Source: an optimization exercise on an open RTL-to-GDS flow (aim: small area and a short achievable clock period). Production flows keep margins and buffers that such runs may drop.
In this exercise RTL edits were held to simulation tests only and were not proved equivalent to the original.
Not every run is shown, and edits may drop behaviour that the tests do not exercise.

==> flow/design.v <==
package opo_package;
parameter word_width = 16;
parameter sine_lut_width = 10;
parameter config_reg_width = 128;
endpackage
import opo_package::*;
module sine_lut(
 input wire [sine_lut_width-1:0] addr,
output reg [word_width-1:0] data
);
always @ * begin
case(addr)
10'h000 : data = 16'h0000;
10'h001 : data = 16'h00C9;
10'h002 : data = 16'h0192;
10'h003 : data = 16'h025B;
10'h004 : data = 16'h0324;
10'h005 : data = 16'h03ED;
10'h006 : data = 16'h04B6;
10'h007 : data = 16'h057F;
10'h008 : data = 16'h0648;
10'h009 : data = 16'h0711;
10'h00A : data = 16'h07D9;
10'h00B : data = 16'h08A2;
10'h00C : data = 16'h096A;
10'h00D : data = 16'h0A33;
10'h00E : data = 16'h0AFB;
10'h00F : data = 16'h0BC4;
10'h010 : data = 16'h0C8C;
10'h011 : data = 16'h0D54;
10'h012 : data = 16'h0E1C;
10'h013 : data = 16'h0EE3;
10'h014 : data = 16'h0FAB;
10'h015 : data = 16'h1072;
10'h016 : data = 16'h113A;
10'h017 : data = 16'h1201;
10'h018 : data = 16'h12C8;
10'h019 : data = 16'h138F;
10'h01A : data = 16'h1455;
10'h01B : data = 16'h151C;
10'h01C : data = 16'h15E2;
10'h01D : data = 16'h16A8;
10'h01E : data = 16'h176E;
10'h01F : data = 16'h1833;
10'h020 : data = 16'h18F9;
10'h021 : data = 16'h19BE;
10'h022 : data = 16'h1A82;
10'h023 : data = 16'h1B47;
10'h024 : data = 16'h1C0B;
10'h025 : data = 16'h1CCF;
10'h026 : data = 16'h1D93;
10'h027 : data = 16'h1E57;
10'h028 : data = 16'h1F1A;
10'h029 : data = 16'h1FDD;
10'h02A : data = 16'h209F;
10'h02B : data = 16'h2161;
10'h02C : data = 16'h2223;
10'h02D : data = 16'h22E5;
10'h02E : data = 16'h23A6;
10'h02F : data = 16'h2467;
10'h030 : data = 16'h2528;
10'h031 : data = 16'h25E8;
10'h032 : data = 16'h26A8;
10'h033 : data = 16'h2767;
10'h034 : data = 16'h2826;
10'h035 : data = 16'h28E5;
10'h036 : data = 16'h29A3;
10'h037 : data = 16'h2A61;
10'h038 : data = 16'h2B1F;
10'h039 : data = 16'h2BDC;
10'h03A : data = 16'h2C99;
10'h03B : data = 16'h2D55;
10'h03C : data = 16'h2E11;
10'h03D : data = 16'h2ECC;
10'h03E : data = 16'h2F87;
10'h03F : data = 16'h3041;
10'h040 : data = 16'h30FB;
10'h041 : data = 16'h31B5;
10'h042 : data = 16'h326E;
10'h043 : data = 16'h3326;
10'h044 : data = 16'h33DF;
10'h045 : data = 16'h3496;
10'h046 : data = 16'h354D;
10'h047 : data = 16'h3604;
10'h048 : data = 16'h36BA;
10'h049 : data = 16'h376F;
10'h04A : data = 16'h3824;
10'h04B : data = 16'h38D9;
10'h04C : data = 16'h398C;
10'h04D : data = 16'h3A40;
10'h04E : data = 16'h3AF2;
10'h04F : data = 16'h3BA5;
10'h050 : data = 16'h3C56;
10'h051 : data = 16'h3D07;
10'h052 : data = 16'h3DB8;
10'h053 : data = 16'h3E68;
10'h054 : data = 16'h3F17;
10'h055 : data = 16'h3FC5;
10'h056 : data = 16'h4073;
10'h057 : data = 16'h4121;
10'h058 : data = 16'h41CE;
10'h059 : data = 16'h427A;
10'h05A : data = 16'h4325;
10'h05B : data = 16'h43D0;
10'h05C : data = 16'h447A;
10'h05D : data = 16'h4524;
10'h05E : data = 16'h45CD;
10'h05F : data = 16'h4675;
10'h060 : data = 16'h471C;
10'h061 : data = 16'h47C3;
10'h062 : data = 16'h4869;
10'h063 : data = 16'h490F;
10'h064 : data = 16'h49B4;
10'h065 : data = 16'h4A58;
10'h066 : data = 16'h4AFB;
10'h067 : data = 16'h4B9D;
10'h068 : data = 16'h4C3F;
10'h069 : data = 16'h4CE0;
10'h06A : data = 16'h4D81;
10'h06B : data = 16'h4E20;
10'h06C : data = 16'h4EBF;
10'h06D : data = 16'h4F5D;
10'h06E : data = 16'h4FFB;
10'h06F : data = 16'h5097;
10'h070 : data = 16'h5133;
10'h071 : data = 16'h51CE;
10'h072 : data = 16'h5268;
10'h073 : data = 16'h5302;
10'h074 : data = 16'h539B;
10'h075 : data = 16'h5432;
10'h076 : data = 16'h54C9;
10'h077 : data = 16'h5560;
10'h078 : data = 16'h55F5;
10'h079 : data = 16'h568A;
10'h07A : data = 16'h571D;
10'h07B : data = 16'h57B0;
10'h07C : data = 16'h5842;
10'h07D : data = 16'h58D3;
10'h07E : data = 16'h5964;
10'h07F : data = 16'h59F3;
10'h080 : data = 16'h5A82;
10'h081 : data = 16'h5B0F;
10'h082 : data = 16'h5B9C;
10'h083 : data = 16'h5C28;
10'h084 : data = 16'h5CB3;
10'h085 : data = 16'h5D3E;
10'h086 : data = 16'h5DC7;
10'h087 : data = 16'h5E4F;
10'h088 : data = 16'h5ED7;
10'h089 : data = 16'h5F5D;
10'h08A : data = 16'h5FE3;
10'h08B : data = 16'h6068;
10'h08C : data = 16'h60EB;
10'h08D : data = 16'h616E;
10'h08E : data = 16'h61F0;
10'h08F : data = 16'h6271;
10'h090 : data = 16'h62F1;
10'h091 : data = 16'h6370;
10'h092 : data = 16'h63EE;
10'h093 : data = 16'h646C;
10'h094 : data = 16'h64E8;
10'h095 : data = 16'h6563;
10'h096 : data = 16'h65DD;
10'h097 : data = 16'h6656;
10'h098 : data = 16'h66CF;
10'h099 : data = 16'h6746;
10'h09A : data = 16'h67BC;
10'h09B : data = 16'h6832;
10'h09C : data = 16'h68A6;
10'h09D : data = 16'h6919;
10'h09E : data = 16'h698B;
10'h09F : data = 16'h69FD;
10'h0A0 : data = 16'h6A6D;
10'h0A1 : data = 16'h6ADC;
10'h0A2 : data = 16'h6B4A;
10'h0A3 : data = 16'h6BB7;
10'h0A4 : data = 16'h6C23;
10'h0A5 : data = 16'h6C8E;
10'h0A6 : data = 16'h6CF8;
10'h0A7 : data = 16'h6D61;
10'h0A8 : data = 16'h6DC9;
10'h0A9 : data = 16'h6E30;
10'h0AA : data = 16'h6E96;
10'h0AB : data = 16'h6EFB;
10'h0AC : data = 16'h6F5E;
10'h0AD : data = 16'h6FC1;
10'h0AE : data = 16'h7022;
10'h0AF : data = 16'h7083;
10'h0B0 : data = 16'h70E2;
10'h0B1 : data = 16'h7140;
10'h0B2 : data = 16'h719D;
10'h0B3 : data = 16'h71F9;
10'h0B4 : data = 16'h7254;
10'h0B5 : data = 16'h72AE;
10'h0B6 : data = 16'h7307;
10'h0B7 : data = 16'h735E;
10'h0B8 : data = 16'h73B5;
10'h0B9 : data = 16'h740A;
10'h0BA : data = 16'h745F;
10'h0BB : data = 16'h74B2;
10'h0BC : data = 16'h7504;
10'h0BD : data = 16'h7555;
10'h0BE : data = 16'h75A5;
10'h0BF : data = 16'h75F3;
10'h0C0 : data = 16'h7641;
10'h0C1 : data = 16'h768D;
10'h0C2 : data = 16'h76D8;
10'h0C3 : data = 16'h7722;
10'h0C4 : data = 16'h776B;
10'h0C5 : data = 16'h77B3;
10'h0C6 : data = 16'h77FA;
10'h0C7 : data = 16'h783F;
10'h0C8 : data = 16'h7884;
10'h0C9 : data = 16'h78C7;
10'h0CA : data = 16'h7909;
10'h0CB : data = 16'h794A;
10'h0CC : data = 16'h7989;
10'h0CD : data = 16'h79C8;
10'h0CE : data = 16'h7A05;
10'h0CF : data = 16'h7A41;
10'h0D0 : data = 16'h7A7C;
10'h0D1 : data = 16'h7AB6;
10'h0D2 : data = 16'h7AEE;
10'h0D3 : data = 16'h7B26;
10'h0D4 : data = 16'h7B5C;
10'h0D5 : data = 16'h7B91;
10'h0D6 : data = 16'h7BC5;
10'h0D7 : data = 16'h7BF8;
10'h0D8 : data = 16'h7C29;
10'h0D9 : data = 16'h7C59;
10'h0DA : data = 16'h7C88;
10'h0DB : data = 16'h7CB6;
10'h0DC : data = 16'h7CE3;
10'h0DD : data = 16'h7D0E;
10'h0DE : data = 16'h7D39;
10'h0DF : data = 16'h7D62;
10'h0E0 : data = 16'h7D89;
10'h0E1 : data = 16'h7DB0;
10'h0E2 : data = 16'h7DD5;
10'h0E3 : data = 16'h7DFA;
10'h0E4 : data = 16'h7E1D;
10'h0E5 : data = 16'h7E3E;
10'h0E6 : data = 16'h7E5F;
10'h0E7 : data = 16'h7E7E;
10'h0E8 : data = 16'h7E9C;
10'h0E9 : data = 16'h7EB9;
10'h0EA : data = 16'h7ED5;
10'h0EB : data = 16'h7EEF;
10'h0EC : data = 16'h7F09;
10'h0ED : data = 16'h7F21;
10'h0EE : data = 16'h7F37;
10'h0EF : data = 16'h7F4D;
10'h0F0 : data = 16'h7F61;
10'h0F1 : data = 16'h7F74;
10'h0F2 : data = 16'h7F86;
10'h0F3 : data = 16'h7F97;
10'h0F4 : data = 16'h7FA6;
10'h0F5 : data = 16'h7FB4;
10'h0F6 : data = 16'h7FC1;
10'h0F7 : data = 16'h7FCD;
10'h0F8 : data = 16'h7FD8;
10'h0F9 : data = 16'h7FE1;
10'h0FA : data = 16'h7FE9;
10'h0FB : data = 16'h7FF0;
10'h0FC : data = 16'h7FF5;
10'h0FD : data = 16'h7FF9;
10'h0FE : data = 16'h7FFD;
10'h0FF : data = 16'h7FFE;
10'h100 : data = 16'h7FFF;
10'h101 : data = 16'h7FFE;
10'h102 : data = 16'h7FFD;
10'h103 : data = 16'h7FF9;
10'h104 : data = 16'h7FF5;
10'h105 : data = 16'h7FF0;
10'h106 : data = 16'h7FE9;
10'h107 : data = 16'h7FE1;
10'h108 : data = 16'h7FD8;
10'h109 : data = 16'h7FCD;
10'h10A : data = 16'h7FC1;
10'h10B : data = 16'h7FB4;
10'h10C : data = 16'h7FA6;
10'h10D : data = 16'h7F97;
10'h10E : data = 16'h7F86;
10'h10F : data = 16'h7F74;
10'h110 : data = 16'h7F61;
10'h111 : data = 16'h7F4D;
10'h112 : data = 16'h7F37;
10'h113 : data = 16'h7F21;
10'h114 : data = 16'h7F09;
10'h115 : data = 16'h7EEF;
10'h116 : data = 16'h7ED5;
10'h117 : data = 16'h7EB9;
10'h118 : data = 16'h7E9C;
10'h119 : data = 16'h7E7E;
10'h11A : data = 16'h7E5F;
10'h11B : data = 16'h7E3E;
10'h11C : data = 16'h7E1D;
10'h11D : data = 16'h7DFA;
10'h11E : data = 16'h7DD5;
10'h11F : data = 16'h7DB0;
10'h120 : data = 16'h7D89;
10'h121 : data = 16'h7D62;
10'h122 : data = 16'h7D39;
10'h123 : data = 16'h7D0E;
10'h124 : data = 16'h7CE3;
10'h125 : data = 16'h7CB6;
10'h126 : data = 16'h7C88;
10'h127 : data = 16'h7C59;
10'h128 : data = 16'h7C29;
10'h129 : data = 16'h7BF8;
10'h12A : data = 16'h7BC5;
10'h12B : data = 16'h7B91;
10'h12C : data = 16'h7B5C;
10'h12D : data = 16'h7B26;
10'h12E : data = 16'h7AEE;
10'h12F : data = 16'h7AB6;
10'h130 : data = 16'h7A7C;
10'h131 : data = 16'h7A41;
10'h132 : data = 16'h7A05;
10'h133 : data = 16'h79C8;
10'h134 : data = 16'h7989;
10'h135 : data = 16'h794A;
10'h136 : data = 16'h7909;
10'h137 : data = 16'h78C7;
10'h138 : data = 16'h7884;
10'h139 : data = 16'h783F;
10'h13A : data = 16'h77FA;
10'h13B : data = 16'h77B3;
10'h13C : data = 16'h776B;
10'h13D : data = 16'h7722;
10'h13E : data = 16'h76D8;
10'h13F : data = 16'h768D;
10'h140 : data = 16'h7641;
10'h141 : data = 16'h75F3;
10'h142 : data = 16'h75A5;
10'h143 : data = 16'h7555;
10'h144 : data = 16'h7504;
10'h145 : data = 16'h74B2;
10'h146 : data = 16'h745F;
10'h147 : data = 16'h740A;
10'h148 : data = 16'h73B5;
10'h149 : data = 16'h735E;
10'h14A : data = 16'h7307;
10'h14B : data = 16'h72AE;
10'h14C : data = 16'h7254;
10'h14D : data = 16'h71F9;
10'h14E : data = 16'h719D;
10'h14F : data = 16'h7140;
10'h150 : data = 16'h70E2;
10'h151 : data = 16'h7083;
10'h152 : data = 16'h7022;
10'h153 : data = 16'h6FC1;
10'h154 : data = 16'h6F5E;
10'h155 : data = 16'h6EFB;
10'h156 : data = 16'h6E96;
10'h157 : data = 16'h6E30;
10'h158 : data = 16'h6DC9;
10'h159 : data = 16'h6D61;
10'h15A : data = 16'h6CF8;
10'h15B : data = 16'h6C8E;
10'h15C : data = 16'h6C23;
10'h15D : data = 16'h6BB7;
10'h15E : data = 16'h6B4A;
10'h15F : data = 16'h6ADC;
10'h160 : data = 16'h6A6D;
10'h161 : data = 16'h69FD;
10'h162 : data = 16'h698B;
10'h163 : data = 16'h6919;
10'h164 : data = 16'h68A6;
10'h165 : data = 16'h6832;
10'h166 : data = 16'h67BC;
10'h167 : data = 16'h6746;
10'h168 : data = 16'h66CF;
10'h169 : data = 16'h6656;
10'h16A : data = 16'h65DD;
10'h16B : data = 16'h6563;
10'h16C : data = 16'h64E8;
10'h16D : data = 16'h646C;
10'h16E : data = 16'h63EE;
10'h16F : data = 16'h6370;
10'h170 : data = 16'h62F1;
10'h171 : data = 16'h6271;
10'h172 : data = 16'h61F0;
10'h173 : data = 16'h616E;
10'h174 : data = 16'h60EB;
10'h175 : data = 16'h6068;
10'h176 : data = 16'h5FE3;
10'h177 : data = 16'h5F5D;
10'h178 : data = 16'h5ED7;
10'h179 : data = 16'h5E4F;
10'h17A : data = 16'h5DC7;
10'h17B : data = 16'h5D3E;
10'h17C : data = 16'h5CB3;
10'h17D : data = 16'h5C28;
10'h17E : data = 16'h5B9C;
10'h17F : data = 16'h5B0F;
10'h180 : data = 16'h5A82;
10'h181 : data = 16'h59F3;
10'h182 : data = 16'h5964;
10'h183 : data = 16'h58D3;
10'h184 : data = 16'h5842;
10'h185 : data = 16'h57B0;
10'h186 : data = 16'h571D;
10'h187 : data = 16'h568A;
10'h188 : data = 16'h55F5;
10'h189 : data = 16'h5560;
10'h18A : data = 16'h54C9;
10'h18B : data = 16'h5432;
10'h18C : data = 16'h539B;
10'h18D : data = 16'h5302;
10'h18E : data = 16'h5268;
10'h18F : data = 16'h51CE;
10'h190 : data = 16'h5133;
10'h191 : data = 16'h5097;
10'h192 : data = 16'h4FFB;
10'h193 : data = 16'h4F5D;
10'h194 : data = 16'h4EBF;
10'h195 : data = 16'h4E20;
10'h196 : data = 16'h4D81;
10'h197 : data = 16'h4CE0;
10'h198 : data = 16'h4C3F;
10'h199 : data = 16'h4B9D;
10'h19A : data = 16'h4AFB;
10'h19B : data = 16'h4A58;
10'h19C : data = 16'h49B4;
10'h19D : data = 16'h490F;
10'h19E : data = 16'h4869;
10'h19F : data = 16'h47C3;
10'h1A0 : data = 16'h471C;
10'h1A1 : data = 16'h4675;
10'h1A2 : data = 16'h45CD;
10'h1A3 : data = 16'h4524;
10'h1A4 : data = 16'h447A;
10'h1A5 : data = 16'h43D0;
10'h1A6 : data = 16'h4325;
10'h1A7 : data = 16'h427A;
10'h1A8 : data = 16'h41CE;
10'h1A9 : data = 16'h4121;
10'h1AA : data = 16'h4073;
10'h1AB : data = 16'h3FC5;
10'h1AC : data = 16'h3F17;
10'h1AD : data = 16'h3E68;
10'h1AE : data = 16'h3DB8;
10'h1AF : data = 16'h3D07;
10'h1B0 : data = 16'h3C56;
10'h1B1 : data = 16'h3BA5;
10'h1B2 : data = 16'h3AF2;
10'h1B3 : data = 16'h3A40;
10'h1B4 : data = 16'h398C;
10'h1B5 : data = 16'h38D9;
10'h1B6 : data = 16'h3824;
10'h1B7 : data = 16'h376F;
10'h1B8 : data = 16'h36BA;
10'h1B9 : data = 16'h3604;
10'h1BA : data = 16'h354D;
10'h1BB : data = 16'h3496;
10'h1BC : data = 16'h33DF;
10'h1BD : data = 16'h3326;
10'h1BE : data = 16'h326E;
10'h1BF : data = 16'h31B5;
10'h1C0 : data = 16'h30FB;
10'h1C1 : data = 16'h3041;
10'h1C2 : data = 16'h2F87;
10'h1C3 : data = 16'h2ECC;
10'h1C4 : data = 16'h2E11;
10'h1C5 : data = 16'h2D55;
10'h1C6 : data = 16'h2C99;
10'h1C7 : data = 16'h2BDC;
10'h1C8 : data = 16'h2B1F;
10'h1C9 : data = 16'h2A61;
10'h1CA : data = 16'h29A3;
10'h1CB : data = 16'h28E5;
10'h1CC : data = 16'h2826;
10'h1CD : data = 16'h2767;
10'h1CE : data = 16'h26A8;
10'h1CF : data = 16'h25E8;
10'h1D0 : data = 16'h2528;
10'h1D1 : data = 16'h2467;
10'h1D2 : data = 16'h23A6;
10'h1D3 : data = 16'h22E5;
10'h1D4 : data = 16'h2223;
10'h1D5 : data = 16'h2161;
10'h1D6 : data = 16'h209F;
10'h1D7 : data = 16'h1FDD;
10'h1D8 : data = 16'h1F1A;
10'h1D9 : data = 16'h1E57;
10'h1DA : data = 16'h1D93;
10'h1DB : data = 16'h1CCF;
10'h1DC : data = 16'h1C0B;
10'h1DD : data = 16'h1B47;
10'h1DE : data = 16'h1A82;
10'h1DF : data = 16'h19BE;
10'h1E0 : data = 16'h18F9;
10'h1E1 : data = 16'h1833;
10'h1E2 : data = 16'h176E;
10'h1E3 : data = 16'h16A8;
10'h1E4 : data = 16'h15E2;
10'h1E5 : data = 16'h151C;
10'h1E6 : data = 16'h1455;
10'h1E7 : data = 16'h138F;
10'h1E8 : data = 16'h12C8;
10'h1E9 : data = 16'h1201;
10'h1EA : data = 16'h113A;
10'h1EB : data = 16'h1072;
10'h1EC : data = 16'h0FAB;
10'h1ED : data = 16'h0EE3;
10'h1EE : data = 16'h0E1C;
10'h1EF : data = 16'h0D54;
10'h1F0 : data = 16'h0C8C;
10'h1F1 : data = 16'h0BC4;
10'h1F2 : data = 16'h0AFB;
10'h1F3 : data = 16'h0A33;
10'h1F4 : data = 16'h096A;
10'h1F5 : data = 16'h08A2;
10'h1F6 : data = 16'h07D9;
10'h1F7 : data = 16'h0711;
10'h1F8 : data = 16'h0648;
10'h1F9 : data = 16'h057F;
10'h1FA : data = 16'h04B6;
10'h1FB : data = 16'h03ED;
10'h1FC : data = 16'h0324;
10'h1FD : data = 16'h025B;
10'h1FE : data = 16'h0192;
10'h1FF : data = 16'h00C9;
10'h200 : data = 16'h0000;
10'h201 : data = 16'hFF37;
10'h202 : data = 16'hFE6E;
10'h203 : data = 16'hFDA5;
10'h204 : data = 16'hFCDC;
10'h205 : data = 16'hFC13;
10'h206 : data = 16'hFB4A;
10'h207 : data = 16'hFA81;
10'h208 : data = 16'hF9B8;
10'h209 : data = 16'hF8EF;
10'h20A : data = 16'hF827;
10'h20B : data = 16'hF75E;
10'h20C : data = 16'hF696;
10'h20D : data = 16'hF5CD;
10'h20E : data = 16'hF505;
10'h20F : data = 16'hF43C;
10'h210 : data = 16'hF374;
10'h211 : data = 16'hF2AC;
10'h212 : data = 16'hF1E4;
10'h213 : data = 16'hF11D;
10'h214 : data = 16'hF055;
10'h215 : data = 16'hEF8E;
10'h216 : data = 16'hEEC6;
10'h217 : data = 16'hEDFF;
10'h218 : data = 16'hED38;
10'h219 : data = 16'hEC71;
10'h21A : data = 16'hEBAB;
10'h21B : data = 16'hEAE4;
10'h21C : data = 16'hEA1E;
10'h21D : data = 16'hE958;
10'h21E : data = 16'hE892;
10'h21F : data = 16'hE7CD;
10'h220 : data = 16'hE707;
10'h221 : data = 16'hE642;
10'h222 : data = 16'hE57E;
10'h223 : data = 16'hE4B9;
10'h224 : data = 16'hE3F5;
10'h225 : data = 16'hE331;
10'h226 : data = 16'hE26D;
10'h227 : data = 16'hE1A9;
10'h228 : data = 16'hE0E6;
10'h229 : data = 16'hE023;
10'h22A : data = 16'hDF61;
10'h22B : data = 16'hDE9F;
10'h22C : data = 16'hDDDD;
10'h22D : data = 16'hDD1B;
10'h22E : data = 16'hDC5A;
10'h22F : data = 16'hDB99;
10'h230 : data = 16'hDAD8;
10'h231 : data = 16'hDA18;
10'h232 : data = 16'hD958;
10'h233 : data = 16'hD899;
10'h234 : data = 16'hD7DA;
10'h235 : data = 16'hD71B;
10'h236 : data = 16'hD65D;
10'h237 : data = 16'hD59F;
10'h238 : data = 16'hD4E1;
10'h239 : data = 16'hD424;
10'h23A : data = 16'hD367;
10'h23B : data = 16'hD2AB;
10'h23C : data = 16'hD1EF;
10'h23D : data = 16'hD134;
10'h23E : data = 16'hD079;
10'h23F : data = 16'hCFBF;
10'h240 : data = 16'hCF05;
10'h241 : data = 16'hCE4B;
10'h242 : data = 16'hCD92;
10'h243 : data = 16'hCCDA;
10'h244 : data = 16'hCC21;
10'h245 : data = 16'hCB6A;
10'h246 : data = 16'hCAB3;
10'h247 : data = 16'hC9FC;
10'h248 : data = 16'hC946;
10'h249 : data = 16'hC891;
10'h24A : data = 16'hC7DC;
10'h24B : data = 16'hC727;
10'h24C : data = 16'hC674;
10'h24D : data = 16'hC5C0;
10'h24E : data = 16'hC50E;
10'h24F : data = 16'hC45B;
10'h250 : data = 16'hC3AA;
10'h251 : data = 16'hC2F9;
10'h252 : data = 16'hC248;
10'h253 : data = 16'hC198;
10'h254 : data = 16'hC0E9;
10'h255 : data = 16'hC03B;
10'h256 : data = 16'hBF8D;
10'h257 : data = 16'hBEDF;
10'h258 : data = 16'hBE32;
10'h259 : data = 16'hBD86;
10'h25A : data = 16'hBCDB;
10'h25B : data = 16'hBC30;
10'h25C : data = 16'hBB86;
10'h25D : data = 16'hBADC;
10'h25E : data = 16'hBA33;
10'h25F : data = 16'hB98B;
10'h260 : data = 16'hB8E4;
10'h261 : data = 16'hB83D;
10'h262 : data = 16'hB797;
10'h263 : data = 16'hB6F1;
10'h264 : data = 16'hB64C;
10'h265 : data = 16'hB5A8;
10'h266 : data = 16'hB505;
10'h267 : data = 16'hB463;
10'h268 : data = 16'hB3C1;
10'h269 : data = 16'hB320;
10'h26A : data = 16'hB27F;
10'h26B : data = 16'hB1E0;
10'h26C : data = 16'hB141;
10'h26D : data = 16'hB0A3;
10'h26E : data = 16'hB005;
10'h26F : data = 16'hAF69;
10'h270 : data = 16'hAECD;
10'h271 : data = 16'hAE32;
10'h272 : data = 16'hAD98;
10'h273 : data = 16'hACFE;
10'h274 : data = 16'hAC65;
10'h275 : data = 16'hABCE;
10'h276 : data = 16'hAB37;
10'h277 : data = 16'hAAA0;
10'h278 : data = 16'hAA0B;
10'h279 : data = 16'hA976;
10'h27A : data = 16'hA8E3;
10'h27B : data = 16'hA850;
10'h27C : data = 16'hA7BE;
10'h27D : data = 16'hA72D;
10'h27E : data = 16'hA69C;
10'h27F : data = 16'hA60D;
10'h280 : data = 16'hA57E;
10'h281 : data = 16'hA4F1;
10'h282 : data = 16'hA464;
10'h283 : data = 16'hA3D8;
10'h284 : data = 16'hA34D;
10'h285 : data = 16'hA2C2;
10'h286 : data = 16'hA239;
10'h287 : data = 16'hA1B1;
10'h288 : data = 16'hA129;
10'h289 : data = 16'hA0A3;
10'h28A : data = 16'hA01D;
10'h28B : data = 16'h9F98;
10'h28C : data = 16'h9F15;
10'h28D : data = 16'h9E92;
10'h28E : data = 16'h9E10;
10'h28F : data = 16'h9D8F;
10'h290 : data = 16'h9D0F;
10'h291 : data = 16'h9C90;
10'h292 : data = 16'h9C12;
10'h293 : data = 16'h9B94;
10'h294 : data = 16'h9B18;
10'h295 : data = 16'h9A9D;
10'h296 : data = 16'h9A23;
10'h297 : data = 16'h99AA;
10'h298 : data = 16'h9931;
10'h299 : data = 16'h98BA;
10'h29A : data = 16'h9844;
10'h29B : data = 16'h97CE;
10'h29C : data = 16'h975A;
10'h29D : data = 16'h96E7;
10'h29E : data = 16'h9675;
10'h29F : data = 16'h9603;
10'h2A0 : data = 16'h9593;
10'h2A1 : data = 16'h9524;
10'h2A2 : data = 16'h94B6;
10'h2A3 : data = 16'h9449;
10'h2A4 : data = 16'h93DD;
10'h2A5 : data = 16'h9372;
10'h2A6 : data = 16'h9308;
10'h2A7 : data = 16'h929F;
10'h2A8 : data = 16'h9237;
10'h2A9 : data = 16'h91D0;
10'h2AA : data = 16'h916A;
10'h2AB : data = 16'h9105;
10'h2AC : data = 16'h90A2;
10'h2AD : data = 16'h903F;
10'h2AE : data = 16'h8FDE;
10'h2AF : data = 16'h8F7D;
10'h2B0 : data = 16'h8F1E;
10'h2B1 : data = 16'h8EC0;
10'h2B2 : data = 16'h8E63;
10'h2B3 : data = 16'h8E07;
10'h2B4 : data = 16'h8DAC;
10'h2B5 : data = 16'h8D52;
10'h2B6 : data = 16'h8CF9;
10'h2B7 : data = 16'h8CA2;
10'h2B8 : data = 16'h8C4B;
10'h2B9 : data = 16'h8BF6;
10'h2BA : data = 16'h8BA1;
10'h2BB : data = 16'h8B4E;
10'h2BC : data = 16'h8AFC;
10'h2BD : data = 16'h8AAB;
10'h2BE : data = 16'h8A5B;
10'h2BF : data = 16'h8A0D;
10'h2C0 : data = 16'h89BF;
10'h2C1 : data = 16'h8973;
10'h2C2 : data = 16'h8928;
10'h2C3 : data = 16'h88DE;
10'h2C4 : data = 16'h8895;
10'h2C5 : data = 16'h884D;
10'h2C6 : data = 16'h8806;
10'h2C7 : data = 16'h87C1;
10'h2C8 : data = 16'h877C;
10'h2C9 : data = 16'h8739;
10'h2CA : data = 16'h86F7;
10'h2CB : data = 16'h86B6;
10'h2CC : data = 16'h8677;
10'h2CD : data = 16'h8638;
10'h2CE : data = 16'h85FB;
10'h2CF : data = 16'h85BF;
10'h2D0 : data = 16'h8584;
10'h2D1 : data = 16'h854A;
10'h2D2 : data = 16'h8512;
10'h2D3 : data = 16'h84DA;
10'h2D4 : data = 16'h84A4;
10'h2D5 : data = 16'h846F;
10'h2D6 : data = 16'h843B;
10'h2D7 : data = 16'h8408;
10'h2D8 : data = 16'h83D7;
10'h2D9 : data = 16'h83A7;
10'h2DA : data = 16'h8378;
10'h2DB : data = 16'h834A;
10'h2DC : data = 16'h831D;
10'h2DD : data = 16'h82F2;
10'h2DE : data = 16'h82C7;
10'h2DF : data = 16'h829E;
10'h2E0 : data = 16'h8277;
10'h2E1 : data = 16'h8250;
10'h2E2 : data = 16'h822B;
10'h2E3 : data = 16'h8206;
10'h2E4 : data = 16'h81E3;
10'h2E5 : data = 16'h81C2;
10'h2E6 : data = 16'h81A1;
10'h2E7 : data = 16'h8182;
10'h2E8 : data = 16'h8164;
10'h2E9 : data = 16'h8147;
10'h2EA : data = 16'h812B;
10'h2EB : data = 16'h8111;
10'h2EC : data = 16'h80F7;
10'h2ED : data = 16'h80DF;
10'h2EE : data = 16'h80C9;
10'h2EF : data = 16'h80B3;
10'h2F0 : data = 16'h809F;
10'h2F1 : data = 16'h808C;
10'h2F2 : data = 16'h807A;
10'h2F3 : data = 16'h8069;
10'h2F4 : data = 16'h805A;
10'h2F5 : data = 16'h804C;
10'h2F6 : data = 16'h803F;
10'h2F7 : data = 16'h8033;
10'h2F8 : data = 16'h8028;
10'h2F9 : data = 16'h801F;
10'h2FA : data = 16'h8017;
10'h2FB : data = 16'h8010;
10'h2FC : data = 16'h800B;
10'h2FD : data = 16'h8007;
10'h2FE : data = 16'h8003;
10'h2FF : data = 16'h8002;
10'h300 : data = 16'h8001;
10'h301 : data = 16'h8002;
10'h302 : data = 16'h8003;
10'h303 : data = 16'h8007;
10'h304 : data = 16'h800B;
10'h305 : data = 16'h8010;
10'h306 : data = 16'h8017;
10'h307 : data = 16'h801F;
10'h308 : data = 16'h8028;
10'h309 : data = 16'h8033;
10'h30A : data = 16'h803F;
10'h30B : data = 16'h804C;
10'h30C : data = 16'h805A;
10'h30D : data = 16'h8069;
10'h30E : data = 16'h807A;
10'h30F : data = 16'h808C;
10'h310 : data = 16'h809F;
10'h311 : data = 16'h80B3;
10'h312 : data = 16'h80C9;
10'h313 : data = 16'h80DF;
10'h314 : data = 16'h80F7;
10'h315 : data = 16'h8111;
10'h316 : data = 16'h812B;
10'h317 : data = 16'h8147;
10'h318 : data = 16'h8164;
10'h319 : data = 16'h8182;
10'h31A : data = 16'h81A1;
10'h31B : data = 16'h81C2;
10'h31C : data = 16'h81E3;
10'h31D : data = 16'h8206;
10'h31E : data = 16'h822B;
10'h31F : data = 16'h8250;
10'h320 : data = 16'h8277;
10'h321 : data = 16'h829E;
10'h322 : data = 16'h82C7;
10'h323 : data = 16'h82F2;
10'h324 : data = 16'h831D;
10'h325 : data = 16'h834A;
10'h326 : data = 16'h8378;
10'h327 : data = 16'h83A7;
10'h328 : data = 16'h83D7;
10'h329 : data = 16'h8408;
10'h32A : data = 16'h843B;
10'h32B : data = 16'h846F;
10'h32C : data = 16'h84A4;
10'h32D : data = 16'h84DA;
10'h32E : data = 16'h8512;
10'h32F : data = 16'h854A;
10'h330 : data = 16'h8584;
10'h331 : data = 16'h85BF;
10'h332 : data = 16'h85FB;
10'h333 : data = 16'h8638;
10'h334 : data = 16'h8677;
10'h335 : data = 16'h86B6;
10'h336 : data = 16'h86F7;
10'h337 : data = 16'h8739;
10'h338 : data = 16'h877C;
10'h339 : data = 16'h87C1;
10'h33A : data = 16'h8806;
10'h33B : data = 16'h884D;
10'h33C : data = 16'h8895;
10'h33D : data = 16'h88DE;
10'h33E : data = 16'h8928;
10'h33F : data = 16'h8973;
10'h340 : data = 16'h89BF;
10'h341 : data = 16'h8A0D;
10'h342 : data = 16'h8A5B;
10'h343 : data = 16'h8AAB;
10'h344 : data = 16'h8AFC;
10'h345 : data = 16'h8B4E;
10'h346 : data = 16'h8BA1;
10'h347 : data = 16'h8BF6;
10'h348 : data = 16'h8C4B;
10'h349 : data = 16'h8CA2;
10'h34A : data = 16'h8CF9;
10'h34B : data = 16'h8D52;
10'h34C : data = 16'h8DAC;
10'h34D : data = 16'h8E07;
10'h34E : data = 16'h8E63;
10'h34F : data = 16'h8EC0;
10'h350 : data = 16'h8F1E;
10'h351 : data = 16'h8F7D;
10'h352 : data = 16'h8FDE;
10'h353 : data = 16'h903F;
10'h354 : data = 16'h90A2;
10'h355 : data = 16'h9105;
10'h356 : data = 16'h916A;
10'h357 : data = 16'h91D0;
10'h358 : data = 16'h9237;
10'h359 : data = 16'h929F;
10'h35A : data = 16'h9308;
10'h35B : data = 16'h9372;
10'h35C : data = 16'h93DD;
10'h35D : data = 16'h9449;
10'h35E : data = 16'h94B6;
10'h35F : data = 16'h9524;
10'h360 : data = 16'h9593;
10'h361 : data = 16'h9603;
10'h362 : data = 16'h9675;
10'h363 : data = 16'h96E7;
10'h364 : data = 16'h975A;
10'h365 : data = 16'h97CE;
10'h366 : data = 16'h9844;
10'h367 : data = 16'h98BA;
10'h368 : data = 16'h9931;
10'h369 : data = 16'h99AA;
10'h36A : data = 16'h9A23;
10'h36B : data = 16'h9A9D;
10'h36C : data = 16'h9B18;
10'h36D : data = 16'h9B94;
10'h36E : data = 16'h9C12;
10'h36F : data = 16'h9C90;
10'h370 : data = 16'h9D0F;
10'h371 : data = 16'h9D8F;
10'h372 : data = 16'h9E10;
10'h373 : data = 16'h9E92;
10'h374 : data = 16'h9F15;
10'h375 : data = 16'h9F98;
10'h376 : data = 16'hA01D;
10'h377 : data = 16'hA0A3;
10'h378 : data = 16'hA129;
10'h379 : data = 16'hA1B1;
10'h37A : data = 16'hA239;
10'h37B : data = 16'hA2C2;
10'h37C : data = 16'hA34D;
10'h37D : data = 16'hA3D8;
10'h37E : data = 16'hA464;
10'h37F : data = 16'hA4F1;
10'h380 : data = 16'hA57E;
10'h381 : data = 16'hA60D;
10'h382 : data = 16'hA69C;
10'h383 : data = 16'hA72D;
10'h384 : data = 16'hA7BE;
10'h385 : data = 16'hA850;
10'h386 : data = 16'hA8E3;
10'h387 : data = 16'hA976;
10'h388 : data = 16'hAA0B;
10'h389 : data = 16'hAAA0;
10'h38A : data = 16'hAB37;
10'h38B : data = 16'hABCE;
10'h38C : data = 16'hAC65;
10'h38D : data = 16'hACFE;
10'h38E : data = 16'hAD98;
10'h38F : data = 16'hAE32;
10'h390 : data = 16'hAECD;
10'h391 : data = 16'hAF69;
10'h392 : data = 16'hB005;
10'h393 : data = 16'hB0A3;
10'h394 : data = 16'hB141;
10'h395 : data = 16'hB1E0;
10'h396 : data = 16'hB27F;
10'h397 : data = 16'hB320;
10'h398 : data = 16'hB3C1;
10'h399 : data = 16'hB463;
10'h39A : data = 16'hB505;
10'h39B : data = 16'hB5A8;
10'h39C : data = 16'hB64C;
10'h39D : data = 16'hB6F1;
10'h39E : data = 16'hB797;
10'h39F : data = 16'hB83D;
10'h3A0 : data = 16'hB8E4;
10'h3A1 : data = 16'hB98B;
10'h3A2 : data = 16'hBA33;
10'h3A3 : data = 16'hBADC;
10'h3A4 : data = 16'hBB86;
10'h3A5 : data = 16'hBC30;
10'h3A6 : data = 16'hBCDB;
10'h3A7 : data = 16'hBD86;
10'h3A8 : data = 16'hBE32;
10'h3A9 : data = 16'hBEDF;
10'h3AA : data = 16'hBF8D;
10'h3AB : data = 16'hC03B;
10'h3AC : data = 16'hC0E9;
10'h3AD : data = 16'hC198;
10'h3AE : data = 16'hC248;
10'h3AF : data = 16'hC2F9;
10'h3B0 : data = 16'hC3AA;
10'h3B1 : data = 16'hC45B;
10'h3B2 : data = 16'hC50E;
10'h3B3 : data = 16'hC5C0;
10'h3B4 : data = 16'hC674;
10'h3B5 : data = 16'hC727;
10'h3B6 : data = 16'hC7DC;
10'h3B7 : data = 16'hC891;
10'h3B8 : data = 16'hC946;
10'h3B9 : data = 16'hC9FC;
10'h3BA : data = 16'hCAB3;
10'h3BB : data = 16'hCB6A;
10'h3BC : data = 16'hCC21;
10'h3BD : data = 16'hCCDA;
10'h3BE : data = 16'hCD92;
10'h3BF : data = 16'hCE4B;
10'h3C0 : data = 16'hCF05;
10'h3C1 : data = 16'hCFBF;
10'h3C2 : data = 16'hD079;
10'h3C3 : data = 16'hD134;
10'h3C4 : data = 16'hD1EF;
10'h3C5 : data = 16'hD2AB;
10'h3C6 : data = 16'hD367;
10'h3C7 : data = 16'hD424;
10'h3C8 : data = 16'hD4E1;
10'h3C9 : data = 16'hD59F;
10'h3CA : data = 16'hD65D;
10'h3CB : data = 16'hD71B;
10'h3CC : data = 16'hD7DA;
10'h3CD : data = 16'hD899;
10'h3CE : data = 16'hD958;
10'h3CF : data = 16'hDA18;
10'h3D0 : data = 16'hDAD8;
10'h3D1 : data = 16'hDB99;
10'h3D2 : data = 16'hDC5A;
10'h3D3 : data = 16'hDD1B;
10'h3D4 : data = 16'hDDDD;
10'h3D5 : data = 16'hDE9F;
10'h3D6 : data = 16'hDF61;
10'h3D7 : data = 16'hE023;
10'h3D8 : data = 16'hE0E6;
10'h3D9 : data = 16'hE1A9;
10'h3DA : data = 16'hE26D;
10'h3DB : data = 16'hE331;
10'h3DC : data = 16'hE3F5;
10'h3DD : data = 16'hE4B9;
10'h3DE : data = 16'hE57E;
10'h3DF : data = 16'hE642;
10'h3E0 : data = 16'hE707;
10'h3E1 : data = 16'hE7CD;
10'h3E2 : data = 16'hE892;
10'h3E3 : data = 16'hE958;
10'h3E4 : data = 16'hEA1E;
10'h3E5 : data = 16'hEAE4;
10'h3E6 : data = 16'hEBAB;
10'h3E7 : data = 16'hEC71;
10'h3E8 : data = 16'hED38;
10'h3E9 : data = 16'hEDFF;
10'h3EA : data = 16'hEEC6;
10'h3EB : data = 16'hEF8E;
10'h3EC : data = 16'hF055;
10'h3ED : data = 16'hF11D;
10'h3EE : data = 16'hF1E4;
10'h3EF : data = 16'hF2AC;
10'h3F0 : data = 16'hF374;
10'h3F1 : data = 16'hF43C;
10'h3F2 : data = 16'hF505;
10'h3F3 : data = 16'hF5CD;
10'h3F4 : data = 16'hF696;
10'h3F5 : data = 16'hF75E;
10'h3F6 : data = 16'hF827;
10'h3F7 : data = 16'hF8EF;
10'h3F8 : data = 16'hF9B8;
10'h3F9 : data = 16'hFA81;
10'h3FA : data = 16'hFB4A;
10'h3FB : data = 16'hFC13;
10'h3FC : data = 16'hFCDC;
10'h3FD : data = 16'hFDA5;
10'h3FE : data = 16'hFE6E;
10'h3FF : data = 16'hFF37;
endcase
end
endmodule
module two_clk_accum # (
    parameter integer inc_bits = 32,
    parameter integer count_bits = 32,
    parameter integer out_bits = 32,
    parameter integer out_bus_size = 32,  
    parameter integer zero = 0
	)(
    input wire rst,
    input wire out_clk,
    input wire sync_i,
    input wire [inc_bits-1:0] inc_in,
    output wire [out_bus_size-1:0] count_out
    );
    reg [count_bits-1:0] count_reg;
    reg [inc_bits-1:0] inc_reg;
    reg [inc_bits-1:0] inc_reg2;
    reg [out_bus_size-1:0] out_reg;
    reg [out_bus_size-1:0] out_reg2;
    always @(posedge out_clk or negedge rst) begin
		if (!rst) begin  
			count_reg <= 0;
			inc_reg<=0;
			inc_reg2<=0;
			out_reg2<=0;
			out_reg<=0;
		end
		else begin
			inc_reg<=inc_in;
			inc_reg2<=inc_reg;
			out_reg[out_bits-1:0] <= count_reg[count_bits-1:count_bits-out_bits];
			out_reg2 <= out_reg;
			if (sync_i) begin
				count_reg<=0;
			end
			else begin
				count_reg <=  count_reg + inc_reg2;
			end
		end
end
    assign count_out = out_reg2;
endmodule
module dds_compiler #(
	parameter integer upperbound = 15,
	parameter integer lowerbound = 6
	)
(
	input wire clk, rst,
	input wire [31:0] inc_in,
	input wire sinc_in,
	output wire [15:0] sin_out, cos_out
);
wire [15:0] count_out;
two_clk_accum # (32,32,16,16,0) two_clk_accum_inst
(
	rst, clk,
    sinc_in,      
    inc_in,
    count_out
);
sine_lut sine_table_inst(
	count_out[upperbound:lowerbound], 
	sin_out
);
wire [upperbound-lowerbound:0] cos_index = count_out[upperbound:lowerbound] + (2**8);
sine_lut cos_table_inst(
	cos_index,
	cos_out
);
endmodule
module adc_2comp # (
    parameter integer bits = 14,
	parameter integer zero = 0
    )(
    input wire [bits-1:0] adc_a_i,
    input wire [bits-1:0] adc_b_i,
    input wire clk, rst,
    output wire [bits-1:0] adc_a_o,
    output wire [bits-1:0] adc_b_o
    );
    reg [bits-1:0] adc_a_t;  
    reg [bits-1:0] adc_b_t;
    always @(posedge clk or negedge rst) begin
		if (!rst) begin
			adc_a_t <= 0;  
			adc_b_t <= 0;
		end
		else if (rst) begin
			adc_a_t <= {adc_a_i[bits-1],~adc_a_i[bits-2:0]};  
			adc_b_t <= {adc_b_i[bits-1],~adc_b_i[bits-2:0]};
		end
    end	
    assign adc_a_o = adc_a_t;
    assign adc_b_o = adc_b_t;
endmodule
module adc_muxing(
	input wire [13:0] adc_a_i,
    input wire [13:0] adc_b_i,
    input wire clk,
    input wire user_cntr,
    output wire [13:0] adc_o
	);
	assign adc_o = (user_cntr) ? adc_a_i: adc_b_i;
endmodule
module mul
#(
	parameter a_width = 16,
	parameter b_width = 16,
	parameter msb = 31,
	parameter lsb = 0
)(
	input wire clk, rst,
	input wire signed [a_width-1:0] a,
	input wire signed [b_width-1:0] b,
	output wire signed [msb-lsb+1:0] p
);
reg signed [(a_width+b_width)-1:0] pr;  
assign p = $signed(pr[msb:lsb]);
always @ (posedge clk) begin
	if(!rst) begin
		pr <= 0;
	end
	else begin
		pr <= a * b;
	end
end	
endmodule
module simple_summation # (
    parameter integer dat_in_bits = 16,
    parameter integer cnt_in_bits = 16
    )(
    input wire [dat_in_bits-1:0] in_data,
    input wire [cnt_in_bits-1:0] counter,
    input wire clk, rst,
    output wire [dat_in_bits+cnt_in_bits-1:0] sum_out,
    output wire cnt_timer
    );
    reg [dat_in_bits+cnt_in_bits-1:0] sum;
    reg [dat_in_bits+cnt_in_bits-1:0] out;
    reg [dat_in_bits+cnt_in_bits-1:0] in_data2;
    reg reset;
    always @(posedge clk or negedge rst) begin
		if (!rst) begin
			out<=0;
			sum <=0;
			reset<=0;
			in_data2 <=0;
		end
		else if (rst) begin
        in_data2 <= {{(cnt_in_bits+1){in_data[dat_in_bits-1]}}, in_data[dat_in_bits-2:0]};
        if(reset & ~counter[cnt_in_bits-1]) begin
            out <= sum;
            sum <= in_data2;
        end
        else begin
            sum <= sum+in_data2;
        end
        reset <= counter[cnt_in_bits-1];
    end
	end
    assign sum_out = out;
    assign cnt_timer = ~counter[cnt_in_bits-1];
endmodule
module moving_average # (
    parameter integer in_bits = 16,
    parameter integer out_bits = 16,
    parameter integer log2_samples = 8
    )(
    input wire [in_bits-1:0] in_data,
    input wire clk, cnt_clk, rst,
    output wire [out_bits-1:0] out_data
    );
    localparam integer reg_bits = in_bits+log2_samples;
    reg [reg_bits-1:0] out_data2;
    reg [reg_bits-1:0] in_data2;
    reg state;
    genvar i;
    always @(posedge clk or negedge rst) begin
		if (!rst) begin
		in_data2 <= 0;
        out_data2 <= 0;
		state <= 1;
		end
		else if(state && rst) begin
        in_data2 <= {{(log2_samples+1){in_data[in_bits-1]}}, in_data[in_bits-2:0]};
        out_data2 <= out_data2 + in_data2 - {{(log2_samples+1){out_data2[reg_bits-1]}}, out_data2[reg_bits-2:log2_samples]};
		state <= 0;
		end
		else begin
		state <= 1;
		end
   end
    assign out_data = out_data2[reg_bits-1:reg_bits-out_bits];
endmodule
module lockin
(
	input wire clk, rst,
	input wire signed [13:0] signal_in, 
	input wire [31:0] counter, cnt_inc,
	input wire [15:0] ref_in,
	output wire [23:0] out_data
);
wire signed [28-5+1:0] p1;
mul #(14, 16, 28, 5) mul0(clk, rst, signal_in, ref_in, p1);
wire [24+32-1:0] sum_out;
wire cnt_timer;
simple_summation #(24,32) simple_summation_inst
	(
    p1[24:1],
    counter,
    clk, rst,
    sum_out,
    cnt_timer
);
wire [24:0] p2;
mul #(56, 32, 55, 32) mul1(clk, rst, sum_out, cnt_inc, p2);
moving_average #(24, 24, 6) moving_average_inst(p2[24:1], clk, cnt_timer, rst, out_data);
endmodule
module ch_processing
(
	input wire clk, rst,
	input wire signed [13:0] signal_in,
	input wire [31:0] counter, cnt_inc,
	input wire [15:0] ref_in_sin, ref_in_cos,
	output wire [23:0] x_out, y_out
);
lockin lockin_x_inst
(
	clk, rst,
	signal_in, 
	counter, cnt_inc,
	ref_in_sin,
	x_out
);
lockin lockin_y_inst
(
	clk, rst,
	signal_in, 
	counter, cnt_inc,
	ref_in_cos,
	y_out
);
endmodule
module opo_locking #(
	parameter integer CART_LENGTH = 24,
	parameter integer SINUSOID_LENGTH = 16,
	parameter integer ADC_LENGTH = 14,
	parameter integer COUNTER_LENGTH = 32,
	parameter integer UPPERBOUND_COUNTOUT = 15,
	parameter integer LOWERBOUND_COUNTOUT = 6
)(
input wire [ADC_LENGTH-1:0]adc_dat_a_i,  
input wire [ADC_LENGTH-1:0]adc_dat_b_i,  
input wire clk,  
input wire user_cntr,  
input wire rst,  
input wire [COUNTER_LENGTH-1:0]inc_in,  
input wire sinc_in,  
(* X_INTERFACE_PARAMETER = "FREQ_HZ 250000000"*) output wire [CART_LENGTH-1:0]x_out,  
(* X_INTERFACE_PARAMETER = "FREQ_HZ 250000000"*) output wire [CART_LENGTH-1:0]y_out,
(* X_INTERFACE_PARAMETER = "FREQ_HZ 250000000"*) output wire [SINUSOID_LENGTH-1:0]cos_out,  
(* X_INTERFACE_PARAMETER = "FREQ_HZ 250000000"*) output wire [SINUSOID_LENGTH-1:0]sin_out
);
wire [ADC_LENGTH-1:0]adc_a_o;
wire [ADC_LENGTH-1:0]adc_b_o;
adc_2comp adc_2_comp_inst(
    adc_dat_a_i,
    adc_dat_b_i,
    clk, rst,
    adc_a_o,
    adc_b_o
    );
wire [ADC_LENGTH-1:0]adc_o;
adc_muxing adc_muxing_inst(
	adc_a_o,
	adc_b_o,
    clk,
    user_cntr,
    adc_o
	);
wire [ADC_LENGTH-1:0]signal_in;
assign signal_in = adc_o;
wire sync_i;
assign sync_i = sinc_in;
wire [COUNTER_LENGTH-1:0]count_out;
two_clk_accum 
    two_clk_accum_inst(
    rst,
	clk,
    sync_i, 
    inc_in, 
    count_out
    );
wire [COUNTER_LENGTH-1:0]counter;
assign counter = count_out;
dds_compiler # (UPPERBOUND_COUNTOUT, LOWERBOUND_COUNTOUT) dds_compiler_inst
(
	clk, rst,
	inc_in,  
	sinc_in,  
	sin_out, cos_out
);
wire cos_shift_out [SINUSOID_LENGTH-1:0];
wire [SINUSOID_LENGTH-1:0]ref_in_sin;
wire [SINUSOID_LENGTH-1:0]ref_in_cos;
assign ref_in_sin = sin_out;
assign ref_in_cos = cos_out;
ch_processing ch_processing_inst
(
	clk, rst,
	signal_in,
	counter, 
	inc_in, 
	ref_in_sin, ref_in_cos,
	x_out, y_out
);
endmodule
==> flow/run.sh <==
#!/bin/bash
# synth_recipe.tcl (not shown) runs the flow's synth.tcl, then flattens the netlist and writes it again
# the make line also repeats each setting of config.mk as NAME=value (left out here)
make -C /OpenROAD-flow-scripts/flow DESIGN_CONFIG=/design/flow/config.mk WORK_HOME=/design/flow/orfs CLKGATE_MAP_FILE= SYNTH_SCRIPT=/design/flow/synth_recipe.tcl finish
==> flow/config.mk <==
export PLATFORM = sky130hd
export DESIGN_NAME = opo_locking
export DESIGN_NICKNAME = opo_locking
export VERILOG_FILES = /design/flow/design.v
export SDC_FILE = /design/flow/constraint.sdc
export NUM_CORES = 8
export LEC_CHECK = 0
export CAP_MARGIN = 20
export CORE_MARGIN = 2
export CORE_UTILIZATION = 40
export SLEW_MARGIN = 20
export SYNTH_MEMORY_MAX_BITS = 65536
==> flow/constraint.sdc <==
create_clock -name core_clock -period 11.0 [get_ports {clk}]
set_input_delay 2.2000 -clock core_clock [delete_from_list [all_inputs] [get_ports {clk}]]
set_output_delay 2.2000 -clock core_clock [all_outputs]
set_load 0.01 [all_outputs]
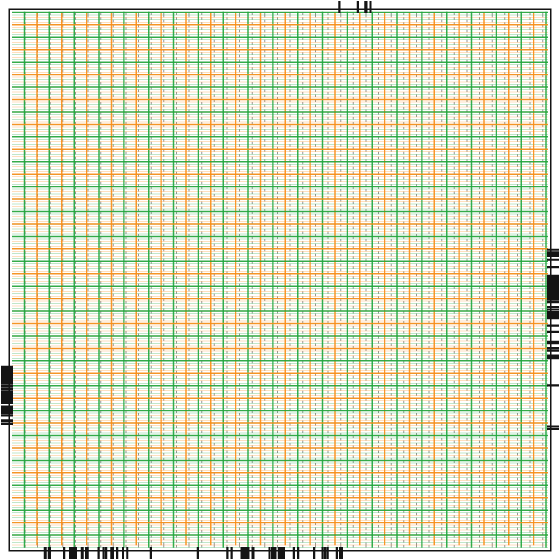
*Power grid, run 1*
Pins as bars on the die edge. Tap cells in gray.
legend:
  VSS:
    color: green
  VDD:
    color: orange
rows: 215
tap cells: 4,557

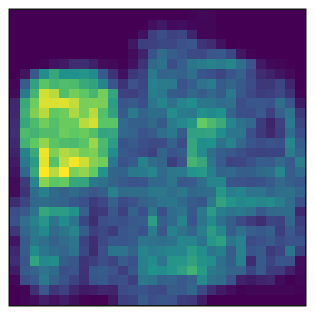
*Signal metal coverage by tile, run 1*
Drawn at 0.5 px/um. 30 x 30 tiles, from dark purple (low) to yellow (high), scaled to the fullest tile. Values are wire area over tile area, all layers added.
tiles over half the peak: 15%
mean over tiles: 0.25
fullest tile: 0.84

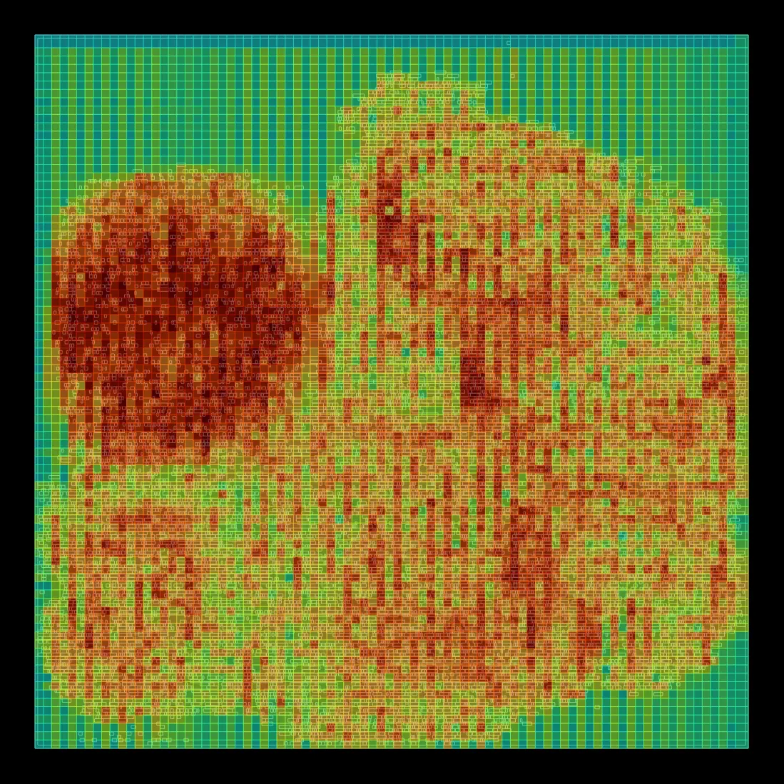
*Routing congestion map, run 1*
gr usage total: 29.42%
WL per Instance: 24.51 um
fin util: 44.10%

==> summary.txt, run 1 <==
Run status
  • Result of the run: no timing/DRC/antenna violations

Final layout
  • Area grow syn2layout: 9.883%
  • Nets: 19.66k
  • Share of cells above drive strength 1: 9.324%
  • Final instance area: 0.1510 mm2
  • Final std cells w/o fill: 20.71k

Synth
  • Syn Area/Cell: 8.651 um2
  • Synth Register Bits: 649
  • Synth warnings: 8
  • Asr flop ratio synth: 85.82%
  • Sequential fraction of the synthesis area: 11.48%
  • Area share of the largest cell type after synthesis: 39.97%
  • Number of flops mapped to enable cells by yosys: 0
  • Mapped Nets: 19.47k
  • Area leader, netlist: fa_1
  • Commonest cells in the synthesized netlist: 3,277 x inv_1, 2,744 x fa_1, 2,711 x nand2_1
  • Post-synth cell types: 108
  • Top cells by area, synth: fa_1 40%, dfrtp_1 10%, inv_1 9.0%, nand2_1 7.4%, ha_1 7.1%
  • Mapped Cells: 15.89k
  • Post-Syn Area: 0.1374 mm2
  • Most frequent cell after synthesis: inv_1

Critical path
  • CP Class: reg -> reg
  • Reg2reg path depth: 35
  • Type of origin of the critical path: flop
  • Arrival @ worst endpoint: 11.36 ns
  • Reg-to-Reg End: ch_processing_inst.lockin_y_inst.mul0.pr[27]$_SDFF_PN0_
  • Crit path to: ch_processing_inst.lockin_y_inst.mul0.pr[27]$_SDFF_PN0_
  • R2R Setup Slk: 0.36 ns
  • Most frequent CP cell: fa_1
  • Required @ worst endpoint: 11.71 ns
  • Worst path max stage delay: 0.77 ns
  • Worst path slowest cell: ha_2
  • CP endpoint kind: flop
  • Reg2reg start: dds_compiler_inst.two_clk_accum_inst.out_reg2[7]$_DFF_PN0_
  • Critical Path Start: dds_compiler_inst.two_clk_accum_inst.out_reg2[7]$_DFF_PN0_

Routing
  • Via count: 112.3k
  • Post-Route WL: 507.5 mm
  • Drt via density: 5.422
  • DRC: 0
  • 1st-iter DRT viols: 10.54k
  • Post-DRT Antenna Nets: 0
  • Total iterations of the first detailed-routing run: 6

Placement
  • Area after DPL: 0.1481 mm2
  • Total placed cells including tap cells: 20.54k
  • RePlAce Congestion: 1.071
  • Detailed Place HPWL: 401.9 mm

GRT
  • Met2 Use GR: 45.23%
  • Largest net degree at the start of global routing: 191
  • Met1 Use GR: 39.30%
  • Initial antenna violation count: 35
  • Total congestion overflow: 0
  • Met3 usage: 6.790%
  • First-pass GRT wire length: 763.4 mm
  • Vias in the first global route: 115.7k
  • Grt peak-use layer: met2

Floorplanning
  • Die X: 590.1 um
  • Row Count: 215
  • Die H: 590.1 um
  • Initial Util: 40.13%
  • Die ar.: 0.3483 mm2

Clocking
  • Bufs on Longest Clock Path: 4
  • CTS Buf Count: 86
  • Hold buffer count at cts: 0
  • Post-CTS Resized: 0
  • Worst-Skew Late Latency: 0.84 ns
  • CTS Root Buffer Type: clkbuf_16
  • TritonCTS clock tree: built
  • Post-CTS Setup Inserts: 0
  • Reg clk slew, reported paths: 0.07 ns
  • Clock sink count: 649
  • H-Tree Depth: 3

STA
  • Max_slew headroom: 21.52%
  • RSZ-0062 raised after global routing: false
  • Peak Freq: 93.95 MHz
  • Worst Skew: 0.06698 ns
  • Least-Margin Pin Slew: 1.177 ns
  • Final worst path period share: 96.77%
  • Post-route minimum period: 10.64 ns
  • Setup TNS: 0 ns
  • Count of final setup violators: 0
  • PnR worst setup slack: 0.3555 ns
  • Max-slew violation count: 0
  • Fin. Hold Viols: 0
  • Hold_ws: 0.3372 ns

Worst hold path
  • Class of the worst hold path: reg -> reg
  • Worst Hold End: dds_compiler_inst.two_clk_accum_inst.inc_reg2[23]$_DFF_PN0_
  • Worst Hold Depth: 0
  • Hold_sp: dds_compiler_inst.two_clk_accum_inst.inc_reg[23]$_DFF_PN0_

Run
  • Max-cap violations: 0
[run 1: cells in the final DEF, fill, tap and decap left out, types with 25 or more instances in the layout]
cell type,n
a21oi_1,606
o21a_1,51
a21o_1,188
buf_12,31
o211ai_1,67
nand2b_1,125
mux4_2,34
buf_4,958
nor2b_1,100
or3_1,25
o311ai_0,26
o221ai_1,25
clkdlybuf4s50_1,109
mux2_2,225
nand4_1,28
clkbuf_16,89
ha_1,778
nand3_1,124
inv_1,3276
nor3_1,126
and2_1,586
fa_1,2744
xnor2_1,259
o21ai_0,439
o21bai_1,26
nor2_1,776
nand2_1,2709
xor2_1,137
dfxtp_1,92
dfrtp_1,545
a211oi_1,82
o31ai_1,36
mux2i_1,33
a221oi_1,36
and3_1,35
a31oi_1,85
o22ai_1,41
[run 1: metal layers]
| metal | vias up | share of wire (%) | wire (um) |
|---|---|---|---|
| met3 | 1281 | 9.5 | 48280 |
| li1 | 48570 | - | - |
| met1 | 57166 | 41 | 207100 |
| met2 | 5252 | 44 | 222900 |
| met5 | - | 0.023 | 119 |
| met4 | 20 | 5.7 | 29080 |
[run 1: logic make-up (layout without fill, tap and decap cells)]
kind of cell               after synthesis  after routing  synth area share (%)
AOI/OAI and AO/OA                     1971           1971                 9.161
xor gates and xnor gates               396            396                 2.524
adders and majority gates             3523           3523                 47.07
buffers and inverters                 4297           4543                 11.96
DFF                                    649            649                 11.48
muxes                                  296            296                 2.676
other                                    0             22                     0
and+or+nand+nor                       4753           4753                 15.13
[run 1: cell type report]
type	count	area (um2)	share of cell area, %
diodes	22	55.05	0.03646
clock buffers	112	2444	1.618
clock inverters	39	386.6	0.2560
inverters	3284	12330	8.167
multi-input cells	10939	105300	69.74
flip-flops and latches	649	15810	10.47
well taps	4557	5702	3.776
repair buffers	1108	8964	5.936
[run 1: worst max-delay path: cells and delay by family, from the launching register on]
kind            cells  cell delay (ns)
fa+ha+maj           8             4.05
simple gates        9             2.33
flops               1             0.36
compound gates      9             1.82
mux                 1             0.59
buf+inv             8             1.36
--- run 2: outline of the changes from run 1 ---
flow/design.v: 1355 -> 3162 lines; modules unchanged: 0
  sine_q: new, 526 lines
  lockin_mul: new, 320 lines
  xy_mul: new, 2170 lines
  opo_locking: edited, 74 -> 146 lines
  removed: sine_lut, two_clk_accum, dds_compiler, adc_2comp, adc_muxing, mul, simple_summation, moving_average, lockin, ch_processing
==> module opo_locking as of run 2 <==
module opo_locking #(
	parameter integer CART_LENGTH = 24,
	parameter integer SINUSOID_LENGTH = 16,
	parameter integer ADC_LENGTH = 14,
	parameter integer COUNTER_LENGTH = 32,
	parameter integer UPPERBOUND_COUNTOUT = 15,
	parameter integer LOWERBOUND_COUNTOUT = 6
)(
input wire [ADC_LENGTH-1:0]adc_dat_a_i,
input wire [ADC_LENGTH-1:0]adc_dat_b_i,
input wire clk,
input wire user_cntr,
input wire rst,
input wire [COUNTER_LENGTH-1:0]inc_in,
input wire sinc_in,
output wire [CART_LENGTH-1:0]x_out,
output wire [CART_LENGTH-1:0]y_out,
output wire [SINUSOID_LENGTH-1:0]cos_out,
output wire [SINUSOID_LENGTH-1:0]sin_out
);
reg g1, g2, g3;
reg state;
always @(posedge clk or negedge rst) begin
	if (!rst) begin
		g1 <= 1'b0;
		state <= 1'b1;
	end else begin
		g1 <= 1'b1;
		state <= ~state;
	end
end
always @(posedge clk) begin
	g2 <= g1;
	g3 <= g2;
end
reg [13:0] adc_a, adc_b;
always @(posedge clk) begin
	adc_a <= {adc_dat_a_i[13], ~adc_dat_a_i[12:0]};
	adc_b <= {adc_dat_b_i[13], ~adc_dat_b_i[12:0]};
end
wire [13:0] sig_d = g1 ? (user_cntr ? adc_a : adc_b) : 14'd0;
reg [13:0] sig_r;
always @(posedge clk) sig_r <= sig_d;
wire [6:0] bd_neg, bd_one, bd_two;
assign bd_neg[0] = sig_r[1];
assign bd_one[0] = sig_r[0] ^ 1'b0;
assign bd_two[0] = (sig_r[1] & ~sig_r[0] & ~1'b0) | (~sig_r[1] & sig_r[0] & 1'b0);
assign bd_neg[1] = sig_r[3];
assign bd_one[1] = sig_r[2] ^ sig_r[1];
assign bd_two[1] = (sig_r[3] & ~sig_r[2] & ~sig_r[1]) | (~sig_r[3] & sig_r[2] & sig_r[1]);
assign bd_neg[2] = sig_r[5];
assign bd_one[2] = sig_r[4] ^ sig_r[3];
assign bd_two[2] = (sig_r[5] & ~sig_r[4] & ~sig_r[3]) | (~sig_r[5] & sig_r[4] & sig_r[3]);
assign bd_neg[3] = sig_r[7];
assign bd_one[3] = sig_r[6] ^ sig_r[5];
assign bd_two[3] = (sig_r[7] & ~sig_r[6] & ~sig_r[5]) | (~sig_r[7] & sig_r[6] & sig_r[5]);
assign bd_neg[4] = sig_r[9];
assign bd_one[4] = sig_r[8] ^ sig_r[7];
assign bd_two[4] = (sig_r[9] & ~sig_r[8] & ~sig_r[7]) | (~sig_r[9] & sig_r[8] & sig_r[7]);
assign bd_neg[5] = sig_r[11];
assign bd_one[5] = sig_r[10] ^ sig_r[9];
assign bd_two[5] = (sig_r[11] & ~sig_r[10] & ~sig_r[9]) | (~sig_r[11] & sig_r[10] & sig_r[9]);
assign bd_neg[6] = sig_r[13];
assign bd_one[6] = sig_r[12] ^ sig_r[11];
assign bd_two[6] = (sig_r[13] & ~sig_r[12] & ~sig_r[11]) | (~sig_r[13] & sig_r[12] & sig_r[11]);
reg [31:0] inc_q;
reg sd;
reg [31:0] c1;
always @(posedge clk) begin
	inc_q <= inc_in;
	sd <= sinc_in;
	if (sd | ~g1)
		c1 <= 32'd0;
	else
		c1 <= c1 + (g3 ? inc_q : 32'd0);
end
wire [9:0] idx = c1[31:22];
wire [14:0] t1, t2;
sine_q sine_q_inst (.a(idx[7:0]), .t1(t1), .t2(t2));
wire [14:0] mag_s = idx[8] ? t2 : t1;
wire [14:0] mag_c = idx[8] ? t1 : t2;
wire neg_s = idx[9];
wire neg_c = idx[9] ^ idx[8];
wire [15:0] sin_n = neg_s ? -{1'b0, mag_s} : {1'b0, mag_s};
wire [15:0] cos_n = neg_c ? -{1'b0, mag_c} : {1'b0, mag_c};
reg [15:0] sin_r, cos_r, sin_d, cos_d;
always @(posedge clk) begin
	sin_r <= sin_n;
	cos_r <= cos_n;
	sin_d <= sin_r;
	cos_d <= cos_r;
end
assign sin_out = sin_r;
assign cos_out = cos_r;
wire [23:0] xa, xb, ya, yb;
wire xc, yc;
lockin_mul mul_x (.bd_neg(bd_neg), .bd_one(bd_one), .bd_two(bd_two), .ref_i(sin_d), .a_hi(xa), .b_hi(xb), .c6(xc));
lockin_mul mul_y (.bd_neg(bd_neg), .bd_one(bd_one), .bd_two(bd_two), .ref_i(cos_d), .a_hi(ya), .b_hi(yb), .c6(yc));
reg [23:0] pxa, pxb, pya, pyb;
reg pxc, pyc;
always @(posedge clk) begin
	pxa <= xa; pxb <= xb; pxc <= xc;
	pya <= ya; pyb <= yb; pyc <= yc;
end
reg b1, b2;
always @(posedge clk) begin
	b1 <= c1[31];
	b2 <= b1;
end
wire cap = b2 & ~b1;           
wire cap_next = b1 & ~c1[31];  
reg [39:0] sum_x, sum_y;
wire [39:0] base_x = (cap | ~g1) ? 40'd0 : sum_x;
wire [39:0] base_y = (cap | ~g1) ? 40'd0 : sum_y;
localparam [39:0] DOFF = 40'hFF_FF80_0000;  
wire [39:0] nsum_x = base_x + {16'd0, pxa} + {16'd0, pxb} + {39'd0, pxc} + DOFF;
wire [39:0] nsum_y = base_y + {16'd0, pya} + {16'd0, pyb} + {39'd0, pyc} + DOFF;
reg [39:0] ox, oy;
always @(posedge clk) begin
	sum_x <= nsum_x;
	sum_y <= nsum_y;
	if (~g1) ox <= 40'd0; else if (cap_next) ox <= nsum_x;
	if (~g1) oy <= 40'd0; else if (cap) oy <= sum_y;
end
wire [39:0] mx = state ? ox : oy;
wire [22:0] p;
xy_mul xy_mul_inst (.clk(clk), .x(mx), .inc(inc_q), .p(p));
reg [22:0] hx, hy;
always @(posedge clk) begin
	if (state) hx <= p; else hy <= p;
end
reg [29:0] fx, fy;
wire [29:0] nfx = fx + {{7{hx[22]}}, hx} - {{6{fx[29]}}, fx[29:6]};
wire [29:0] nfy = fy + {{7{hy[22]}}, hy} - {{6{fy[29]}}, fy[29:6]};
always @(posedge clk) begin
	if (~g1) begin
		fx <= 30'd0;
		fy <= 30'd0;
	end else if (state) begin
		fx <= nfx;
		fy <= nfy;
	end
end
assign x_out = fx[29:6];
assign y_out = fy[29:6];
endmodule
--- a/flow/config.mk
+++ b/flow/config.mk
@@ -6,4 +6,5 @@
 export NUM_CORES = 8
 export LEC_CHECK = 0
+export ABC_AREA = 1
 export CAP_MARGIN = 20
 export CORE_MARGIN = 2
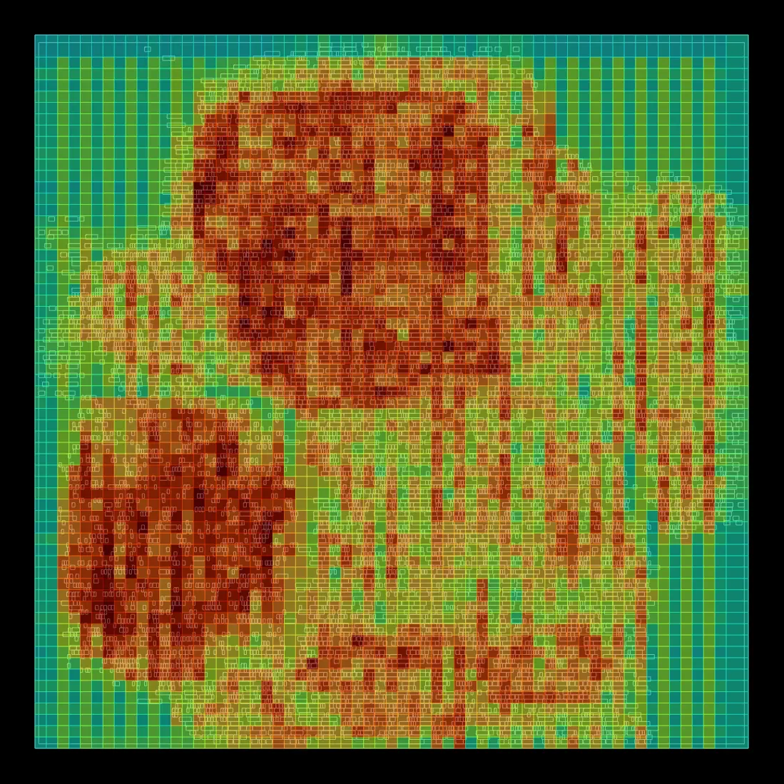
*Routing congestion map, run 2*
fin util: 43.97%
gr usage total: 30.74%

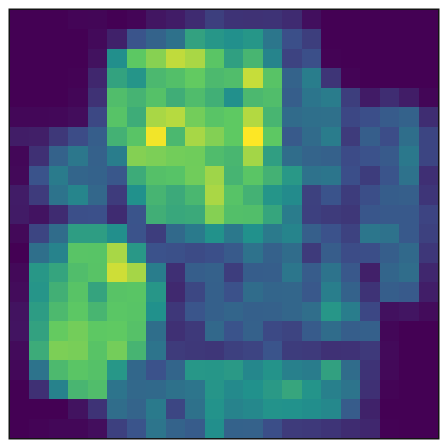
*Signal metal coverage by tile, run 2*
22 x 22 tiles, from dark purple (low) to yellow (high), scaled to the fullest tile. Values are wire area over tile area, all layers added.
mean over tiles: 0.27
emptiest ninth of the die: north-east
densest ninth of the die: north
nearly empty tiles: 16%
fullest tile: 0.81

==> run 2 against run 1 <==
- synthesized cell count is 40% lower
- still clean
- critical endpoint is now ox[14]$_SDFFE_PN0P_
- first-iteration DRC count is 23% lower
- clock skew is 0.022 ns lower
- sequential share of layout area is 10 points higher
- utilization is 0.12 points lower
- fmax is 89% higher
- clock-buffer cell count is 12 higher
- hold slack better by 0.015 ns
- area after synthesis is 46% lower
==> summary.txt, run 2 <==
Placement
  • Total placed cells including tap cells: 11.64k (was 20.54k)
  • RePlAce Congestion: 1.042 (was 1.071)
  • Area after DPL: 0.07739 mm2 (was 0.1481 mm2)
  • Detailed Place HPWL: 210.4 mm (was 401.9 mm)

STA
  • Count of final setup violators: 0 (unchanged)
  • Fin. Hold Viols: 0 (unchanged)
  • Post-route minimum period: 5.619 ns (was 10.64 ns)
  • Max-slew violation count: 0 (unchanged)
  • Setup TNS: 0 ns (unchanged)
  • Hold_ws: 0.3522 ns (was 0.3372 ns)
  • Final worst path period share: 51.08% (was 96.77%)
  • PnR worst setup slack: 5.381 ns (was 0.3555 ns)
  • Worst Skew: 0.04530 ns (was 0.06698 ns)
  • Max_slew headroom: 19.74% (was 21.52%)
  • Peak Freq: 178.0 MHz (was 93.95 MHz)
  • Least-Margin Pin Slew: 1.204 ns (was 1.177 ns)
  • RSZ-0062 raised after global routing: false (unchanged)

Synth
  • Mapped Nets: 10.60k (was 19.47k)
  • Post-Synth Simple-Gate Area: 13.95% (was 15.13%)
  • Syn Area/Cell: 7.820 um2 (was 8.651 um2)
  • XOR/XNOR Fraction of Synth Area: 11.28% (was 2.524%)
  • Synth warnings: 3 (was 8)
  • Commonest cells in the synthesized netlist: 1,584 x inv_1, 1,362 x nand2_1, 872 x xor2_1 (was 3,277 x inv_1, 2,744 x fa_1, 2,711 x nand2_1)
  • Most frequent cell after synthesis: inv_1 (unchanged)
  • Top cells by area, synth: dfxtp_1 20%, fa_1 19%, xor2_1 10%, inv_1 8.0%, nand2_1 6.9% (was fa_1 40%, dfrtp_1 10%, inv_1 9.0%, nand2_1 7.4%, ha_1 7.1%)
  • Post-Syn Area: 0.07409 mm2 (was 0.1374 mm2)
  • Number of flops mapped to enable cells by yosys: 46 (was 0)
  • Area share of the largest cell type after synthesis: 20.45% (was 39.97%)
  • Synth Area in Compound Gates: 15.28% (was 9.161%)
  • Post-synth cell types: 62 (was 108)
  • Synth Area in Adders: 25.24% (was 47.07%)
  • Area leader, netlist: dfxtp_1 (was fa_1)
  • Mux share of post-synthesis cell area: 0.1081% (was 2.676%)
  • Asr flop ratio synth: 0.2484% (was 85.82%)
  • Mapped Cells: 9,475 (was 15.89k)
  • Main combinational cell family by area after synthesis: adder cells (unchanged)
  • Sequential fraction of the synthesis area: 22.39% (was 11.48%)
  • Synth Register Bits: 805 (was 649)

Final layout
  • Logic inverters: 1,627 (was 3,284)
  • Final instance area: 0.08068 mm2 (was 0.1510 mm2)
  • Number of multi-input logic gates: 6,450 (was 10.94k)
  • Most common cell after layout, fill and taps aside: inv_1 (unchanged)
  • Final clock-cell share: 4.083% (was 1.874%)
  • Fraction of area in multi-input gates: 60.76% (was 69.74%)
  • Final std cells w/o fill: 11.82k (was 20.71k)
  • Clk_buf instances: 124 (was 112)
  • Multi-input gate area: 0.04902 mm2 (was 0.1053 mm2)
  • Top cell category: multi-input gates (unchanged)
  • Sequential share of cell area: 20.57% (was 10.47%)
  • Most frequent cells in the layout: 1,571 x inv_1, 1,362 x nand2_1, 872 x xor2_1, 751 x dfxtp_1, 740 x o22ai_1 (was 3,276 x inv_1, 2,744 x fa_1, 2,709 x nand2_1, 958 x buf_4, 778 x ha_1)
  • Non-clk bufs: 295 (was 1,108)
  • Seq_cells: 805 (was 649)
  • Area grow syn2layout: 8.893% (was 9.883%)
  • Register Area: 0.01660 mm2 (was 0.01581 mm2)
  • Nets: 10.40k (was 19.66k)
  • Diodes inserted: 1 (was 22)
  • Share of cells above drive strength 1: 5.143% (was 9.324%)
  • Layout non-clock buf frac: 3.188% (was 5.936%)

Critical path
  • CP Class: reg -> reg (unchanged)
  • CP endpoint kind: flop (unchanged)
  • Type of origin of the critical path: flop (unchanged)
  • Reg2reg start: b1$_DFF_P_ (was dds_compiler_inst.two_clk_accum_inst.out_reg2[7]$_DFF_PN0_)
  • Crit path to: ox[14]$_SDFFE_PN0P_ (was ch_processing_inst.lockin_y_inst.mul0.pr[27]$_SDFF_PN0_)
  • Reg-to-Reg End: ox[14]$_SDFFE_PN0P_ (was ch_processing_inst.lockin_y_inst.mul0.pr[27]$_SDFF_PN0_)
  • Critical Path Start: b1$_DFF_P_ (was dds_compiler_inst.two_clk_accum_inst.out_reg2[7]$_DFF_PN0_)
  • Reg2reg path depth: 20 (was 35)
  • Required @ worst endpoint: 11.69 ns (was 11.71 ns)
  • R2R Setup Slk: 5.38 ns (was 0.36 ns)

Routing
  • Total iterations of the first detailed-routing run: 8 (was 6)
  • Post-DRT Antenna Nets: 0 (unchanged)
  • Via count: 67.91k (was 112.3k)
  • Drt via density: 5.747 (was 5.422)
  • DRC: 0 (unchanged)
  • 1st-iter DRT viols: 8,115 (was 10.54k)
  • Post-Route WL: 293.8 mm (was 507.5 mm)
  • WL per Instance: 24.86 um (was 24.51 um)

Run status
  • Result of the run: no timing/DRC/antenna violations (unchanged)

Clocking
  • Bufs on Longest Clock Path: 3 (was 4)
  • CTS Buf Count: 97 (was 86)
  • CTS Root Buffer Type: clkbuf_16 (unchanged)
  • Post-CTS Resized: 0 (unchanged)
  • Worst-Skew Late Latency: 0.75 ns (was 0.84 ns)
  • Clock sink count: 805 (was 649)
  • Post-CTS Setup Inserts: 0 (unchanged)
  • Reg clk slew, reported paths: 0.06 ns (was 0.07 ns)
  • H-Tree Depth: 3 (unchanged)
  • Hold buffer count at cts: 0 (unchanged)
  • TritonCTS clock tree: built (unchanged)

GRT
  • Vias in the first global route: 68.02k (was 115.7k)
  • Initial antenna violation count: 9 (was 35)
  • First-pass GRT wire length: 435.8 mm (was 763.4 mm)
  • Total congestion overflow: 0 (unchanged)
  • Largest net degree at the start of global routing: 99 (was 191)

Floorplanning
  • Die X: 434.4 um (was 590.1 um)
  • Initial Util: 40.38% (was 40.13%)
  • Row Count: 157 (was 215)
  • Die ar.: 0.1887 mm2 (was 0.3483 mm2)
  • Die H: 434.4 um (was 590.1 um)
  • Tap Count: 2,464 (was 4,557)

Worst hold path
  • Worst Hold Depth: 0 (unchanged)
  • Class of the worst hold path: reg -> reg (unchanged)

Run
  • Max-cap violations: 0 (unchanged)
## run 2: cell types whose count changed in the layout (fill, tap and decap cells not counted), moves of 174 or more
cell / previous run / this run
mux2_2: 225 / 0
and2_1: 586 / 3
nand3_1: 124 / 298
inv_1: 3276 / 1571
dfrtp_1: 545 / 0
dfxtp_1: 92 / 751
xnor2_1: 259 / 82
nand2_1: 2709 / 1362
o22ai_1: 41 / 740
xor2_1: 137 / 872
fa_1: 2744 / 721
buf_4: 958 / 152
ha_1: 778 / 341
## run 2: logic make-up after synthesis
kind of cell | after synthesis
and+or+nand+nor | 2486
DFF | 805
other | 1
buffers and inverters | 2220
muxes | 8
xor gates and xnor gates | 954
AOI/OAI and AO/OA | 1939
adders and majority gates | 1062
## run 2: critical path: stages, from the launching register on
cell	delay [ns]
dfxtp_1	0.30
inv_1	0.07
nand2_1	0.26
inv_2	0.80
nor2_2	0.08
inv_2	0.07
buf_4	0.46
nor2_1	0.12
fa_1	0.52
ha_1	0.33
inv_1	0.10
fa_1	0.42
inv_1	0.15
nand3_1	0.09
nand2_1	0.21
a21oi_1	0.17
o21ai_0	0.39
a21oi_1	0.15
xnor2_1	0.59
o21ai_0	0.17
inv_1	0.09
## run 2: per-layer routing
| metal | up-vias | global-route usage [%] | part of all wire (%) |
|---|---|---|---|
| met5 | - | 0 | 0.024 |
| met1 | 32688 | 39.69 | 39 |
| met4 | 12 | 15.55 | 5.8 |
| met3 | 1052 | 9.299 | 12 |
| li1 | 29976 | - | - |
| met2 | 4186 | 46.46 | 43 |
## run 2: worst min path at each step
stage                from    endpoint  slack, ns
2_1_floorplan  g2$_DFF_P_  g3$_DFF_P_       0.31
3_3_place_gp   b1$_DFF_P_  b2$_DFF_P_       0.33
4_1_cts        b1$_DFF_P_  b2$_DFF_P_       0.35
5_1_grt        b1$_DFF_P_  b2$_DFF_P_       0.36
6_report       b1$_DFF_P_  b2$_DFF_P_       0.35
3_5_place_dp   b1$_DFF_P_  b2$_DFF_P_       0.34

## what the ideal ports hide
No port has a modelled driver above. Below, the same layouts with a new extraction and two added sets of constraints.
Step 1 (the two cells are an assumption about what drives the block):
set clk [get_ports {clk}]
set_driving_cell -lib_cell sky130_fd_sc_hd__clkbuf_16 $clk
set_driving_cell -lib_cell sky130_fd_sc_hd__buf_2 [delete_from_list [all_inputs] $clk]
Step 2 adds t to the input delays and takes it off the output delays; t is the mean of the earliest and latest rising clock arrival at the registers after step 1. Input paths then give back, and output paths get back, about the clock's delay inside the block.
Slacks: no drivers / after step 1 / after step 2; pairs: no drivers / after step 1.
| run | t (ns) | slack for setup (ns) | worst slew at a driven data input, ns |
|---|---|---|---|
| run 1 | 0.901 | 0.356 / 0.356 / -0.220 | 0.21 |
| run 2 | 0.808 | 5.381 / 5.381 / 5.381 | 0.07 |
Met with ideal ports but missed after step 2: setup timing in run 1. For run 1, which loses most, drivers alone change the setup slack by 0.000 ns; drivers and shift together by -0.576 ns.
